Context: an optimization exercise on an open-source flow, tuned for small area. The choices shown serve that exercise and are no tape-out recipe.
Where RTL was checked, it was by simulation tests only, not by an equivalence proof against the original.
Not every run is shown, and edits may drop behaviour that the tests do not exercise.
No functional check of the RTL was part of run 2.

`design/flow/design.v`:
```
`timescale 1ns / 1ps
module BCD (input [15:0] binary, output reg [15:0] BCDcode);
	reg [3:0] Thousands;
	reg [3:0] Hundreds;
	reg [3:0] Tens;
	reg [3:0] Ones;
	integer i;
	always @ (*)
	begin
		Thousands = 4'd0;
		Hundreds = 4'd0;
		Tens = 4'd0;
		Ones = 4'd0;
		for (i=10; i>=0; i = i-1)
		begin
			if (Thousands >= 5)
				Thousands = Thousands +3;
			if (Hundreds >= 5)
				Hundreds = Hundreds + 3;
			if (Tens >= 5)
				Tens = Tens + 3;
			if (Ones >= 5)
				Ones = Ones + 3;
			Thousands = Thousands << 1;
			Thousands[0] = Hundreds[3];
			Hundreds = Hundreds << 1;
			Hundreds[0] = Tens[3];
			Tens = Tens << 1;
			Tens[0] = Ones[3];
			Ones = Ones << 1;
			Ones[0] = binary[i];
		end
		BCDcode = {Thousands, Hundreds, Tens, Ones};
	end
endmodule
`timescale 1ns / 1ps
module bin27(bin, seven);
	input [3:0] bin; 
	output reg [6:0] seven;
	always @ (*)
	case (bin)
		4'b0000: seven= 7'b1000000;
		4'b0001: seven= 7'b1111001;
		4'b0010: seven= 7'b0100100;
		4'b0011: seven= 7'b0110000;
		4'b0100: seven= 7'b0011001;
		4'b0101: seven= 7'b0010010;
		4'b0110: seven= 7'b0000010;
		4'b0111: seven= 7'b1111000;
		4'b1000: seven= 7'b0000000;
		4'b1001: seven= 7'b0010000;
		4'b1010: seven= 7'b0001000;
		4'b1011: seven= 7'b0000011;
		4'b1100: seven= 7'b1000110;
		4'b1101: seven= 7'b0100001;
		4'b1110: seven= 7'b0000110;
		4'b1111: seven= 7'b0001110;
		default: seven= 7'b1111111;
	endcase
endmodule
module clk1khz(clk, reset, oclk, tick);
	input clk;
	input reset;
	output reg oclk;
	output tick;
	reg [15:0] count;  
	wire oclk_n = (count >= 16'b1100001101010000);  
	assign tick = oclk_n & ~oclk;
	always @ (posedge clk) begin
		if (reset) begin
			count <= 16'd0;
			oclk <= 1'b0;
		end
		else begin
			count<=count+ 1'b1;
			oclk <= oclk_n;
		end
	end
endmodule
`timescale 1ns / 1ps
module big2small(bigbin, smallbin, AN, clk, reset, en);
	input [15:0] bigbin;
	output reg [3:0] smallbin;
	output reg [3:0] AN;
	input clk;
	input reset;
	input en;
	reg [1:0] count; 
	always @(posedge clk) begin
		if (reset) begin
			AN <= 0;
			smallbin <= 0;
			count <= 2'b00;
		end
		else if (en) begin
			case (count)
			2'b00: begin 
				AN<=4'b1110;
				smallbin <= bigbin[3:0];
			end
			2'b01: begin 
				AN<=4'b1101;
				smallbin<=bigbin[7:4];
			end
			2'b10: begin 
				AN<=4'b1011;
				smallbin<=bigbin[11:8];
			end
			default: begin 
				AN<=4'b0111;
				smallbin<=bigbin[15:12];
			end
			endcase
			count <= count+1'b1;
		end
	end
endmodule
`timescale 1ns / 1ps
module vga_controller (pixel_clk,reset,HS,VS,hcounter,vcounter,blank);
	input pixel_clk;
	input reset;
	output reg HS, VS;
	output reg blank;
	output reg [10:0] hcounter, vcounter;
	parameter HMAX = 800;
	parameter VMAX = 525;
	parameter HLINES = 640;
	parameter HFP = 648;
	parameter HSP = 744;
	parameter VLINES = 480;
	parameter VFP = 482;
	parameter VSP = 484;
	parameter SPP = 0;
	wire video_enable;
	always@(posedge pixel_clk)begin
		if (reset) blank <= 1'b1;
		else blank <= ~video_enable; 
	end
	always@(posedge pixel_clk)begin
		if (reset) hcounter <= 0;
		else if(hcounter == HMAX) hcounter <= 0;
		else hcounter <= hcounter + 1'b1;
	end
	always@(posedge pixel_clk)begin
		if (reset) vcounter <= 0;
		else if(hcounter == HMAX) begin
			if(vcounter == VMAX) vcounter <= 0;
			else vcounter <= vcounter + 1'b1; 
		end
	end
	always@(posedge pixel_clk)begin
		if (reset) HS <= ~SPP;
		else if(hcounter >= HFP && hcounter < HSP) HS <= SPP;
		else HS <= ~SPP; 
	end
	always@(posedge pixel_clk)begin
		if (reset) VS <= ~SPP;
		else if(vcounter >= VFP && vcounter < VSP) VS <= SPP;
		else VS <= ~SPP; 
	end
	assign video_enable = (hcounter < HLINES && vcounter < VLINES) ? 1'b1 : 1'b0;
endmodule
`timescale 1ns / 1ps
module Snake(
	input up, 
	input down, 
	input left, 
	input right, 
	input reset, 
	input clk,
	output reg B, 
	output reg R, 
	output reg G,
	output VS, 
	output HS,  
	output [3:0] AN, 
	output [6:0] seven,
	input speed);
	parameter SLOW_BIT = 17;
	parameter FAST_BIT = 14;
	parameter S_IDLE = 0;
	parameter S_UP = 1;
	parameter S_DOWN = 2;
	parameter S_LEFT = 4;
	parameter S_RIGHT = 8;
	wire [10:0] hcount, vcount;
	wire blank;
	wire snakehead;
	wire food;
	wire [15:0] BCDcode;
	wire [3:0] smallbin;
	wire [15:0] scorewire;
	wire clk1khz;
	wire scan_tick;
	integer i;
	reg [15:0] score;
	reg [10:0] foodx, foody; 
	reg [15:0] foodxcount, foodycount;
	reg [10:0] x, y;
	reg [10:0] x1 [1:25];
	reg [10:0] y1 [1:25];
	reg [SLOW_BIT:0] slow_count;
	reg slow_clk;
	reg [4:0] state, next_state;
	reg d_up, d_down, d_left, d_right;
	reg lose; 
	assign scorewire = score;
	clk1khz 		clock(clk, reset, clk1khz, scan_tick);
	BCD 			bcd(scorewire, BCDcode);
	big2small 	long2short(BCDcode, smallbin, AN, clk, reset, scan_tick);
	bin27 		bin2seven(smallbin, seven);
	vga_controller vc(.pixel_clk(clk), 
							.reset(reset),
							.HS(HS), 
							.VS(VS), 
							.hcounter(hcount), 
							.vcounter(vcount), 
							.blank(blank));
	assign snakehead = ~blank & (hcount >= x & hcount <= x+20 & vcount >= y & vcount <= y+20);
	assign food= ~blank & (hcount >=foodx & hcount <= foodx + 20 &vcount >= foody & vcount <= foody + 20);
	reg [SLOW_BIT:0] n_slow_count;
	reg n_slow_clk, move;
	reg [4:0] n_state, n_next_state;
	reg n_d_up, n_d_down, n_d_left, n_d_right;
	reg n_lose, n_B, n_R, n_G;
	reg [15:0] n_score, n_foodxcount, n_foodycount;
	reg [10:0] n_foodx, n_foody, n_x, n_y;
	reg [25:1] snakeseg;
	reg [4:1] wall;
	reg eaten, is_seg, is_wall, shift;
	always @(*) begin
		n_state = state;
		n_d_up = d_up; n_d_down = d_down; n_d_left = d_left; n_d_right = d_right;
		n_lose = lose;
		n_score = score;
		n_foodx = foodx; n_foody = foody;
		n_foodxcount = foodxcount; n_foodycount = foodycount;
		if (lose==1'b1) begin
			n_d_up =0; n_d_down=0; n_d_left=0; n_d_right =0;
			n_state = next_state;
		end
		else begin
			n_foodxcount = (foodxcount + 5'd20) % 10'd600;
			n_foodycount = (foodycount + 5'd20) % 9'd420;
			if (up==1'b1 && d_down == 1'b0) begin
				n_d_up =1; n_d_down=0; n_d_left=0; n_d_right =0; 
				n_state = next_state;
			end
			else if (down==1'b1 && d_up== 1'b0) begin
				n_d_up =0; n_d_down=1; n_d_left=0; n_d_right =0; 
				n_state = next_state;
			end
			else if (left==1'b1 && d_right==1'b0) begin
				n_d_up =0; n_d_down=0; n_d_left=1; n_d_right =0; 
				n_state = next_state;
			end
			else if (right==1'b1 && d_left==1'b0) begin
				n_d_up =0; n_d_down=0; n_d_left=0; n_d_right =1; 
				n_state = next_state;
			end
		end
		for (i = 1; i<=25; i = i+1)
			snakeseg[i] = (score >= i) & ~blank & (hcount >=x1[i]+1 & hcount <= x1[i] + 19 &vcount >= y1[i]+1 & vcount <= y1[i]+19);
		wall[1]= ~blank & (hcount >= 1 & hcount <= 639 & vcount >= 1 & vcount <= 19);
		wall[2]= ~blank & (hcount >= 1 & hcount <= 639 & vcount >= 461 & vcount <= 479);
		wall[3]= ~blank & (hcount >= 1 & hcount <= 19 & vcount >= 1 & vcount <= 479);
		wall[4]= ~blank & (hcount >= 621 & hcount <= 639 & vcount >= 1 & vcount <= 479);
		for (i = 1; i<=25; i = i+1)
			if (snakehead && snakeseg[i])
				n_lose=1'b1;
		for (i = 1; i<=4; i = i+1)
			if (snakehead && wall[i])
				n_lose=1'b1;
		if (snakehead && food) begin
			n_score = score+1'd1;
			n_foodx = n_foodxcount[10:0];
			n_foody = n_foodycount[10:0];
		end
		eaten = 0;
		for (i = 1; i<=25; i = i+1)
			if (food && snakeseg[i])
				eaten = 1;
		for (i = 1; i<=4; i = i+1)
			if (food && wall[i])
				eaten = 1;
		if(eaten) begin
			n_foodx = n_foodxcount[10:0];
			n_foody = n_foodycount[10:0];
		end
		is_seg = |snakeseg;
		is_wall = |wall;
		n_B = (is_wall||food||((snakehead || is_seg)&&~n_lose));
		n_G = (is_wall||food||((snakehead || is_seg)&&~n_lose));
		n_R = (is_wall||food||(snakehead || is_seg));
		n_slow_count = slow_count + 1'b1;
		n_slow_clk = (speed == 1'b1) ? n_slow_count[FAST_BIT] : n_slow_count[SLOW_BIT];
		move = n_slow_clk & ~slow_clk;
		n_x = x; n_y = y;
		n_next_state = next_state;
		shift = 0;
		if (move) begin
			shift = (state == S_UP || state == S_DOWN || state == S_LEFT || state == S_RIGHT);
			case (state)
				S_UP:
					n_y = y - 11'd20;
				S_DOWN:
					n_y = y + 11'd20;
				S_LEFT:
					n_x = x - 11'd20;
				S_RIGHT:
					n_x = x + 11'd20;
				default: ;
			endcase
			n_next_state = {1'b0, d_right , d_left, d_down, d_up};
		end
	end
	always @(posedge clk) begin
		if (reset == 1'b1) begin
			d_up <=0; d_down<=0; d_left<=0; d_right <=0;
			state <= S_IDLE;
			next_state <= S_IDLE;
			lose <= 1'b0;
			score <= 16'b0;
			foodx <= 11'd400;
			foody <= 11'd400;
			foodxcount <= 16'd400;
			foodycount <= 16'd400;
			slow_count <= 0;
			slow_clk <= 1'b0;
			x <= 11'd100; 
			y <= 11'd100;
			B <= 1'b0; R <= 1'b0; G <= 1'b0;
		end
		else begin
			d_up <= n_d_up; d_down <= n_d_down; d_left <= n_d_left; d_right <= n_d_right;
			state <= n_state;
			next_state <= n_next_state;
			lose <= n_lose;
			score <= n_score;
			foodx <= n_foodx;
			foody <= n_foody;
			foodxcount <= n_foodxcount;
			foodycount <= n_foodycount;
			slow_count <= n_slow_count;
			slow_clk <= n_slow_clk;
			x <= n_x;
			y <= n_y;
			B <= n_B; R <= n_R; G <= n_G;
		end
	end
	always @(posedge clk) begin
		if (reset == 1'b1) begin
			for (i = 1; i<=25; i = i+1) begin
				x1[i] <= 11'd0;
				y1[i] <= 11'd0;
			end
		end
		else if (shift) begin
			for (i = 25; i>1; i = i-1) begin
				x1[i] <= x1[i-1];
				y1[i] <= y1[i-1];
			end
			x1[1] <= x; y1[1] <= y;
		end
	end
endmodule
```
`design/flow/constraint.sdc`:
```
create_clock -name core_clock -period 40.0 [get_ports {clk}]
set_input_delay 8.0000 -clock core_clock [delete_from_list [all_inputs] [get_ports {clk}]]
set_output_delay 8.0000 -clock core_clock [all_outputs]
set_load 0.01 [all_outputs]
```
`design/flow/run.sh`:
```
#!/bin/bash
# synth_recipe.tcl (not shown) runs the flow's synth.tcl, then flattens the netlist and writes it again
# the make line also repeats each setting of config.mk as NAME=value (left out here)
make -C /OpenROAD-flow-scripts/flow DESIGN_CONFIG=/design/flow/config.mk WORK_HOME=/design/flow/orfs CLKGATE_MAP_FILE= SYNTH_SCRIPT=/design/flow/synth_recipe.tcl finish
```
`design/flow/config.mk`:
```
export PLATFORM = sky130hd
export DESIGN_NAME = Snake
export DESIGN_NICKNAME = Snake
export VERILOG_FILES = /design/flow/design.v
export SDC_FILE = /design/flow/constraint.sdc
export NUM_CORES = 4
export LEC_CHECK = 0
export CAP_MARGIN = 20
export CORE_MARGIN = 2
export CORE_UTILIZATION = 40
export SLEW_MARGIN = 20
```
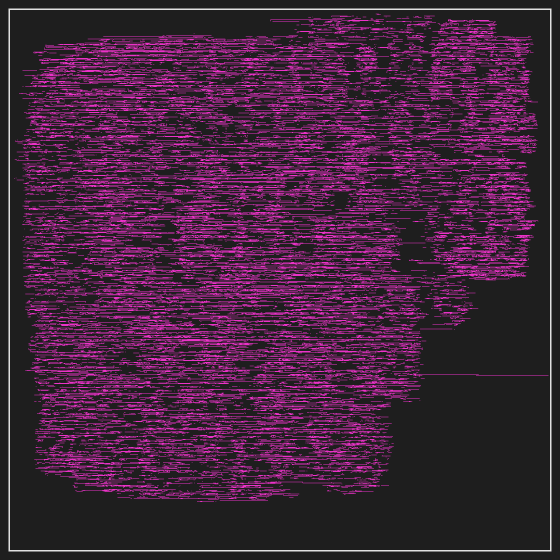
**Above:** run 1 (M1 wires).
longest straight run: 66.7 microns
share of all routed wire: 47%
nets with wire on the layer: 7929
main direction: horizontal

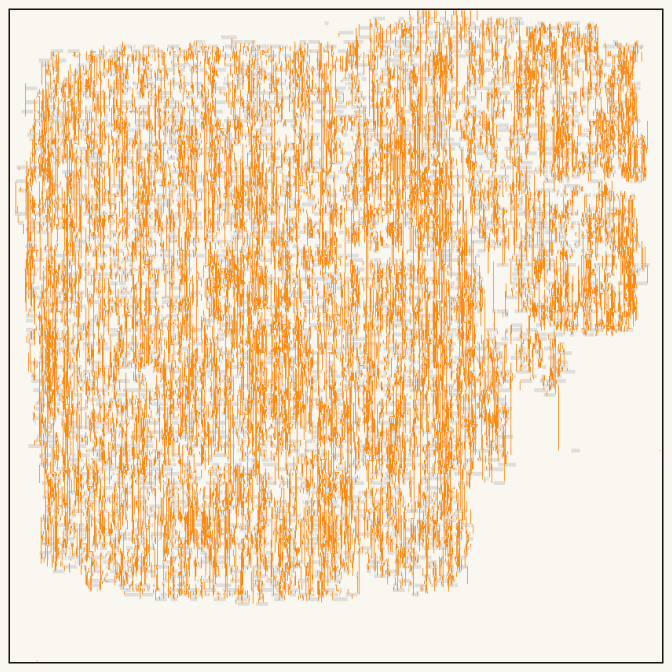
**Above:** run 1 (met2 routing).
Cells faint in the background.
main direction: vertical
nets with wire on the layer: 6527
wire length on this layer: 74.5 mm
longest straight run: 122 microns

==> flow_summary_export.csv, run 1 <==
group,metric,value,unit
status,outcome,"complete, no violations",
logic_synthesis,synth-warning-count,8,
worst_setup_path,cp-start-kind,"input port",
drt,vias,51400,
worst_setup_path,slowest_delay,0.86,ns
global_route,grt_max_degree,98,
finish,drive_gt1_share,4.45,%
worst_setup_path,rr_startpoint,"score[9]",
worst_setup_path,cp_top_family,"buffers and inverters",
hold_path,hold_class,"reg2reg",
clocking,clock_latency,0.66,ns
placed_design,routabilityCongestion,0.865,
clocking,cts_htree_levels,3,
logic_synthesis,synth.area.top_cells,"ha_1, dfxtp_1, a21oi_1, nand2_1, xnor2_1",
placed_design,port-buffer-count,22,
floorplanning,start_util,40.3,%
drt,wl_per_cell,17.1,microns
logic_synthesis,synth-seq-cells,623,
drt,drc,0,
sta,fin_crit,11.99,ns
global_route,grt_pass1_vias,49400,
worst_setup_path,crit_top_cell,"buf_4",
sta,tns,0,ns
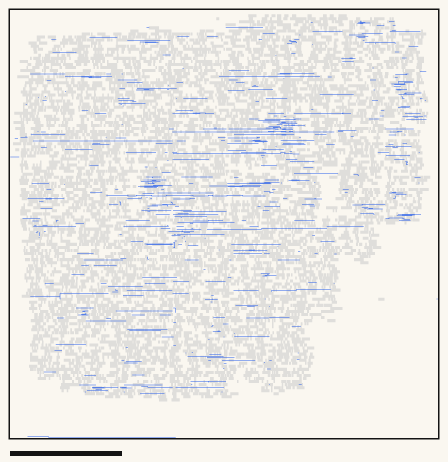
**Above:** run 1 (metal 3).
Bar = 100 microns. Cells faint in the background.
nets with wire on the layer: 304
main direction: horizontal
wire length on this layer: 6140 microns
longest straight run: 124 microns

==> run 1: worst reg2reg max path: cells and delay by family (launching register included) <==
kind | cells | cell delay (ns)
buffers and inverters | 5 | 0.51
muxes | 4 | 1.38
xor gates and xnor gates | 5 | 1.03
AOI/OAI and AO/OA | 13 | 2.97
DFF | 1 | 0.48
adders and majority gates | 9 | 2.18
and+or+nand+nor | 6 | 0.92
==> run 1: per-layer routing <==
| metal | global-route usage (%) | up-vias | wire [microns] |
|---|---|---|---|
| li1 | - | 25900 | - |
| met1 | 28.2 | 24300 | 75100 |
| met2 | 36.7 | 878 | 74500 |
| met3 | 2.35 | 219 | 6140 |
| met4 | 5.76 | 6 | 3620 |
| met5 | 0 | - | 41 |
==> run 1: registers in the layout (all words and copies together) (netlist names), 2 cells and up <==
signal               cells
x1                     225
y1                     225
slow_count              18
clock.count             16
score                   16
foodxcount              14
foodycount              14
vc.hcounter             11
vc.vcounter             11
foodx                    9
foody                    9
x                        9
y                        9
seven                    7
long2short.AN            4
long2short.smallbin      4
next_state               4
state                    4
long2short.count         2
==> run 1: placed cells by master, fill, tap and decap left out, types with 26 or more instances in the layout <==
master and instances:
nand2b_1 244, a21o_1 113, nand4_1 90, mux2i_1 62, or3_1 33, clkbuf_16 80, xor2_1 64, nand3_1 243
and3_1 90, nand4b_1 30, o21ai_0 314, nor2b_1 216, nor3_1 172, xnor2_1 382, inv_1 620, o21a_1 55
nor4_1 36, nor2_1 298, ha_1 1003, a21oi_1 909, dfxtp_1 605, a211oi_1 34, nand2_1 1104, and2_1 26
buf_4 59
==> run 1: area by class of cell <==
cell class,instances,area [sq um]
clock inverters,35,418
flip-flops and latches,623,12500
multi-input cells,5986,41300
well taps,1890,2360
fillers,14500,79700
clock buffers,105,2250
repair buffers,81,668
inverters,628,2360
diodes,1,2.50
==> run 1: metrics by stage <==
stage	util (%)	worst slack, ns	area, sq um	std cells
finish	43.7	28.01	61900	9349
global placement	41.8	27.42	59200	9208
global route	43.7	27.63	61900	9349
floorplan	-	29.50	57100	7481
CTS	43.7	28.04	61900	9348
detailed placement	41.8	27.35	59200	9208
==> run 1: kinds of logic after synthesis <==
group	Yosys count	synth area share (%)
multiplexers	74	1.32
adder cells (fa/ha/maj)	1008	22.1
buffers and inverters	872	5.84
AND/OR/NAND/NOR	2685	22.9
AO/OA/AOI/OAI	1759	18.7
XOR/XNOR	460	7.26
flip-flops	623	21.8
==> run 1: path summary, 6_finish.rpt <==
path | end
setup / recovery | x1[10][2]
hold / removal | slow_count[0]
setup reg to reg | seven[0]
hold reg to reg | slow_count[0]
**Run 1: routing view**

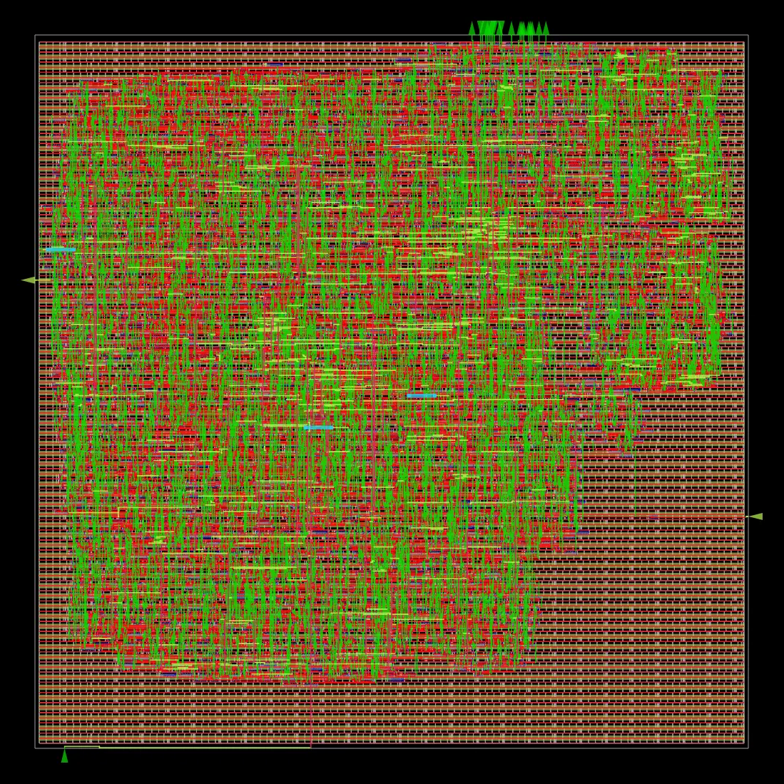

--- run 2 (changed files replaced; the others as in run 1) ---
removed: design/flow/run.sh
==> design/flow/design.v <==
`timescale 1ns / 1ps
module Snake(
	input up,
	input down,
	input left,
	input right,
	input reset,
	input clk,
	output reg B,
	output reg R,
	output G,
	output VS,
	output HS,
	output [3:0] AN,
	output [6:0] seven,
	input speed);
	parameter SLOW_BIT = 17;
	parameter FAST_BIT = 14;
	reg [4:0] hr, vr;
	reg [5:0] hq;
	reg [4:0] vq;
	reg blank, hs_r, vs_r;
	assign HS = hs_r;
	assign VS = vs_r;
	wire h_end = (hq == 6'd40) & (hr == 5'd0);
	wire v_end = (vq == 5'd26) & (vr == 5'd5);
	always @(posedge clk) begin
		if (reset) begin
			hq <= 0; hr <= 0; vq <= 0; vr <= 0;
			blank <= 1'b1; hs_r <= 1'b1; vs_r <= 1'b1;
		end else begin
			if (h_end) begin
				hq <= 0; hr <= 0;
				if (v_end) begin
					vq <= 0; vr <= 0;
				end else if (vr == 5'd19) begin
					vr <= 0; vq <= vq + 1'b1;
				end else
					vr <= vr + 1'b1;
			end else if (hr == 5'd19) begin
				hr <= 0; hq <= hq + 1'b1;
			end else
				hr <= hr + 1'b1;
			blank <= ~((hq < 6'd32) & (vq < 5'd24));
			hs_r <= ~(((hq == 6'd32) & (hr >= 5'd8)) | ((hq >= 6'd33) & (hq <= 6'd36)) |
			          ((hq == 6'd37) & (hr <= 5'd3)));
			vs_r <= ~((vq == 5'd24) & (vr[4:1] == 4'd1));
		end
	end
	reg [17:0] sc;
	reg slow_clk;
	reg started;
	reg [3:0] smallbin;
	wire [17:0] n_sc = sc + 1'b1;
	wire n_slow_clk = speed ? n_sc[FAST_BIT] : n_sc[SLOW_BIT];
	wire move = n_slow_clk & ~slow_clk;
	wire tick = (sc[15:0] == 16'd50000);
	wire [1:0] an_idx = sc[17:16] - {1'b0, (sc[15:0] <= 16'd50000)};
	assign AN = started ? ~(4'b0001 << an_idx) : 4'b0000;
	reg [3:0] on, te, hu;
	reg [1:0] th;
	reg [4:0] hi;
	reg [4:0] fxc, fyc, fxi, fyi;
	reg [6:0] xq, yq;                 
	reg [2:0] xr, yr;
	reg d_up, d_down, d_left, d_right;
	reg [3:0] state, next_state;      
	reg lose;
	reg [4:0] ns;                     
	reg [1:0] path [1:25];            
	wire [7:0] Eq = {xq[6], xq} - {2'b0, hq};
	wire [5:0] Er = {1'b0, xr, 2'b0} - {1'b0, hr};
	wire [7:0] Fq = {yq[6], yq} - {3'b0, vq};
	wire [5:0] Fr = {1'b0, yr, 2'b0} - {1'b0, vr};
	wire Er_pos = ~Er[5] & (Er != 0);
	wire Fr_pos = ~Fr[5] & (Fr != 0);
	wire [7:0] ch = Eq + Er_pos;
	wire [7:0] cv = Fq + Fr_pos;
	wire h_ok = (Er != 0) & ~((hq == 0) & Er_pos) & (ch[7:5] == 3'b000 | ch[7:5] == 3'b111);
	wire v_ok = (Fr != 0) & ~((vq == 0) & Fr_pos) & (cv[7:5] == 3'b000 | cv[7:5] == 3'b111);
	wire head_h = ~xq[6] & (((Eq == 0) & (Er[5] | Er == 0)) | ((Eq == 8'hff) & ~Er[5]));
	wire head_v = ~yq[6] & (((Fq == 0) & (Fr[5] | Fr == 0)) | ((Fq == 8'hff) & ~Fr[5]));
	wire snakehead = ~blank & head_h & head_v;
	wire food_h = (hq == {1'b0, fxi}) | ((hq == {1'b0, fxi} + 6'd1) & (hr == 0));
	wire food_v = ({1'b0, vq} == {1'b0, fyi}) | (({1'b0, vq} == {1'b0, fyi} + 6'd1) & (vr == 0));
	wire food = ~blank & food_h & food_v;
	wire v_ge1 = ~((vq == 0) & (vr == 0));
	wire is_wall = ~blank & (
		(~((hq == 6'd32) & (hr == 0)) & (((vq == 0) & (vr != 0)) | ((vq == 5'd23) & (vr != 0)))) |
		(v_ge1 & ((hq == 0) | ((hq == 6'd31) & (hr != 0)))));
	wire sat = (hi != 0) | (th != 0) | (hu != 0) | (te >= 4'd3);
	wire [4:0] s5 = sat ? 5'd31 : te * 4'd10 + on;
	wire [5:0] rx [0:25];
	wire [5:0] ry [0:25];
	wire [25:1] hit;
	assign rx[0] = ch[5:0];
	assign ry[0] = cv[5:0];
	genvar gi;
	generate
		for (gi = 1; gi <= 25; gi = gi + 1) begin : body
			wire [1:0] d = path[gi];
			wire [5:0] tx, ty;
			assign tx[0] = d[1];
			assign ty[0] = ~d[1];
			genvar k;
			for (k = 1; k < 6; k = k + 1) begin : t
				assign tx[k] = tx[k-1] & (rx[gi-1][k-1] ^ ~d[0]);
				assign ty[k] = ty[k-1] & (ry[gi-1][k-1] ^ ~d[0]);
			end
			assign rx[gi] = rx[gi-1] ^ tx;
			assign ry[gi] = ry[gi-1] ^ ty;
			assign hit[gi] = (rx[gi] == 0) & (ry[gi] == 0) & (s5 >= gi) & (ns >= gi);
		end
	endgenerate
	wire is_seg = ~blank & h_ok & v_ok & (|hit);
	wire n_lose = lose | (snakehead & (is_seg | is_wall));
	wire eat = snakehead & food;
	wire eaten = food & (is_seg | is_wall);
	wire [4:0] fxc_inc = (fxc == 5'd29) ? 5'd0 : fxc + 1'b1;
	wire [4:0] fyc_inc = (fyc == 5'd20) ? 5'd0 : fyc + 1'b1;
	wire [4:0] n_fxc = lose ? fxc : fxc_inc;
	wire [4:0] n_fyc = lose ? fyc : fyc_inc;
	wire shift = move & (|state);
	wire [1:0] sdir = {state[3] | state[2], state[3] | state[1]};
	integer i;
	always @(posedge clk) begin
		if (reset) begin
			sc <= 0; slow_clk <= 0; started <= 0; smallbin <= 0;
			on <= 0; te <= 0; hu <= 0; th <= 0; hi <= 0;
			fxc <= 5'd20; fyc <= 5'd20; fxi <= 5'd20; fyi <= 5'd20;
			xq <= 7'd5; xr <= 0; yq <= 7'd5; yr <= 0;
			d_up <= 0; d_down <= 0; d_left <= 0; d_right <= 0;
			state <= 0; next_state <= 0;
			lose <= 0; ns <= 0;
			B <= 0; R <= 0;
		end else begin
			sc <= n_sc;
			slow_clk <= n_slow_clk;
			if (tick) begin
				started <= 1'b1;
				case (sc[17:16])
					2'd0: smallbin <= on;
					2'd1: smallbin <= te;
					2'd2: smallbin <= hu;
					default: smallbin <= {2'b0, th};
				endcase
			end
			if (eat) begin
				if (th == 2'd2 && hu == 4'd0 && te == 4'd4 && on == 4'd7) begin
					th <= 0; hu <= 0; te <= 0; on <= 0; hi <= hi + 1'b1;
				end else if (on != 4'd9)
					on <= on + 1'b1;
				else begin
					on <= 0;
					if (te != 4'd9)
						te <= te + 1'b1;
					else begin
						te <= 0;
						if (hu != 4'd9)
							hu <= hu + 1'b1;
						else begin
							hu <= 0;
							th <= th + 1'b1;
						end
					end
				end
			end
			fxc <= n_fxc; fyc <= n_fyc;
			if (eat | eaten) begin
				fxi <= n_fxc; fyi <= n_fyc;
			end
			lose <= n_lose;
			if (lose) begin
				d_up <= 0; d_down <= 0; d_left <= 0; d_right <= 0;
				state <= next_state;
			end else if (up & ~d_down) begin
				d_up <= 1; d_down <= 0; d_left <= 0; d_right <= 0;
				state <= next_state;
			end else if (down & ~d_up) begin
				d_up <= 0; d_down <= 1; d_left <= 0; d_right <= 0;
				state <= next_state;
			end else if (left & ~d_right) begin
				d_up <= 0; d_down <= 0; d_left <= 1; d_right <= 0;
				state <= next_state;
			end else if (right & ~d_left) begin
				d_up <= 0; d_down <= 0; d_left <= 0; d_right <= 1;
				state <= next_state;
			end
			if (move) begin
				next_state <= {d_right, d_left, d_down, d_up};
				if (state[0]) begin                          
					if (yq == 7'd88) begin
						if (yr >= 3'd3) begin yq <= 7'd62; yr <= yr - 3'd3; end
						else begin yq <= 7'd61; yr <= yr + 3'd2; end
					end else
						yq <= yq - 7'd1;
				end
				if (state[1]) begin                          
					if (yq == 7'd62 || (yq == 7'd61 && yr >= 3'd2)) begin
						if (yr >= 3'd2) begin yq <= 7'd88; yr <= yr - 3'd2; end
						else begin yq <= 7'd88; yr <= yr + 3'd3; end
					end else
						yq <= yq + 7'd1;
				end
				if (state[2]) begin                          
					if (xq == 7'd88) begin
						if (xr >= 3'd3) begin xq <= 7'd62; xr <= xr - 3'd3; end
						else begin xq <= 7'd61; xr <= xr + 3'd2; end
					end else
						xq <= xq - 7'd1;
				end
				if (state[3]) begin                          
					if (xq == 7'd62 || (xq == 7'd61 && xr >= 3'd2)) begin
						if (xr >= 3'd2) begin xq <= 7'd88; xr <= xr - 3'd2; end
						else begin xq <= 7'd88; xr <= xr + 3'd3; end
					end else
						xq <= xq + 7'd1;
				end
			end
			if (shift && ns != 5'd25)
				ns <= ns + 1'b1;
			R <= is_wall | food | snakehead | is_seg;
			B <= is_wall | food | ((snakehead | is_seg) & ~n_lose);
		end
	end
	assign G = B;
	always @(posedge clk) begin
		if (shift) begin
			for (i = 25; i > 1; i = i - 1)
				path[i] <= path[i-1];
			path[1] <= sdir;
		end
	end
	reg [6:0] seg7;
	always @(*) begin
		case (smallbin)
			4'd0: seg7 = 7'b1000000;
			4'd1: seg7 = 7'b1111001;
			4'd2: seg7 = 7'b0100100;
			4'd3: seg7 = 7'b0110000;
			4'd4: seg7 = 7'b0011001;
			4'd5: seg7 = 7'b0010010;
			4'd6: seg7 = 7'b0000010;
			4'd7: seg7 = 7'b1111000;
			4'd8: seg7 = 7'b0000000;
			4'd9: seg7 = 7'b0010000;
			4'd10: seg7 = 7'b0001000;
			4'd11: seg7 = 7'b0000011;
			4'd12: seg7 = 7'b1000110;
			4'd13: seg7 = 7'b0100001;
			4'd14: seg7 = 7'b0000110;
			default: seg7 = 7'b0001110;
		endcase
	end
	assign seven = seg7;
endmodule
==> design/flow/flow/run.sh <==
#!/bin/bash
set -uo pipefail
HERE=$(pwd)
R=$HERE/orfs/results/$FLOW_PLATFORM/Snake/base
RA=$HERE/orfs_area/results/$FLOW_PLATFORM/Snake/base

# 1. the standard synthesis
bash standard.sh synth > synth_standard.log 2>&1 || { echo "standard synthesis failed"; exit 1; }
cp $R/1_2_yosys.v $HERE/standard_1_2_yosys.v

# 2. the area-oriented synthesis, in a work folder of its own
sed -e "s#log_cmd abc {\*}\$abc_args#log_cmd abc -script $HERE/flow/area.abc {*}[lrange \$abc_args 2 end]#" \
    -e "s#\"-extra-map \$::env(FLOW_HOME)/platforms/common/lcu_kogge_stone.v\"#\"\"#" \
    -e "s#^  extract_fa {\*}\[dont_use_extract_fa_args\]#  \# extract_fa skipped#" \
    $FLOW_HOME/scripts/synth.tcl > $HERE/synth_area.tcl
sed -e "s#source \$::env(SCRIPTS_DIR)/synth.tcl#source $HERE/synth_area.tcl#" synth_recipe.tcl > $HERE/synth_recipe_area.tcl
sed -e "s#WORK_HOME=$HERE/orfs #WORK_HOME=$HERE/orfs_area #" \
    -e "s#SYNTH_SCRIPT=[^ ]*#SYNTH_SCRIPT=$HERE/synth_recipe_area.tcl#" standard.sh > $HERE/standard_area.sh
grep -c "orfs_area" standard_area.sh > /dev/null && grep -c "synth_recipe_area" standard_area.sh > /dev/null && \
  grep -c "extract_fa skipped" synth_area.tcl > /dev/null && \
  bash standard_area.sh synth > synth_area.log 2>&1
ok=0
if [[ -f $RA/1_2_yosys.v ]]; then
  regs() { grep -E '^\s*sky130_fd_sc_hd__(df|edf|sdf|sedf|dl)[a-z0-9_]* ' "$1" | awk '{print $1, $2}' | sort; }
  regs $R/1_2_yosys.v > regs_standard.txt
  regs $RA/1_2_yosys.v > regs_area.txt
  if [[ -s regs_standard.txt ]] && cmp -s regs_standard.txt regs_area.txt; then ok=1; fi
fi
if [[ $ok == 1 ]]; then
  echo "using the area-oriented synthesis ($(wc -l < regs_area.txt) registers match)"
  cp $RA/1_2_yosys.v $R/1_2_yosys.v
  rm -f $R/1_synth.odb $R/1_synth.sdc
else
  echo "registers differ or area synthesis failed: using the standard synthesis"
fi

# 3. the rest of the standard flow
bash standard.sh > layout.log 2>&1 || { echo "layout failed"; tail -20 layout.log; exit 1; }
==> design/flow/flow/area.abc <==
strash; &get -n; &fraig -x; &put; scorr; dc2; balance; rewrite; refactor; balance; rewrite; rewrite -z; balance; refactor -z; rewrite -z; balance; dch -f; amap; topo
==> design/flow/standard.sh <==
#!/bin/bash
# synth_recipe.tcl (not shown) runs the flow's synth.tcl, then flattens the netlist and writes it again
# the make line also repeats each setting of config.mk as NAME=value (left out here)
make -C /OpenROAD-flow-scripts/flow DESIGN_CONFIG=/design/flow/config.mk WORK_HOME=/design/flow/orfs CLKGATE_MAP_FILE= SYNTH_SCRIPT=/design/flow/synth_recipe.tcl "${@:-finish}"
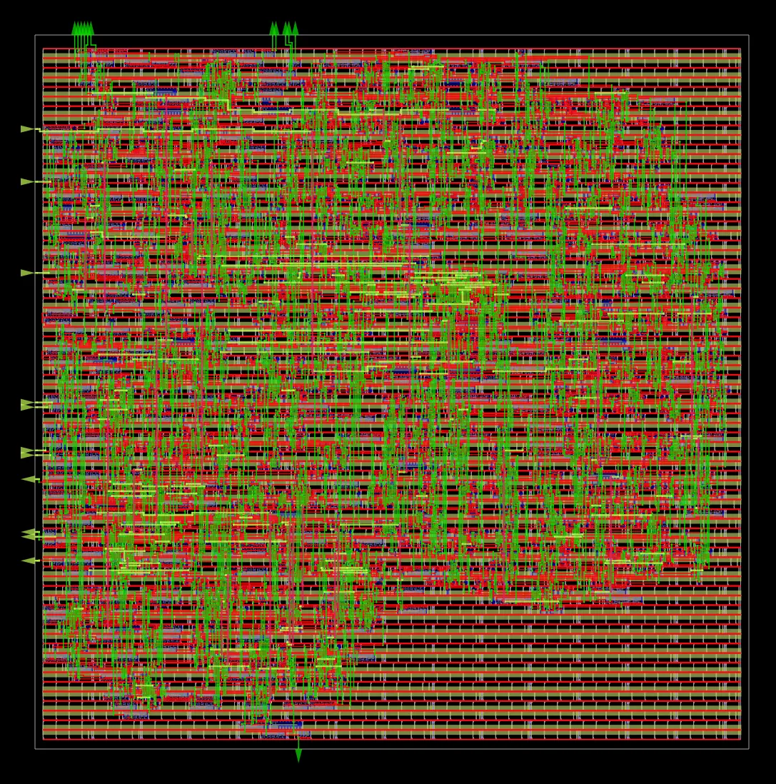
**Above:** run 2 (routing view).
uppermost routed layer: met4
metal2 WL: 20400 microns

==> run 2 against run 1 <==
  * Core utilization is 0.75 points higher
  * Final area is 72% lower
  * Via count down 66%
  * Routed wire length down 73%
  * Worst setup slack worse by 5.3 ns
  * Clock-buffer cell count down 87
  * Die area is 72% lower
  * Critical endpoint is now fxi[3]
==> flow_summary_export.csv, run 2 <==
group,metric,value,unit
status,outcome,"complete, no violations",
sta,slew_viol_final,0,
floorplanning,fp.dieW,202,microns
drt,wl_per_cell,14.3,microns
hold_path,hold_class,"reg2reg",
placed_design,placed_cells,3032,
sta,setup_ws,22.68,ns
clocking,clock_latency,0.49,ns
floorplanning,start_util,40.7,%
clocking,max-clock-path-buffers,2,
finish,largest_registers,"path: 50 flops, sc: 18 flops",
finish,diodes,0,
sta,fin_skew,0.0209,ns
finish,regMostFlops,"path",
logic_synthesis,synth-warning-count,2,
sta,fin_crit,17.32,ns
finish,drive_gt1_share,1.45,%
sta,worst_slew_pin_slew,0.891,ns
global_route,grt_pass1_vias,15900,
finish,layout_common_cells,"clkinv_1, nor2_1, o21ai_0",
drt,drc,0,
finish,syn2layout_area_growth,9.34,%
worst_setup_path,crit_required,40.38,ns
worst_setup_path,crit_top_cell,"clkinv_1",
drt,wl_met3,1660,microns
clocking,cts_tree,"done",
placed_design,port-buffer-count,22,
worst_setup_path,cp-start-kind,"flop",
finish,layout_commonest_cell,"clkinv_1",
finish,multi_input_area,0.00953,sq mm
finish,fin_area,0.0172,sq mm
global_route,grt_max_degree,60,
placed_design,routabilityCongestion,0.920,
sta,fmax,57.7,MHz
worst_setup_path,cp.arrival,17.70,ns
sta,tns,0,ns
finish,final_cells,3062,
placed_design,place_area,0.0166,sq mm
worst_setup_path,crit_path_end_kind,"flop",
floorplanning,ios,23,
worst_setup_path,slowest_delay,0.55,ns
finish,fillers,4030,
clocking,cts_htree_levels,4,
drt,wl_met1,20700,microns
finish,regArea,0.00418,sq mm
finish,final_core_util,44.5,%
placed_design,place_ws,22.98,ns
drt,drt_iter0_drc,1259,
finish,largest_reg_flops,50,
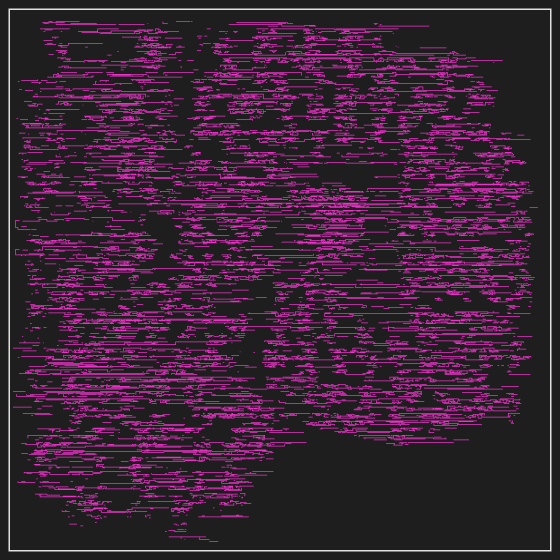
**Above:** run 2 (M1 wires).
main direction: horizontal
nets with wire on the layer: 2491
longest straight run: 39.1 microns
share of all routed wire: 47%
wire length on this layer: 20.7 mm
met1 Use GR: 28.0%
final wirelength: 43800 microns
vias: 17600

-- run 2: changes by cell type in the layout (fill, tap and decap cells not counted), sizes merged, moves of 489 or more --
cell	delta
dfxtp	-489
ha	-1004
inv	-615
nand2	-891
clkinv	+512
a21oi	-781
-- run 2: final cells by class --
class                      count  share of cell area, %
clock buffer                  18                   2.62
clock inverter                12                  0.756
inverter                     541                   11.8
multi-input combinational   1763                   55.4
sequential                   184                   24.3
tap                          518                   3.76
timing repair buffer          26                   1.42
-- run 2: through the flow --
step,hold slack (ns)
3_3_place_gp,0.424
5_1_grt,0.462
4_1_cts,0.440
2_1_floorplan,0.410
6_report,0.438
3_5_place_dp,0.428
-- run 2: worst max-delay path: cells and delay by family (launching register included) --
family,cells,cell delay [ns]
compound gates,34,10.17
buf+inv,28,4.63
flops,1,0.35
simple gates,12,2.07
-- run 2: final timing paths --
path,start,end,slack (ns),depth (start not counted)
worst max-delay path,vr[0],fxi[3],22.68,74
worst min-delay path,hr[0],hr[0],0.44,1
worst max register to register,vr[0],fxi[3],22.68,74
worst min register to register,hr[0],hr[0],0.44,1
-- run 2: metal layers --
layer,vias to the layer above,global-route usage [%]
met3,70,2.55
met5,-,0
met2,314,36.5
met4,0,7.66
li1,9276,-
met1,7913,28.0
**Run 2: met2 routing**

Cells faint in the background.
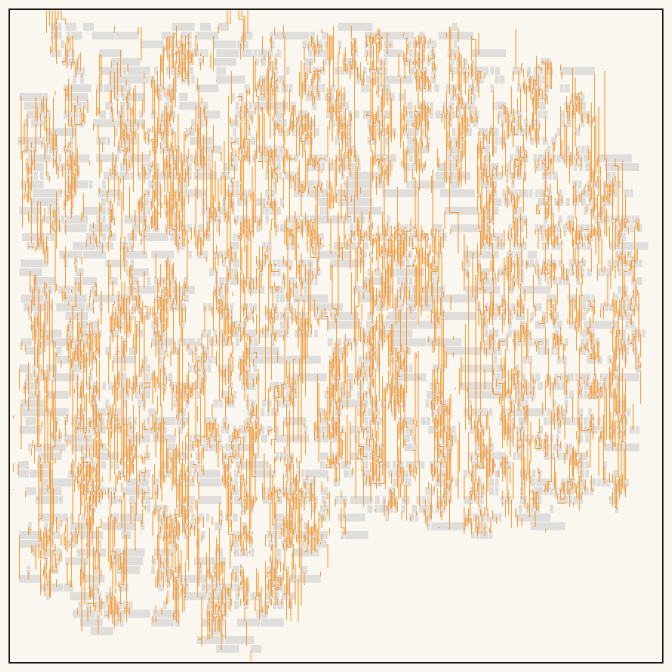

## Run 3: what changed since run 2
--- a/design/flow/design.v
+++ b/design/flow/design.v
@@ -99,16 +99,8 @@
 	generate
 		for (gi = 1; gi <= 25; gi = gi + 1) begin : body
 			wire [1:0] d = path[gi];
-			wire [5:0] tx, ty;
-			assign tx[0] = d[1];
-			assign ty[0] = ~d[1];
-			genvar k;
-			for (k = 1; k < 6; k = k + 1) begin : t
-				assign tx[k] = tx[k-1] & (rx[gi-1][k-1] ^ ~d[0]);
-				assign ty[k] = ty[k-1] & (ry[gi-1][k-1] ^ ~d[0]);
-			end
-			assign rx[gi] = rx[gi-1] ^ tx;
-			assign ry[gi] = ry[gi-1] ^ ty;
+			assign rx[gi] = d[1] ? (d[0] ? rx[gi-1] - 1'b1 : rx[gi-1] + 1'b1) : rx[gi-1];
+			assign ry[gi] = d[1] ? ry[gi-1] : (d[0] ? ry[gi-1] - 1'b1 : ry[gi-1] + 1'b1);
 			assign hit[gi] = (rx[gi] == 0) & (ry[gi] == 0) & (s5 >= gi) & (ns >= gi);
 		end
 	endgenerate
==> design/flow/run.sh (new file) <==
#!/bin/bash
# synth_recipe.tcl (not shown) runs the flow's synth.tcl, then flattens the netlist and writes it again
# the make line also repeats each setting of config.mk as NAME=value (left out here)
make -C /OpenROAD-flow-scripts/flow DESIGN_CONFIG=/design/flow/config.mk WORK_HOME=/design/flow/orfs CLKGATE_MAP_FILE= SYNTH_SCRIPT=/design/flow/synth_recipe.tcl finish
removed: design/flow/flow/run.sh
removed: design/flow/flow/area.abc
removed: design/flow/standard.sh
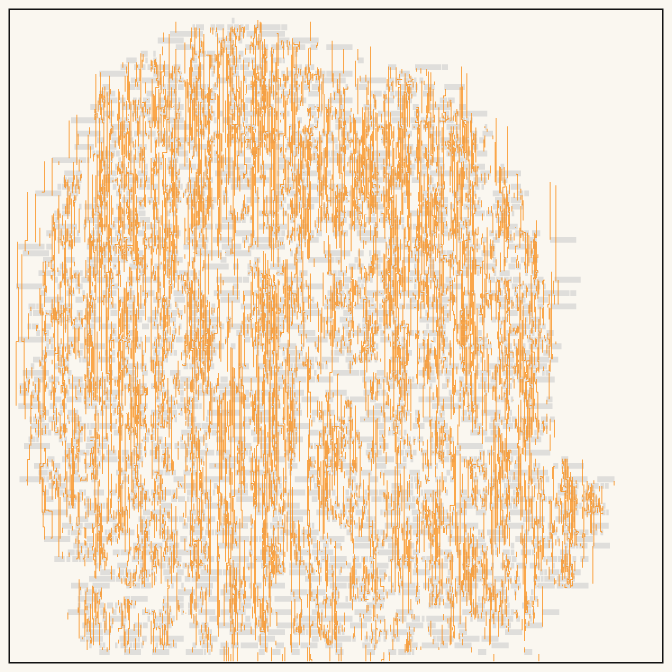
**Above:** run 3 (met2 routing).
Cells faint in the background.
longest straight run: 55.4 microns
nets with wire on the layer: 3026
share of all routed wire: 45%
main direction: vertical
wire length on this layer: 35.6 mm

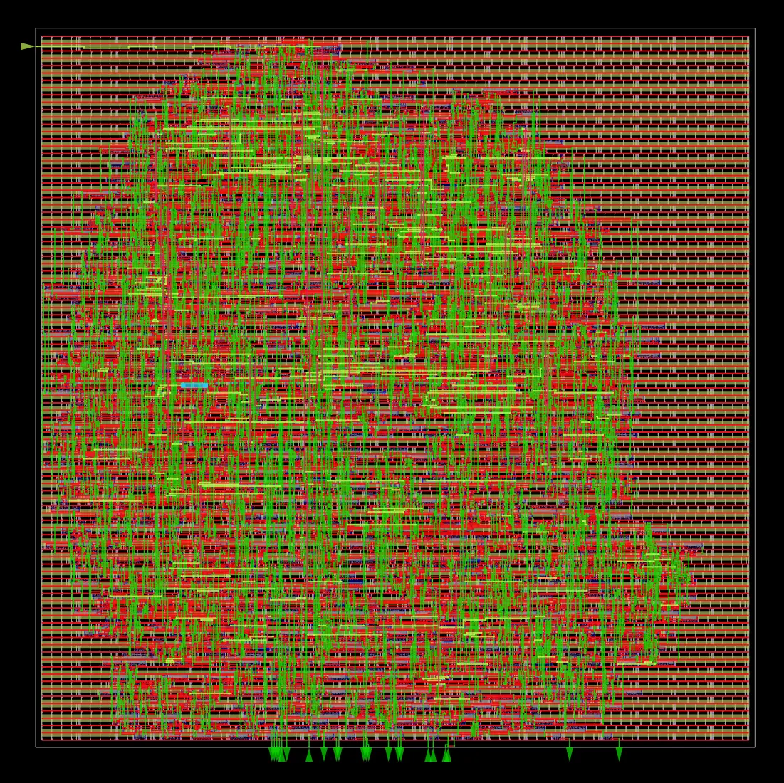
**Above:** run 3 (routing view).
total length of routed met3 wires: 3330 microns
metal2 WL: 35600 microns

==> run 3 against run 2 <==
  * Register-to-register slack worse by 12 ns
  * Via count up 41%
  * Clock-buffer cell count grew 1
  * Maximum frequency is 41% lower
  * Still clean
  * Largest cell class unchanged
  * Worst setup slack worse by 12 ns
  * Highest routed layer is now met5
  * Synthesized cell count up 40%
  * Cell count rose by 41%
==> flow_summary_export.csv, run 3 <==
group,metric,value,unit
sta,fmax,34.3,MHz
logic_synthesis,synth-seq-cells,184,
drt,drc,0,
floorplanning,fp.dieW,267,microns
drt,vias,24900,
status,outcome,"complete, no violations",
floorplanning,ios,23,
sta,slew_viol_final,0,
finish,syn2layout_area_growth,5.77,%
finish,drive_gt1_share,5.20,%
logic_synthesis,synth.area.top_cells,"ha_1, dfxtp_1, xnor2_1, edfxtp_1, nor2_1",
placed_design,place_area,0.0286,sq mm
worst_setup_path,crit_path_end_kind,"flop",
finish,largest_registers,"path: 50 flops, sc: 18 flops",
worst_setup_path,cp.arrival,29.55,ns
clocking,max-clock-path-buffers,2,
clocking,cts_htree_levels,4,
finish,regMostFlops,"path",
worst_setup_path,slowest_delay,0.57,ns
global_route,grt_pass1_vias,23100,
placed_design,port-buffer-count,22,
logic_synthesis,synth-warning-count,2,
floorplanning,start_util,40.3,%
drt,finalWirelength,79000,microns
sta,fin_crit,29.12,ns
finish,largest_reg_flops,50,
[run 3: cell count changes in the layout (fill, tap and decap cells not counted), sizes merged, moves of 96 or more]
cell	previous run	this run
o22ai	174	15
nor2	424	328
o221ai	162	5
inv	10	258
xor2	0	111
ha	0	336
xnor2	0	222
clkinv	542	10
[run 3: worst max-delay path by stage]
| stage | from | endpoint | slack, ns | cells past startpoint |
|---|---|---|---|---|
| 4_1_cts | vr[2] | fyi[1] | 11.22 | 122 |
| 3_5_place_dp | vr[2] | fyi[1] | 11.38 | 112 |
| 3_3_place_gp | vr[2] | fyi[1] | 11.20 | 122 |
| 5_1_grt | vr[2] | fyi[1] | 8.82 | 122 |
| 6_report | vr[2] | fyi[1] | 10.88 | 122 |
| 2_1_floorplan | vr[2] | fyi[3] | 14.87 | 113 |
[run 3: final cells by class]
class,count,share of cell area [%]
tap,882,3.78
clock inverter,13,0.535
sequential,184,14.3
multi-input combinational,2922,75.1
antenna,1,0.00856
inverter,255,3.29
clock buffer,19,1.52
timing repair buffer,51,1.49
[run 3: routing by layer]
layer,vias up,track usage [%],part of all wire (%)
met5,-,0,0.010
met2,540,35.7,45
li1,12400,-,-
met4,2,5.33,1.9
met3,89,2.24,4.2
met1,11800,31.7,49
[run 3: kinds of logic after synthesis]
group / count (synthesis) / synth area share [%]
AND/OR/NAND/NOR: 1188 / 21.1
multiplexers: 91 / 3.54
XOR/XNOR: 375 / 14.6
adder cells (fa/ha/maj): 389 / 19.1
AO/OA/AOI/OAI: 879 / 21.1
flip-flops: 184 / 15.1
buffers and inverters: 391 / 5.49
[run 3: critical path: cells and delay by family, from the launching register on]
kind	cells	cell delay, ns
fa+ha+maj	28	10.48
compound gates	34	8.75
simple gates	33	5.20
xor+xnor	14	2.33
buf+inv	10	0.94
mux	3	0.88
flops	1	0.43
[run 3: per-stage QoR]
stage	std cells	util, %	setup slack [ns]
2_1_floorplan	3497	-	14.87
3_3_place_gp	4293	41.8	11.20
3_5_place_dp	4293	41.8	11.38
4_1_cts	4325	42.7	11.22
5_1_grt	4326	42.7	8.82
6_report	4327	42.7	10.88
**Run 3: M1 wires**

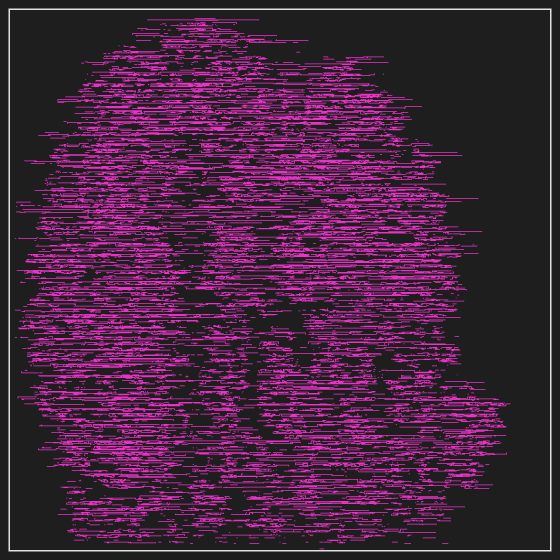

==> run 4: a larger rewrite; changed files in full <==
removed: design/flow/run.sh
==> design/flow/design.v <==
`timescale 1ns / 1ps
module Snake(
	input up,
	input down,
	input left,
	input right,
	input reset,
	input clk,
	output reg B,
	output reg R,
	output G,
	output VS,
	output HS,
	output [3:0] AN,
	output [6:0] seven,
	input speed);
	parameter SLOW_BIT = 17;
	parameter FAST_BIT = 14;
	reg [4:0] hr, vr;
	reg [5:0] hq;
	reg [4:0] vq;
	wire h0 = (hq == 0) & (hr == 0);
	wire blank = ~((((hq < 6'd32) & ~h0) | ((hq == 6'd32) & (hr == 0))) & (vq < 5'd24));
	assign HS = ~(((hq == 6'd32) & (hr >= 5'd9)) | ((hq >= 6'd33) & (hq <= 6'd36)) |
	              ((hq == 6'd37) & (hr <= 5'd4)));
	assign VS = ~((vq == 5'd24) & (h0 ? (vr[4:1] == 4'd1 & vr[0]) | (vr == 5'd4) : (vr[4:1] == 4'd1)));
	wire h_end = (hq == 6'd40) & (hr == 5'd0);
	wire v_end = (vq == 5'd26) & (vr == 5'd5);
	always @(posedge clk) begin
		if (reset) begin
			hq <= 0; hr <= 0; vq <= 0; vr <= 0;
		end else begin
			if (h_end) begin
				hq <= 0; hr <= 0;
				if (v_end) begin
					vq <= 0; vr <= 0;
				end else if (vr == 5'd19) begin
					vr <= 0; vq <= vq + 1'b1;
				end else
					vr <= vr + 1'b1;
			end else if (hr == 5'd19) begin
				hr <= 0; hq <= hq + 1'b1;
			end else
				hr <= hr + 1'b1;
		end
	end
	reg [17:0] sc;
	reg slow_clk;
	reg started;
	reg [3:0] smallbin;
	wire [17:0] n_sc = sc + 1'b1;
	wire n_slow_clk = speed ? n_sc[FAST_BIT] : n_sc[SLOW_BIT];
	wire move = n_slow_clk & ~slow_clk;
	wire tick = (sc[15:0] == 16'd50000);
	wire [1:0] an_idx = sc[17:16] - {1'b0, (sc[15:0] <= 16'd50000)};
	assign AN = started ? ~(4'b0001 << an_idx) : 4'b0000;
	reg [3:0] on, te, hu;
	reg [1:0] th;
	reg [4:0] hi;
	reg [4:0] fxc, fyc, fxi, fyi;
	reg [6:0] xq, yq;                 
	reg [2:0] xr, yr;
	reg [2:0] dir, state, next_state;
	wire d_up = dir == 3'b100, d_down = dir == 3'b101, d_left = dir == 3'b110, d_right = dir == 3'b111;
	wire s_up = state == 3'b100, s_down = state == 3'b101, s_left = state == 3'b110, s_right = state == 3'b111;
	reg lose;
	reg [4:0] ns;                     
	reg [1:0] path [1:25];            
	wire shift = move & state[2];
	wire [7:0] Eq = {xq[6], xq} - {2'b0, hq};
	wire [5:0] Er = {1'b0, xr, 2'b0} - {1'b0, hr};
	wire [7:0] Fq = {yq[6], yq} - {3'b0, vq};
	wire [5:0] Fr = {1'b0, yr, 2'b0} - {1'b0, vr};
	wire Er_pos = ~Er[5] & (Er != 0);
	wire Fr_pos = ~Fr[5] & (Fr != 0);
	wire [7:0] ch = Eq + Er_pos;
	wire [7:0] cv = Fq + Fr_pos;
	wire h_ok = (Er != 0) & ~((hq == 0) & Er_pos);
	wire v_ok = (Fr != 0) & ~((vq == 0) & Fr_pos);
	wire head_h = ~xq[6] & (((Eq == 0) & (Er[5] | Er == 0)) | ((Eq == 8'hff) & ~Er[5]));
	wire head_v = ~yq[6] & (((Fq == 0) & (Fr[5] | Fr == 0)) | ((Fq == 8'hff) & ~Fr[5]));
	wire snakehead = ~blank & head_h & head_v;
	wire food_h = (hq == {1'b0, fxi}) | ((hq == {1'b0, fxi} + 6'd1) & (hr == 0));
	wire food_v = ({1'b0, vq} == {1'b0, fyi}) | (({1'b0, vq} == {1'b0, fyi} + 6'd1) & (vr == 0));
	wire food = ~blank & food_h & food_v;
	wire v_ge1 = ~((vq == 0) & (vr == 0));
	wire is_wall = ~blank & (
		(~((hq == 6'd32) & (hr == 0)) & (((vq == 0) & (vr != 0)) | ((vq == 5'd23) & (vr != 0)))) |
		(v_ge1 & ((hq == 0) | ((hq == 6'd31) & (hr != 0)))));
	wire sat = (hi != 0) | (th != 0) | (hu != 0) | (te >= 4'd3);
	wire [4:0] s5 = sat ? 5'd31 : te * 4'd10 + on;
	wire ls = (hq >= 6'd32) & ~((hq == 6'd32) & (hr == 0));
	wire [7:0] ch1 = {xq[6], xq} + (xr != 0);
	wire [7:0] cvn = cv - {7'b0, (Fr == 6'd1) | (Fr == 6'h2d)};    
	wire [7:0] tcx = ls ? ch1 : ch;
	wire [7:0] tcy = ls ? cvn : cv;
	wire zc_cur = (tcx == 0) & (tcy == 0);           
	wire zc_nxt = (tcx == 8'd1) & (tcy == 0);        
	wire cell_end = ~blank & ~((hq == 6'd32) & (hr == 0)) & ((Er == 6'd1) | (Er == 6'h2d));
	reg [4:0] cur, nxt;
	reg busy, st;
	reg [4:0] j, mm;
	reg [5:0] rmx, rmy;               
	wire [7:0] twx = tcx - 8'd1;
	wire tw_in = ((twx[7] ? -twx : twx) <= 8'd25) & ((tcy[7] ? -tcy : tcy) <= 8'd25);
	reg [1:0] p1, p2;
	integer k;
	always @(*) begin
		p1 = 2'b00; p2 = 2'b00;
		for (k = 1; k <= 25; k = k + 1) begin
			if ({27'b0, j} == k - 1) p1 = path[k];
			if ({27'b0, j} == k - 2) p2 = path[k];
		end
	end
	wire [5:0] r1x = p1[1] ? (p1[0] ? rmx - 1'b1 : rmx + 1'b1) : rmx;
	wire [5:0] r1y = p1[1] ? rmy : (p1[0] ? rmy - 1'b1 : rmy + 1'b1);
	wire [5:0] r2x = p2[1] ? (p2[0] ? r1x - 1'b1 : r1x + 1'b1) : r1x;
	wire [5:0] r2y = p2[1] ? r1y : (p2[0] ? r1y - 1'b1 : r1y + 1'b1);
	wire z1 = (r1x == 0) & (r1y == 0);
	wire z2 = (r2x == 0) & (r2y == 0) & (j != 5'd24);
	wire stepping = busy & (j != 5'd25);
	wire [4:0] j_s = ~stepping ? j : (j == 5'd24) ? 5'd25 : j + 5'd2;
	wire [4:0] mm_s = (~stepping | (mm != 5'd31)) ? mm : z1 ? j + 5'd1 : z2 ? j + 5'd2 : 5'd31;
	wire [5:0] rmx_s = stepping ? r2x : rmx;
	wire [5:0] rmy_s = stepping ? r2y : rmy;
	function [4:0] tr;
		input [4:0] m;
		input z;
		tr = z ? 5'd1 : (m >= 5'd25) ? 5'd31 : m + 5'd1;
	endfunction
	wire [4:0] mm_m = shift ? tr(mm_s, zc_nxt) : mm_s;
	wire [4:0] j_m = (shift & (j_s != 5'd25)) ? j_s + 5'd1 : j_s;
	wire done = busy & (j == 5'd25) & ~st;
	wire [4:0] cur_m = shift ? tr(cur, zc_cur) : cur;
	wire [4:0] nxt_m = shift ? tr(nxt, zc_nxt) : nxt;
	always @(posedge clk) begin
		begin
			st <= cell_end | ((hq == 6'd32) & (hr == 5'd1));
			if (st) begin
				busy <= 1'b1;
				rmx <= twx[5:0]; rmy <= tcy[5:0];
				if (~tw_in) begin
					j <= 5'd25; mm <= 5'd31;
				end else begin
					j <= shift ? 5'd1 : 5'd0;
					mm <= (shift & zc_nxt) ? 5'd1 : 5'd31;
				end
			end else begin
				if (done) busy <= 1'b0;
				rmx <= rmx_s; rmy <= rmy_s;
				j <= j_m; mm <= mm_m;
			end
			cur <= cell_end ? nxt_m : cur_m;
			nxt <= done ? mm_m : nxt_m;
		end
	end
	wire is_seg = ~blank & h_ok & v_ok & (cur <= s5) & (cur <= ns);
	wire n_lose = lose | (snakehead & (is_seg | is_wall));
	wire eat = snakehead & food;
	wire eaten = food & (is_seg | is_wall);
	wire [4:0] fxc_inc = (fxc == 5'd29) ? 5'd0 : fxc + 1'b1;
	wire [4:0] fyc_inc = (fyc == 5'd20) ? 5'd0 : fyc + 1'b1;
	wire [4:0] n_fxc = lose ? fxc : fxc_inc;
	wire [4:0] n_fyc = lose ? fyc : fyc_inc;
	integer i;
	always @(posedge clk) begin
		if (reset) begin
			sc <= 0; slow_clk <= 0; started <= 0; smallbin <= 0;
			on <= 0; te <= 0; hu <= 0; th <= 0; hi <= 0;
			fxc <= 5'd20; fyc <= 5'd20; fxi <= 5'd20; fyi <= 5'd20;
			xq <= 7'd5; xr <= 0; yq <= 7'd5; yr <= 0;
			dir <= 0; state <= 0; next_state <= 0;
			lose <= 0; ns <= 0;
			B <= 0; R <= 0;
		end else begin
			sc <= n_sc;
			slow_clk <= n_slow_clk;
			if (tick) begin
				started <= 1'b1;
				case (sc[17:16])
					2'd0: smallbin <= on;
					2'd1: smallbin <= te;
					2'd2: smallbin <= hu;
					default: smallbin <= {2'b0, th};
				endcase
			end
			if (eat) begin
				if (th == 2'd2 && hu == 4'd0 && te == 4'd4 && on == 4'd7) begin
					th <= 0; hu <= 0; te <= 0; on <= 0; hi <= hi + 1'b1;
				end else if (on != 4'd9)
					on <= on + 1'b1;
				else begin
					on <= 0;
					if (te != 4'd9)
						te <= te + 1'b1;
					else begin
						te <= 0;
						if (hu != 4'd9)
							hu <= hu + 1'b1;
						else begin
							hu <= 0;
							th <= th + 1'b1;
						end
					end
				end
			end
			fxc <= n_fxc; fyc <= n_fyc;
			if (eat | eaten) begin
				fxi <= n_fxc; fyi <= n_fyc;
			end
			lose <= n_lose;
			if (lose) begin
				dir <= 0;
				state <= next_state;
			end else if (up & ~d_down) begin
				dir <= 3'b100;
				state <= next_state;
			end else if (down & ~d_up) begin
				dir <= 3'b101;
				state <= next_state;
			end else if (left & ~d_right) begin
				dir <= 3'b110;
				state <= next_state;
			end else if (right & ~d_left) begin
				dir <= 3'b111;
				state <= next_state;
			end
			if (move) begin
				next_state <= dir;
				if (s_up) begin
					if (yq == 7'd88) begin
						if (yr >= 3'd3) begin yq <= 7'd62; yr <= yr - 3'd3; end
						else begin yq <= 7'd61; yr <= yr + 3'd2; end
					end else
						yq <= yq - 7'd1;
				end
				if (s_down) begin
					if (yq == 7'd62 || (yq == 7'd61 && yr >= 3'd2)) begin
						if (yr >= 3'd2) begin yq <= 7'd88; yr <= yr - 3'd2; end
						else begin yq <= 7'd88; yr <= yr + 3'd3; end
					end else
						yq <= yq + 7'd1;
				end
				if (s_left) begin
					if (xq == 7'd88) begin
						if (xr >= 3'd3) begin xq <= 7'd62; xr <= xr - 3'd3; end
						else begin xq <= 7'd61; xr <= xr + 3'd2; end
					end else
						xq <= xq - 7'd1;
				end
				if (s_right) begin
					if (xq == 7'd62 || (xq == 7'd61 && xr >= 3'd2)) begin
						if (xr >= 3'd2) begin xq <= 7'd88; xr <= xr - 3'd2; end
						else begin xq <= 7'd88; xr <= xr + 3'd3; end
					end else
						xq <= xq + 7'd1;
				end
			end
			if (shift && ns != 5'd25)
				ns <= ns + 1'b1;
			R <= is_wall | food | snakehead | is_seg;
			B <= is_wall | food | ((snakehead | is_seg) & ~n_lose);
		end
	end
	assign G = B;
	always @(posedge clk) begin
		if (reset) begin
			for (i = 1; i <= 25; i = i + 1)
				path[i] <= 2'b00;
		end else if (shift) begin
			for (i = 25; i > 1; i = i - 1)
				path[i] <= path[i-1];
			path[1] <= state[1:0];
		end
	end
	reg [6:0] seg7;
	always @(*) begin
		case (smallbin)
			4'd0: seg7 = 7'b1000000;
			4'd1: seg7 = 7'b1111001;
			4'd2: seg7 = 7'b0100100;
			4'd3: seg7 = 7'b0110000;
			4'd4: seg7 = 7'b0011001;
			4'd5: seg7 = 7'b0010010;
			4'd6: seg7 = 7'b0000010;
			4'd7: seg7 = 7'b1111000;
			4'd8: seg7 = 7'b0000000;
			4'd9: seg7 = 7'b0010000;
			4'd10: seg7 = 7'b0001000;
			4'd11: seg7 = 7'b0000011;
			4'd12: seg7 = 7'b1000110;
			4'd13: seg7 = 7'b0100001;
			4'd14: seg7 = 7'b0000110;
			default: seg7 = 7'b0001110;
		endcase
	end
	assign seven = seg7;
endmodule
==> design/flow/flow/run.sh <==
#!/bin/bash
set -uo pipefail
HERE=$(pwd)
R=$HERE/orfs/results/$FLOW_PLATFORM/Snake/base
RA=$HERE/orfs_area/results/$FLOW_PLATFORM/Snake/base

# 1. the standard synthesis
bash standard.sh synth > synth_standard.log 2>&1 || { echo "standard synthesis failed"; exit 1; }
cp $R/1_2_yosys.v $HERE/standard_1_2_yosys.v

# 2. the area-oriented synthesis, in a work folder of its own
sed -e "s#log_cmd abc {\*}\$abc_args#log_cmd abc -script $HERE/flow/area.abc {*}[lrange \$abc_args 2 end]#" \
    -e "s#\"-extra-map \$::env(FLOW_HOME)/platforms/common/lcu_kogge_stone.v\"#\"\"#" \
    -e "s#^  extract_fa {\*}\[dont_use_extract_fa_args\]#  \# extract_fa skipped#" \
    $FLOW_HOME/scripts/synth.tcl > $HERE/synth_area.tcl
sed -e "s#source \$::env(SCRIPTS_DIR)/synth.tcl#source $HERE/synth_area.tcl#" synth_recipe.tcl > $HERE/synth_recipe_area.tcl
sed -e "s#WORK_HOME=$HERE/orfs #WORK_HOME=$HERE/orfs_area #" \
    -e "s#SYNTH_SCRIPT=[^ ]*#SYNTH_SCRIPT=$HERE/synth_recipe_area.tcl#" standard.sh > $HERE/standard_area.sh
grep -c "orfs_area" standard_area.sh > /dev/null && grep -c "synth_recipe_area" standard_area.sh > /dev/null && \
  grep -c "extract_fa skipped" synth_area.tcl > /dev/null && \
  bash standard_area.sh synth > synth_area.log 2>&1
ok=0
if [[ -f $RA/1_2_yosys.v ]]; then
  regs() { grep -E '^\s*sky130_fd_sc_hd__(df|edf|sdf|sedf|dl)[a-z0-9_]* ' "$1" | awk '{print $1, $2}' | sort; }
  regs $R/1_2_yosys.v > regs_standard.txt
  regs $RA/1_2_yosys.v > regs_area.txt
  if [[ -s regs_standard.txt ]] && cmp -s regs_standard.txt regs_area.txt; then ok=1; fi
fi
if [[ $ok == 1 ]]; then
  echo "using the area-oriented synthesis ($(wc -l < regs_area.txt) registers match)"
  cp $RA/1_2_yosys.v $R/1_2_yosys.v
  rm -f $R/1_synth.odb $R/1_synth.sdc
else
  echo "registers differ or area synthesis failed: using the standard synthesis"
fi

# 3. the rest of the standard flow, with a clock tree of fewer, larger
#    clusters and no dummy loads, and the smallest buffer on the ports
bash standard.sh finish \
  "CTS_ARGS=-sink_clustering_enable -repair_clock_nets -dont_use_dummy_load -sink_clustering_size 40 -sink_clustering_max_diameter 100" \
  "BUFFER_PORTS_ARGS=-buffer_cell sky130_fd_sc_hd__buf_1" > layout.log 2>&1 || { echo "layout failed"; tail -20 layout.log; exit 1; }
==> design/flow/flow/area.abc <==
strash; &get -n; &fraig -x; &put; scorr; dc2; balance; rewrite; refactor; balance; rewrite; rewrite -z; balance; refactor -z; rewrite -z; balance; dch -f; amap; topo
==> design/flow/standard.sh <==
#!/bin/bash
# synth_recipe.tcl (not shown) runs the flow's synth.tcl, then flattens the netlist and writes it again
# the make line also repeats each setting of config.mk as NAME=value (left out here)
make -C /OpenROAD-flow-scripts/flow DESIGN_CONFIG=/design/flow/config.mk WORK_HOME=/design/flow/orfs CLKGATE_MAP_FILE= SYNTH_SCRIPT=/design/flow/synth_recipe.tcl "${@:-finish}"
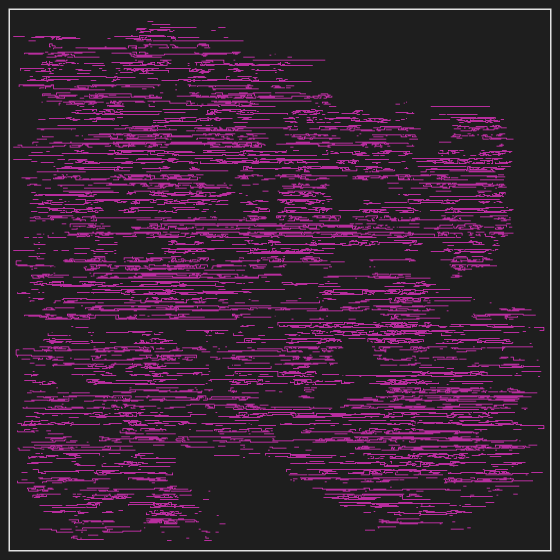
**Above:** run 4 (M1 wires).
share of all routed wire: 48%
wire length on this layer: 16300 microns
longest straight run: 37.3 microns

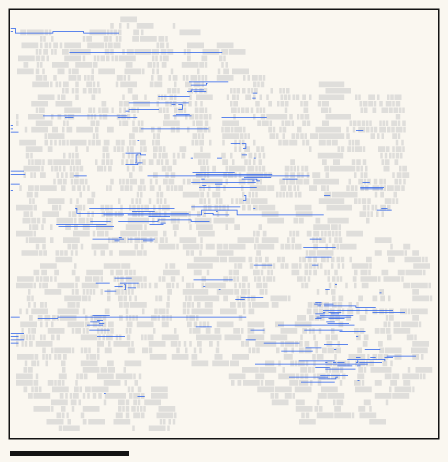
**Above:** run 4 (metal 3).
Bar = 50 microns. Cells faint in the background.
share of all routed wire: 4.9%
wire length on this layer: 1670 microns
longest straight run: 78.9 microns
nets with wire on the layer: 132
main direction: horizontal
GRT met3 Usage: 2.38%
final wirelength: 34300 microns
vias: 12700

==> run 4 against run 3 <==
  * Still clean
  * Register-to-register slack better by 19 ns
  * Sequential share of layout area is 19 points higher
  * Core utilization grew 0.87 points
  * Clock-buffer cell count shrank 6
  * Via count down 49%
  * Worst setup slack improved by 18 ns
  * Routed wire length down 57%
  * Critical endpoint is now yq[4]
==> flow_summary_export.csv, run 4 <==
group,metric,value,unit
worst_setup_path,crit_top_cell,"nor2_1",
hold_path,whs_endpoint,"hu[3]",
finish,largest_registers,"path: 50 flops, sc: 18 flops",
worst_setup_path,r2r_cells,45,
clocking,cts_hold_buf,0,
sta,fmax,87.2,MHz
worst_setup_path,crit_path_end_kind,"flop",
sta,worst_slew_pin_slew,0.824,ns
global_route,grt_max_degree,74,
drt,wl_per_cell,15.8,microns
status,outcome,"complete, no violations",
clocking,cts_htree_levels,1,
drt,drc,0,
logic_synthesis,synth-warning-count,2,
finish,layout_commonest_cell,"nor2_1",
sta,worst_hold_slack,0.475,ns
worst_setup_path,critical_path_buf_inv_count,7,
hold_path,hold_class,"reg2reg",
floorplanning,ios,23,
worst_setup_path,rr_endpoint,"nxt[3]",
worst_setup_path,slowest_delay,0.70,ns
clocking,max-clock-path-buffers,3,
worst_setup_path,rr_startpoint,"j[2]",
worst_setup_path,crit_required,40.38,ns
finish,syn2layout_area_growth,7.71,%
finish,regMostFlops,"path",
hold_path,worstHoldPathCells,1,
clocking,cts_tree,"done",
sta,slew_viol_final,0,
floorplanning,start_util,40.4,%
global_route,grt_pass1_vias,11500,
clocking,clock_latency,0.50,ns
clocking,post_cts_resize_count,0,
drt,antenna_left,0,
sta,fin_crit,11.47,ns
finish,largest_reg_flops,50,
sta,tns,0,ns
worst_setup_path,path_depth,15,
placed_design,port-buffer-count,22,
worst_setup_path,r2r_slack,29.84,ns
placed_design,dpl.hpwl,25800,microns
finish,drive_gt1_share,1.18,%
worst_setup_path,cp-start-kind,"input port",
sta,fin_skew,0.0460,ns
finish,layout_common_cells,"nor2_1, clkinv_1, dfxtp_1",
placed_design,routabilityCongestion,0.930,
drt,drt_iter0_drc,1163,
floorplanning,fp.dieW,179,microns
hold_path,hold_path.startpoint,"hu[3]",
[run 4: changes by cell type in the layout (fill, tap and decap cells not counted), moves of 53 or more]
cell	before	now
a21o_1	78	2
a21oi_1	230	114
clkinv_1	4	254
dfxtp_1	134	195
fa_1	53	0
ha_1	336	0
inv_1	248	0
mux2i_1	56	0
nand2_1	298	129
nand3_1	80	22
o22ai_1	15	73
xnor2_1	211	0
xor2_1	108	0
[run 4: cell type report]
cell class	instances	area, sq um
tap	396	495
timing repair buffer	28	131
inverter	254	953
sequential	212	4410
multi-input combinational	1270	6930
fill	3192	17200
clock buffer	13	325
[run 4: metal layers]
layer / track usage, % / wire length (microns) / vias up / share of wire (%)
li1: - / - / 6490 / -
met1: 29.7 / 16300 / 5876 / 48
met2: 35.3 / 15600 / 301 / 46
met3: 2.38 / 1670 / 51 / 4.9
met4: 4.94 / 684 / 0 / 2.0
met5: 0 / 0 / - / 0
[run 4: stage by stage]
stage | worst slack [ns] | instance area, sq um | util, % | std cells
floorplan | 25.96 | 12300 | - | 1738
global placement | 28.17 | 12900 | 42.5 | 2160
detailed placement | 28.05 | 12900 | 42.5 | 2160
CTS | 28.52 | 13300 | 43.5 | 2173
global route | 27.92 | 13300 | 43.5 | 2173
finish | 28.53 | 13300 | 43.5 | 2173
[run 4: worst max path at each step]
stage               startpoint  endpoint  slack (ns)
global route             speed     xq[4]       27.92
global placement         speed     yq[4]       28.17
detailed placement       speed     yq[4]       28.05
finish                   speed     yq[4]       28.53
floorplan                speed     yq[6]       25.96
CTS                      speed     yq[4]       28.52
**Run 4: routing view**

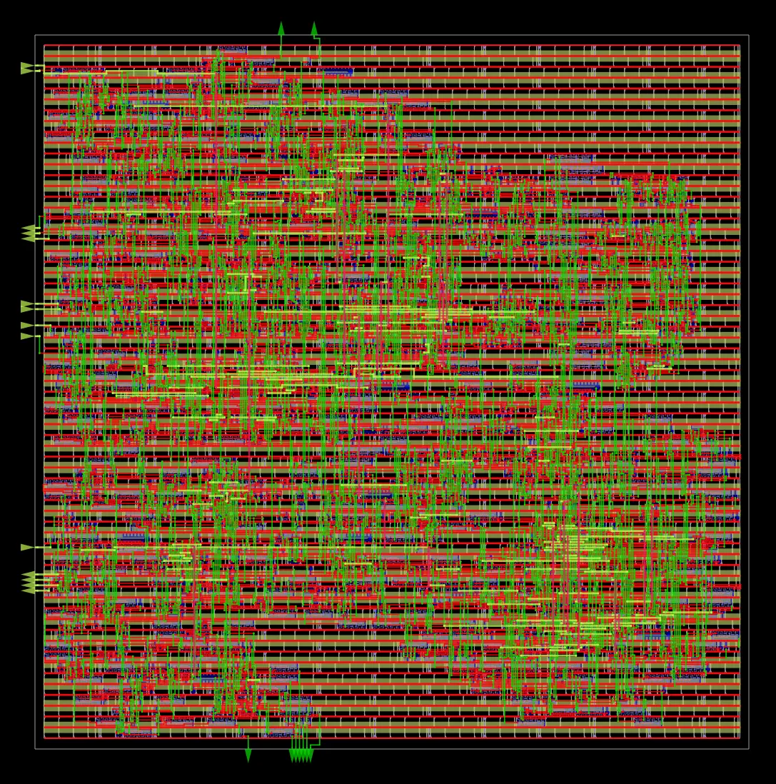

## Run 5: what changed since run 4
--- a/design/flow/design.v
+++ b/design/flow/design.v
@@ -67,10 +67,15 @@
 	reg [4:0] ns;                     
 	reg [1:0] path [1:25];            
 	wire shift = move & state[2];
-	wire [7:0] Eq = {xq[6], xq} - {2'b0, hq};
-	wire [5:0] Er = {1'b0, xr, 2'b0} - {1'b0, hr};
-	wire [7:0] Fq = {yq[6], yq} - {3'b0, vq};
-	wire [5:0] Fr = {1'b0, yr, 2'b0} - {1'b0, vr};
+	wire ls = (hq >= 6'd32) & ~((hq == 6'd32) & (hr == 0));
+	wire [5:0] hq_e = ls ? 6'd0 : hq;
+	wire [4:0] hr_e = ls ? 5'd1 : hr;
+	wire [7:0] Eq = {xq[6], xq} - {2'b0, hq_e};
+	wire [5:0] Er = {1'b0, xr, 2'b0} - {1'b0, hr_e};
+	wire [4:0] vq_e = (ls & (vr == 5'd19)) ? vq + 5'd1 : vq;
+	wire [4:0] vr_e = ls ? ((vr == 5'd19) ? 5'd0 : vr + 5'd1) : vr;
+	wire [7:0] Fq = {yq[6], yq} - {3'b0, vq_e};
+	wire [5:0] Fr = {1'b0, yr, 2'b0} - {1'b0, vr_e};
 	wire Er_pos = ~Er[5] & (Er != 0);
 	wire Fr_pos = ~Fr[5] & (Fr != 0);
 	wire [7:0] ch = Eq + Er_pos;
@@ -89,69 +94,84 @@
 		(v_ge1 & ((hq == 0) | ((hq == 6'd31) & (hr != 0)))));
 	wire sat = (hi != 0) | (th != 0) | (hu != 0) | (te >= 4'd3);
 	wire [4:0] s5 = sat ? 5'd31 : te * 4'd10 + on;
-	wire ls = (hq >= 6'd32) & ~((hq == 6'd32) & (hr == 0));
-	wire [7:0] ch1 = {xq[6], xq} + (xr != 0);
-	wire [7:0] cvn = cv - {7'b0, (Fr == 6'd1) | (Fr == 6'h2d)};    
-	wire [7:0] tcx = ls ? ch1 : ch;
-	wire [7:0] tcy = ls ? cvn : cv;
-	wire zc_cur = (tcx == 0) & (tcy == 0);           
-	wire zc_nxt = (tcx == 8'd1) & (tcy == 0);        
+	wire zc_cur = (ch == 0) & (cv == 0);             
+	wire zc_nxt = (ch == 8'd1) & (cv == 0);          
 	wire cell_end = ~blank & ~((hq == 6'd32) & (hr == 0)) & ((Er == 6'd1) | (Er == 6'h2d));
-	reg [4:0] cur, nxt;
-	reg busy, st;
-	reg [4:0] j, mm;
+	reg [4:0] cur;
+	reg st;
+	reg [4:0] j;                      
+	reg [4:0] mm;                     
 	reg [5:0] rmx, rmy;               
-	wire [7:0] twx = tcx - 8'd1;
-	wire tw_in = ((twx[7] ? -twx : twx) <= 8'd25) & ((tcy[7] ? -tcy : tcy) <= 8'd25);
-	reg [1:0] p1, p2;
+	wire tw_in = ((ch[7] ? (ch >= 8'hE8) : (ch <= 8'd26))) & (cv[7] ? (cv >= 8'hE7) : (cv <= 8'd25));
+	reg [1:0] q1, q2;
 	integer k;
 	always @(*) begin
-		p1 = 2'b00; p2 = 2'b00;
-		for (k = 1; k <= 25; k = k + 1) begin
-			if ({27'b0, j} == k - 1) p1 = path[k];
-			if ({27'b0, j} == k - 2) p2 = path[k];
+		q1 = 2'b00; q2 = 2'b00;
+		for (k = 0; k <= 12; k = k + 1) begin
+			q1 = q1 | (path[2 * k + 1] & {2{j[4:1] == k}});
+			if (k < 12) q2 = q2 | (path[2 * k + 2] & {2{j[4:1] == k}});
 		end
 	end
-	wire [5:0] r1x = p1[1] ? (p1[0] ? rmx - 1'b1 : rmx + 1'b1) : rmx;
-	wire [5:0] r1y = p1[1] ? rmy : (p1[0] ? rmy - 1'b1 : rmy + 1'b1);
-	wire [5:0] r2x = p2[1] ? (p2[0] ? r1x - 1'b1 : r1x + 1'b1) : r1x;
-	wire [5:0] r2y = p2[1] ? r1y : (p2[0] ? r1y - 1'b1 : r1y + 1'b1);
-	wire z1 = (r1x == 0) & (r1y == 0);
-	wire z2 = (r2x == 0) & (r2y == 0) & (j != 5'd24);
-	wire stepping = busy & (j != 5'd25);
-	wire [4:0] j_s = ~stepping ? j : (j == 5'd24) ? 5'd25 : j + 5'd2;
+	wire [1:0] p1 = j[0] ? q2 : q1;
+	wire [1:0] p2 = q2;
+	function [5:0] incdec;            
+		input [5:0] r;
+		input en, dn;
+		reg [5:0] t;
+		integer b;
+		begin
+			t[0] = en;
+			for (b = 1; b < 6; b = b + 1)
+				t[b] = t[b-1] & (r[b-1] ^ dn);
+			incdec = r ^ t;
+		end
+	endfunction
+	wire [5:0] r1x = incdec(rmx, p1[1], p1[0]);
+	wire [5:0] r1y = incdec(rmy, ~p1[1], p1[0]);
+	wire [5:0] r2x = incdec(r1x, p2[1], p2[0]);
+	wire [5:0] r2y = incdec(r1y, ~p2[1], p2[0]);
+	wire two = ~j[0] & (j != 5'd24);
+	wire z1 = (r1x == 6'd1) & (r1y == 0);
+	wire z2 = (r2x == 6'd1) & (r2y == 0) & two;
+	wire stepping = j != 5'd25;
+	wire [4:0] j_s = ~stepping ? j : two ? j + 5'd2 : j + 5'd1;
 	wire [4:0] mm_s = (~stepping | (mm != 5'd31)) ? mm : z1 ? j + 5'd1 : z2 ? j + 5'd2 : 5'd31;
-	wire [5:0] rmx_s = stepping ? r2x : rmx;
-	wire [5:0] rmy_s = stepping ? r2y : rmy;
+	wire [5:0] rmx_s = ~stepping ? rmx : two ? r2x : r1x;
+	wire [5:0] rmy_s = ~stepping ? rmy : two ? r2y : r1y;
 	function [4:0] tr;
 		input [4:0] m;
 		input z;
 		tr = z ? 5'd1 : (m >= 5'd25) ? 5'd31 : m + 5'd1;
 	endfunction
+	wire xwrap = (s_right & ((xq == 7'd62) | ((xq == 7'd61) & (xr >= 3'd2)))) | (s_left & (xq == 7'd88));
+	wire ywrap = (s_down & ((yq == 7'd62) | ((yq == 7'd61) & (yr >= 3'd2)))) | (s_up & (yq == 7'd88));
+	wire jump = shift & (xwrap | ywrap);
 	wire [4:0] mm_m = shift ? tr(mm_s, zc_nxt) : mm_s;
 	wire [4:0] j_m = (shift & (j_s != 5'd25)) ? j_s + 5'd1 : j_s;
-	wire done = busy & (j == 5'd25) & ~st;
 	wire [4:0] cur_m = shift ? tr(cur, zc_cur) : cur;
-	wire [4:0] nxt_m = shift ? tr(nxt, zc_nxt) : nxt;
 	always @(posedge clk) begin
 		begin
 			st <= cell_end | ((hq == 6'd32) & (hr == 5'd1));
 			if (st) begin
-				busy <= 1'b1;
-				rmx <= twx[5:0]; rmy <= tcy[5:0];
-				if (~tw_in) begin
+				rmx <= ch[5:0]; rmy <= cv[5:0];
+				if (~tw_in | jump) begin
 					j <= 5'd25; mm <= 5'd31;
 				end else begin
 					j <= shift ? 5'd1 : 5'd0;
 					mm <= (shift & zc_nxt) ? 5'd1 : 5'd31;
 				end
 			end else begin
-				if (done) busy <= 1'b0;
 				rmx <= rmx_s; rmy <= rmy_s;
-				j <= j_m; mm <= mm_m;
+				if (jump) begin
+					j <= 5'd25; mm <= 5'd31;
+				end else begin
+					j <= j_m; mm <= mm_m;
+				end
 			end
-			cur <= cell_end ? nxt_m : cur_m;
-			nxt <= done ? mm_m : nxt_m;
+			if (jump)
+				cur <= 5'd31;
+			else
+				cur <= cell_end ? mm_m : cur_m;
 		end
 	end
 	wire is_seg = ~blank & h_ok & v_ok & (cur <= s5) & (cur <= ns);
--- a/design/flow/flow/run.sh
+++ b/design/flow/flow/run.sh
@@ -37,5 +37,5 @@
 # 3. the rest of the standard flow, with a clock tree of fewer, larger
 #    clusters and no dummy loads, and the smallest buffer on the ports
 bash standard.sh finish \
-  "CTS_ARGS=-sink_clustering_enable -repair_clock_nets -dont_use_dummy_load -sink_clustering_size 40 -sink_clustering_max_diameter 100" \
+  "CTS_ARGS=-sink_clustering_enable -repair_clock_nets -dont_use_dummy_load -sink_clustering_size 25 -sink_clustering_max_diameter 80" \
   "BUFFER_PORTS_ARGS=-buffer_cell sky130_fd_sc_hd__buf_1" > layout.log 2>&1 || { echo "layout failed"; tail -20 layout.log; exit 1; }
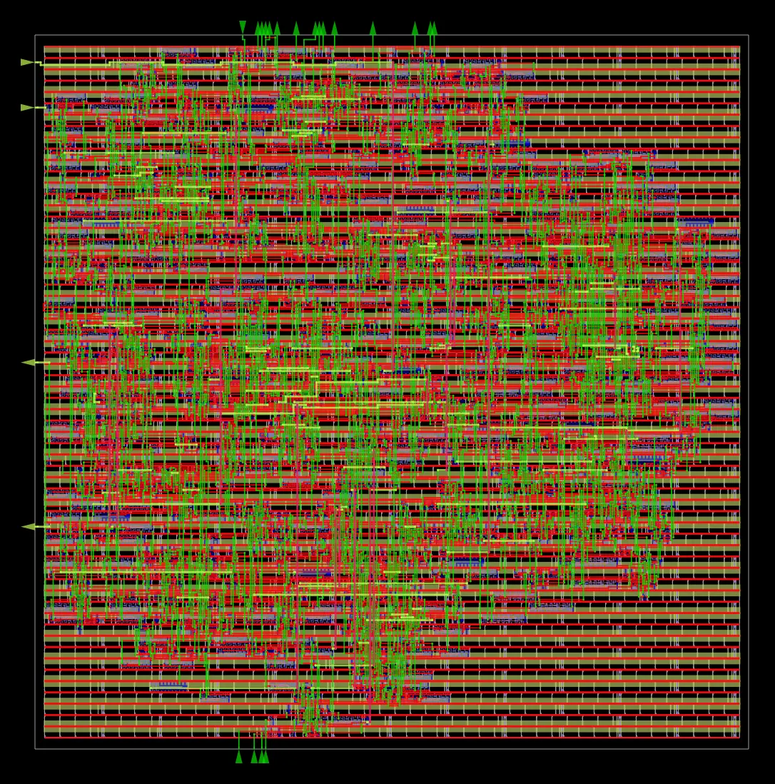
**Above:** run 5 (routing view).
vias: 11100
M1 WL: 14800 microns
final wirelength: 30400 microns
GRT Total Usage: 20.7%
metal2 WL: 13600 microns

==> run 5 against run 4 <==
  * Still clean
  * Clock-buffer cell count up 2
  * Core utilization grew 0.56 points
  * Critical endpoint unchanged
  * Final area is 7.8% lower
  * Sequential share of layout area grew 1.4 points
  * Cell count fell by 11%
  * Synthesized area decreased by 8.8%
  * Flip-flop and latch count decreased by 6
  * Synthesized cell count shrank 12%
==> flow_summary_export.csv, run 5 <==
group,metric,value,unit
worst_setup_path,cp_top_family,"buffers and inverters",
finish,layout_commonest_cell,"nor2_1",
drt,drc,0,
sta,fmax,80.5,MHz
finish,fin_area,0.0122,sq mm
hold_path,hold_path.startpoint,"hr[4]",
finish,largest_registers,"path: 50 flops, sc: 18 flops",
worst_setup_path,rr_endpoint,"mm[3]",
finish,syn2layout_area_growth,8.95,%
finish,drive_gt1_share,1.66,%
floorplanning,ios,23,
status,outcome,"complete, no violations",
placed_design,port-buffer-count,22,
global_route,grt_max_degree,75,
drt,drt_iter0_drc,706,
clocking,cts_htree_levels,1,
sta,fin_skew,0.0557,ns
worst_setup_path,crit_required,40.43,ns
finish,regMostFlops,"path",
clocking,cts_hold_buf,0,
worst_setup_path,critical_path_buf_inv_count,6,
sta,setup_ws,27.58,ns
floorplanning,fp.dieW,171,microns
sta,fin_crit,12.42,ns
drt,wl_per_cell,15.6,microns
logic_synthesis,synth-warning-count,2,
finish,layout_common_cells,"nor2_1, clkinv_1, dfxtp_1",
global_route,grt_pass1_vias,10100,
finish,diodes,0,
sta,worst_hold_slack,0.452,ns
global_route,grtUsageMet2,33.5,%
drt,antenna_left,0,
placed_design,place_ws,27.02,ns
floorplanning,start_util,40.5,%
worst_setup_path,rr_startpoint,"j[1]",
worst_setup_path,cp.arrival,12.86,ns
worst_setup_path,r2r_cells,30,
hold_path,hold_class,"reg2reg",
global_route,busiest_layer,"met2",
hold_path,worstHoldPathCells,1,
finish,finalNetCount,1574,
hold_path,whs_endpoint,"hr[4]",
global_route,grt_use_met1,28.8,%
worst_setup_path,slowest_delay,0.92,ns
sta,tns,0,ns
finish,largest_reg_flops,50,
worst_setup_path,crit_path_end_kind,"flop",
clocking,cts_tree,"done",
clocking,post_cts_resize_count,0,
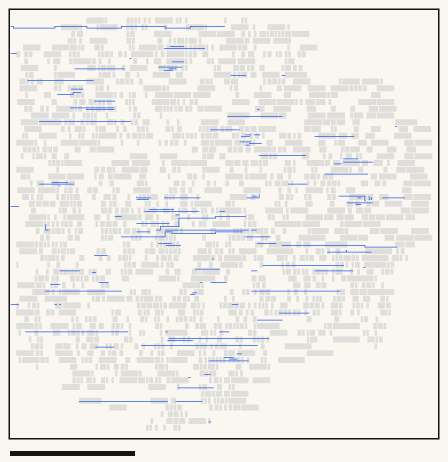
**Above:** run 5 (metal 3).
Bar = 50 microns. Cells faint in the background.
longest straight run: 46.5 microns
share of all routed wire: 4.0%
main direction: horizontal
GRT met3 Usage: 2.72%

==> run 5: cell type report <==
type	instances	area (sq um)
multi-input cells	1096	6170
well taps	378	473
repair buffers	29	136
inverters	219	822
fillers	2790	15500
clock buffers	15	375
flip-flops and latches	206	4240
==> run 5: how the worst max path moves through the flow <==
| stage | startpoint | slack (ns) | end | cells after the start |
|---|---|---|---|---|
| after global routing | speed | 27.00 | yq[6] | 14 |
| after global placement | speed | 27.09 | yq[4] | 14 |
| after floorplan | speed | 26.02 | yq[4] | 11 |
| after CTS | speed | 27.57 | yq[4] | 14 |
| final | speed | 27.58 | yq[4] | 14 |
| after detailed placement | speed | 27.02 | yq[4] | 14 |
==> run 5: stage by stage <==
step / utilization, % / std cells
CTS: 44.1 / 1943
finish: 44.1 / 1943
global placement: 42.7 / 1928
floorplan: - / 1522
detailed placement: 42.7 / 1928
global route: 44.1 / 1943
==> run 5: per-layer routing <==
metal  wire, microns  up-vias
li1                -     5728
met1           14800     5178
met2           13600      200
met3            1200       42
met4             807        0
met5               0        -
**Run 5: M4 wires**

Bar = 50 microns.
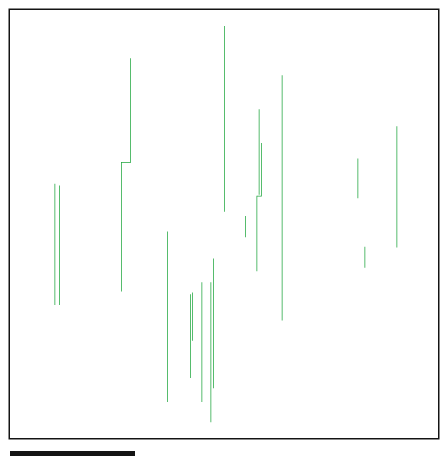

## Run 6: what changed since run 5
--- a/design/flow/flow/run.sh
+++ b/design/flow/flow/run.sh
@@ -34,8 +34,8 @@
   echo "registers differ or area synthesis failed: using the standard synthesis"
 fi
 
-# 3. the rest of the standard flow, with a clock tree of fewer, larger
-#    clusters and no dummy loads, and the smallest buffer on the ports
+# 3. the rest of the standard flow, with a clock tree of small clusters of
+#    small buffers and no dummy loads, and the smallest buffer on the ports
 bash standard.sh finish \
-  "CTS_ARGS=-sink_clustering_enable -repair_clock_nets -dont_use_dummy_load -sink_clustering_size 25 -sink_clustering_max_diameter 80" \
+  "CTS_ARGS=-sink_clustering_enable -repair_clock_nets -dont_use_dummy_load -sink_clustering_size 10 -sink_clustering_max_diameter 50 -buf_list sky130_fd_sc_hd__clkbuf_4" \
   "BUFFER_PORTS_ARGS=-buffer_cell sky130_fd_sc_hd__buf_1" > layout.log 2>&1 || { echo "layout failed"; tail -20 layout.log; exit 1; }
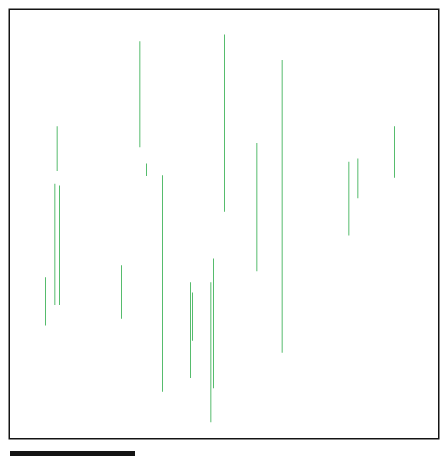
**Above:** run 6 (M4 wires).
Bar = 50 microns.
longest straight run: 117 microns
nets with wire on the layer: 13

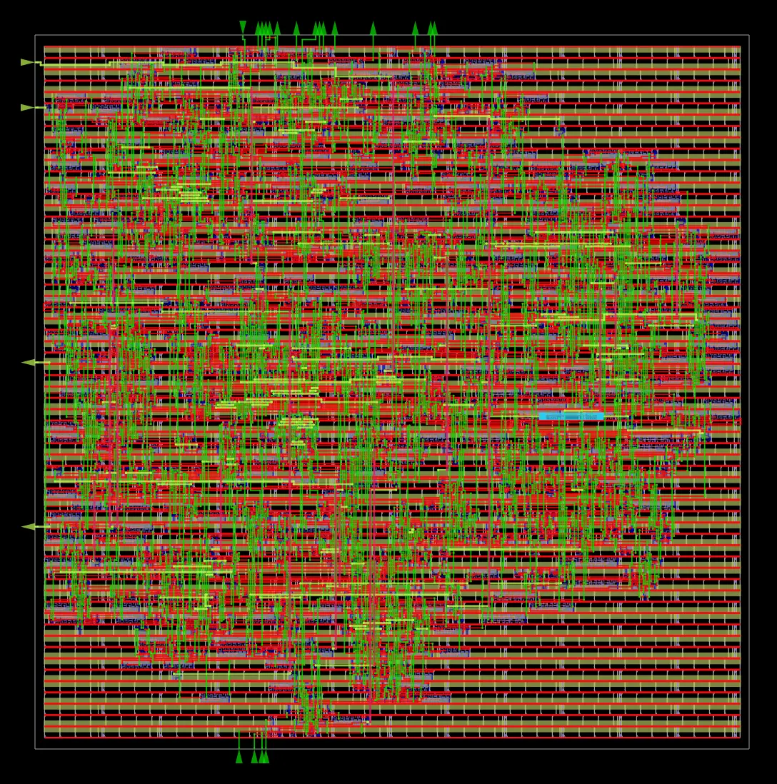
**Above:** run 6 (routing view).
M1 WL: 14600 microns
GRT Total Usage: 20.7%

==> run 6 against run 5 <==
  * Still clean on timing, DRC and antenna
  * Clock-buffer cell count grew 15
  * Routed wire length shrank 0.15%
  * Synthesized cell count did not move
  * Synthesized area stayed put
  * Hold slack improved by 0.0051 ns
  * Clock skew grew 0.026 ns
  * Sequential share of layout area grew 0.42 points
==> flow_summary_export.csv, run 6 <==
group,metric,value,unit
floorplanning,ios,23,
sta,fmax,82.2,MHz
floorplanning,fp.dieW,171,microns
logic_synthesis,synth-warning-count,2,
clocking,clock_latency,0.71,ns
clocking,max-clock-path-buffers,3,
drt,drt_iter0_drc,698,
finish,final_core_util,43.6,%
global_route,grt_pass1_vias,10300,
sta,fin_skew,0.0813,ns
status,outcome,"complete, no violations",
finish,final_cells,1960,
finish,syn2layout_area_growth,7.65,%
clocking,cts_htree_levels,1,
finish,layout_commonest_cell,"nor2_1",
finish,layout_common_cells,"nor2_1, clkinv_1, dfxtp_1",
worst_setup_path,cp_top_family,"buffers and inverters",
sta,tns,0,ns
worst_setup_path,slowest_delay,0.90,ns
drt,antenna_left,0,
worst_setup_path,crit_required,40.64,ns
global_route,grt_max_degree,75,
hold_path,hold_class,"reg2reg",
placed_design,routabilityCongestion,0.906,
worst_setup_path,crit_path_end_kind,"flop",
worst_setup_path,path_depth,14,
worst_setup_path,r2r_cells,30,
==> run 6: metrics by stage <==
step	area (sq um)	hold slack, ns	setup WS (ns)
detailed placement	11800	0.442	27.02
floorplan	11200	0.416	26.02
finish	12100	0.457	27.83
global placement	11800	0.433	27.09
global route	12100	0.469	27.25
CTS	12100	0.461	27.82
==> run 6: cell type report <==
type | count | area [sq um] | area share (%)
Multi-Input combinational cell | 1096 | 6170 | 51.1
Sequential cell | 206 | 4240 | 35.2
Inverter | 219 | 822 | 6.81
Tap cell | 378 | 473 | 3.92
Clock buffer | 30 | 225 | 1.87
Timing Repair Buffer | 29 | 136 | 1.13
Antenna cell | 2 | 5.00 | 0.0415
==> run 6: worst paths after layout <==
check	start	endpoint	slack, ns
min reg2reg	hr[4]	hr[4]	0.46
max reg2reg	j[1]	mm[3]	32.29
min	hr[4]	hr[4]	0.46
max	speed	yq[4]	27.83
==> run 6: metal layers <==
| layer | global-route usage [%] | routed length, microns | up-vias |
|---|---|---|---|
| met3 | 3.34 | 1380 | 50 |
| met2 | 33.7 | 13500 | 253 |
| li1 | - | - | 5776 |
| met5 | 0 | 13 | - |
| met1 | 28.4 | 14600 | 5193 |
| met4 | 5.75 | 755 | 2 |
**Run 6: metal 3**

Bar = 50 microns. Cells faint in the background.
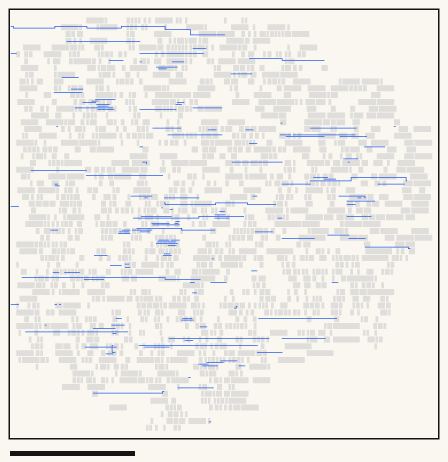

## Run 7: what changed since run 6
--- a/design/flow/design.v
+++ b/design/flow/design.v
@@ -21,15 +21,19 @@
 	reg [4:0] vq;
 	wire h0 = (hq == 0) & (hr == 0);
 	wire blank = ~((((hq < 6'd32) & ~h0) | ((hq == 6'd32) & (hr == 0))) & (vq < 5'd24));
-	assign HS = ~(((hq == 6'd32) & (hr >= 5'd9)) | ((hq >= 6'd33) & (hq <= 6'd36)) |
-	              ((hq == 6'd37) & (hr <= 5'd4)));
-	assign VS = ~((vq == 5'd24) & (h0 ? (vr[4:1] == 4'd1 & vr[0]) | (vr == 5'd4) : (vr[4:1] == 4'd1)));
+	reg hs_r, vs_r;
+	assign HS = hs_r;
+	assign VS = vs_r;
 	wire h_end = (hq == 6'd40) & (hr == 5'd0);
 	wire v_end = (vq == 5'd26) & (vr == 5'd5);
 	always @(posedge clk) begin
 		if (reset) begin
 			hq <= 0; hr <= 0; vq <= 0; vr <= 0;
+			hs_r <= 1'b1; vs_r <= 1'b1;
 		end else begin
+			hs_r <= ~(((hq == 6'd32) & (hr >= 5'd8)) | ((hq >= 6'd33) & (hq <= 6'd36)) |
+			          ((hq == 6'd37) & (hr <= 5'd3)));
+			vs_r <= ~((vq == 5'd24) & (vr[4:1] == 4'd1));
 			if (h_end) begin
 				hq <= 0; hr <= 0;
 				if (v_end) begin
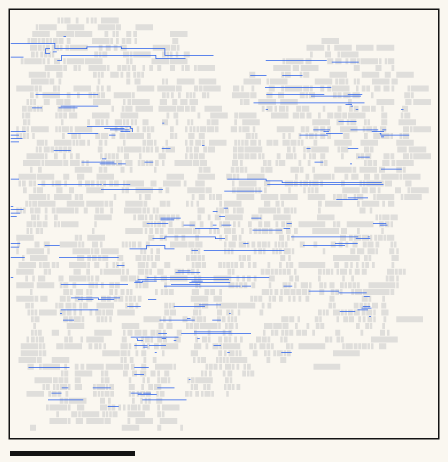
**Above:** run 7 (metal 3).
Bar = 50 microns. Cells faint in the background.
main direction: horizontal
wire length on this layer: 1570 microns
nets with wire on the layer: 120
longest straight run: 48.8 microns
share of all routed wire: 5.2%

==> run 7 against run 6 <==
  * Worst setup slack gained 0.95 ns
  * Critical path depth unchanged
  * Still clean
  * First-iteration DRC count increased by 16%
  * Cell count rose by 2.5%
  * Global-route usage decreased by 0.26 points
  * Synthesized area hardly changed
  * Flip-flop and latch count grew 2
  * Critical path type unchanged
==> flow_summary_export.csv, run 7 <==
group,metric,value,unit
drt,dr_wl_met2,13400,microns
finish,finalNetCount,1639,
finish,fillers,2842,
finish,layout_commonest_cell,"nor2_1",
drt,antenna_left,0,
drt,wl_per_cell,15.0,microns
floorplanning,ios,23,
finish,layout_common_cells,"nor2_1, clkinv_1, dfxtp_1",
clocking,post_cts_resize_count,0,
worst_setup_path,cp-start-kind,"input port",
worst_setup_path,rr_endpoint,"cur[3]",
sta,fmax,89.1,MHz
global_route,grtUsageTotal,20.5,%
clocking,clock_latency,0.74,ns
status,outcome,"complete, no violations",
drt,drt_iter0_drc,812,
global_route,grt_pass1_vias,10400,
finish,drive_gt1_share,2.64,%
sta,slew_viol_final,0,
worst_setup_path,startpoint,"speed",
finish,regMostFlops,"path",
drt,wl_met1,14500,microns
finish,largest_registers,"path: 50 flops, sc: 18 flops",
sta,worst_slew_pin_slew,0.997,ns
finish,largest_reg_flops,50,
sta,fin_crit,11.22,ns
drt,dr.max_layer_used,"met4",
worst_setup_path,r2r_cells,31,
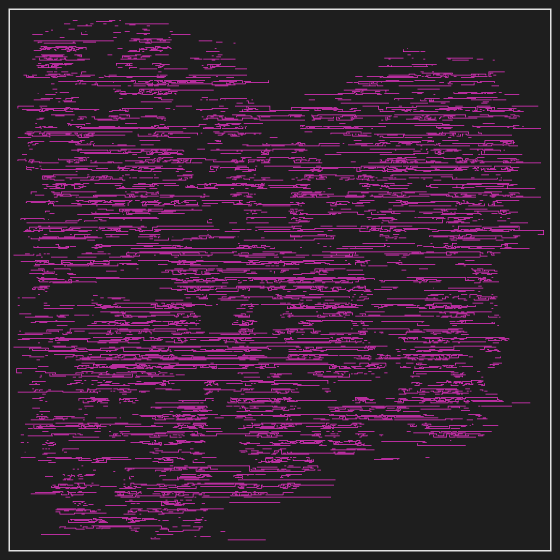
**Above:** run 7 (M1 wires).
main direction: horizontal
nets with wire on the layer: 1578
met1 Use GR: 28.5%
vias: 11500
final wirelength: 30100 microns

run 7: cell count changes in the layout (fill, tap and decap cells not counted), sizes merged, moves of 5 or more:
cell	change
o221a	-33
o21bai	-7
nand4	-5
a22oi	+39
nor2	+37
or4	-7
a221oi	-8
nand2	+13
or3	+5
o22ai	-10
o21ai	+15
run 7: worst min-delay path by stage:
stage	start	end	slack (ns)	cells after the start
final	sc[0]	sc[0]	0.44	1
after CTS	sc[0]	sc[0]	0.45	1
after detailed placement	sc[0]	sc[0]	0.42	1
after floorplan	sc[0]	sc[0]	0.40	1
after global placement	sc[0]	sc[0]	0.42	1
after global routing	sc[0]	sc[0]	0.46	1
run 7: worst max-delay path, stage by stage:
cell and delay, ns:
buf_1 0.08, nand2_1 0.05, o21ai_0 0.11, nor2_1 0.53
clkinv_1 0.50, nor2_4 0.17, buf_4 0.51, clkinv_1 0.18
buf_4 0.32, nor2_1 0.42, clkinv_1 0.32, a211oi_1 0.38
nor2_1 0.07, a211oi_1 0.17
run 7: metal layers:
metal,vias up,track usage (%)
met5,-,0
met4,0,5.82
met3,56,2.88
met2,297,33.0
met1,5222,28.5
li1,5880,-
run 7: through the flow:
step / util, % / worst slack [ns] / instance area [sq um] / std cells
after detailed placement: 42.8 / 28.14 / 11800 / 1977
after global routing: 43.6 / 28.37 / 12100 / 2009
after global placement: 42.8 / 28.25 / 11800 / 1977
final: 43.6 / 28.78 / 12100 / 2009
after floorplan: - / 26.07 / 11200 / 1569
after CTS: 43.6 / 28.84 / 12100 / 2008
run 7: layout make-up:
type | instances | area (sq um) | area share [%]
diodes | 1 | 2.50 | 0.0207
clock buffers | 31 | 233 | 1.93
inverters | 217 | 815 | 6.74
multi-input cells | 1143 | 6120 | 50.7
flip-flops and latches | 208 | 4280 | 35.5
well taps | 378 | 473 | 3.91
repair buffers | 31 | 154 | 1.27

## port drivers added, routing unchanged
No port has a modelled driver above. Below, the same layouts with a new extraction and two added sets of constraints.
Step 1 sets driving cells, clkbuf_16 on the clock port and buf_2 on the other inputs (assumed; they add their load-dependent delay and slew).
Step 2 moves the port delays by t, midway between the first and last clock arrival at a register: inputs arrive t later, outputs are due t later. That takes back most of the time a late clock gives input paths.
Slacks: no drivers / after step 1 / after step 2; pairs: no drivers / after step 1.
run | shift t [ns] | setup WS [ns] | worst setup path at the end
run 1 | 0.732 | 28.010 / 28.067 / 27.335 | input to register
run 2 | 0.532 | 22.681 / 22.681 / 22.681 | register to register
run 3 | 0.553 | 10.884 / 10.884 / 10.884 | register to register
run 4 | 0.527 | 28.526 / 28.559 / 28.032 | input to register
run 5 | 0.521 | 27.577 / 27.605 / 27.084 | input to register
run 6 | 0.718 | 27.828 / 27.854 / 27.136 | input to register
run 7 | 0.733 | 28.777 / 28.802 / 28.069 | input to register
After both steps every run listed still meets setup and hold. For run 7, which loses most, drivers alone change the setup slack by +0.025 ns; drivers and shift together by -0.708 ns.
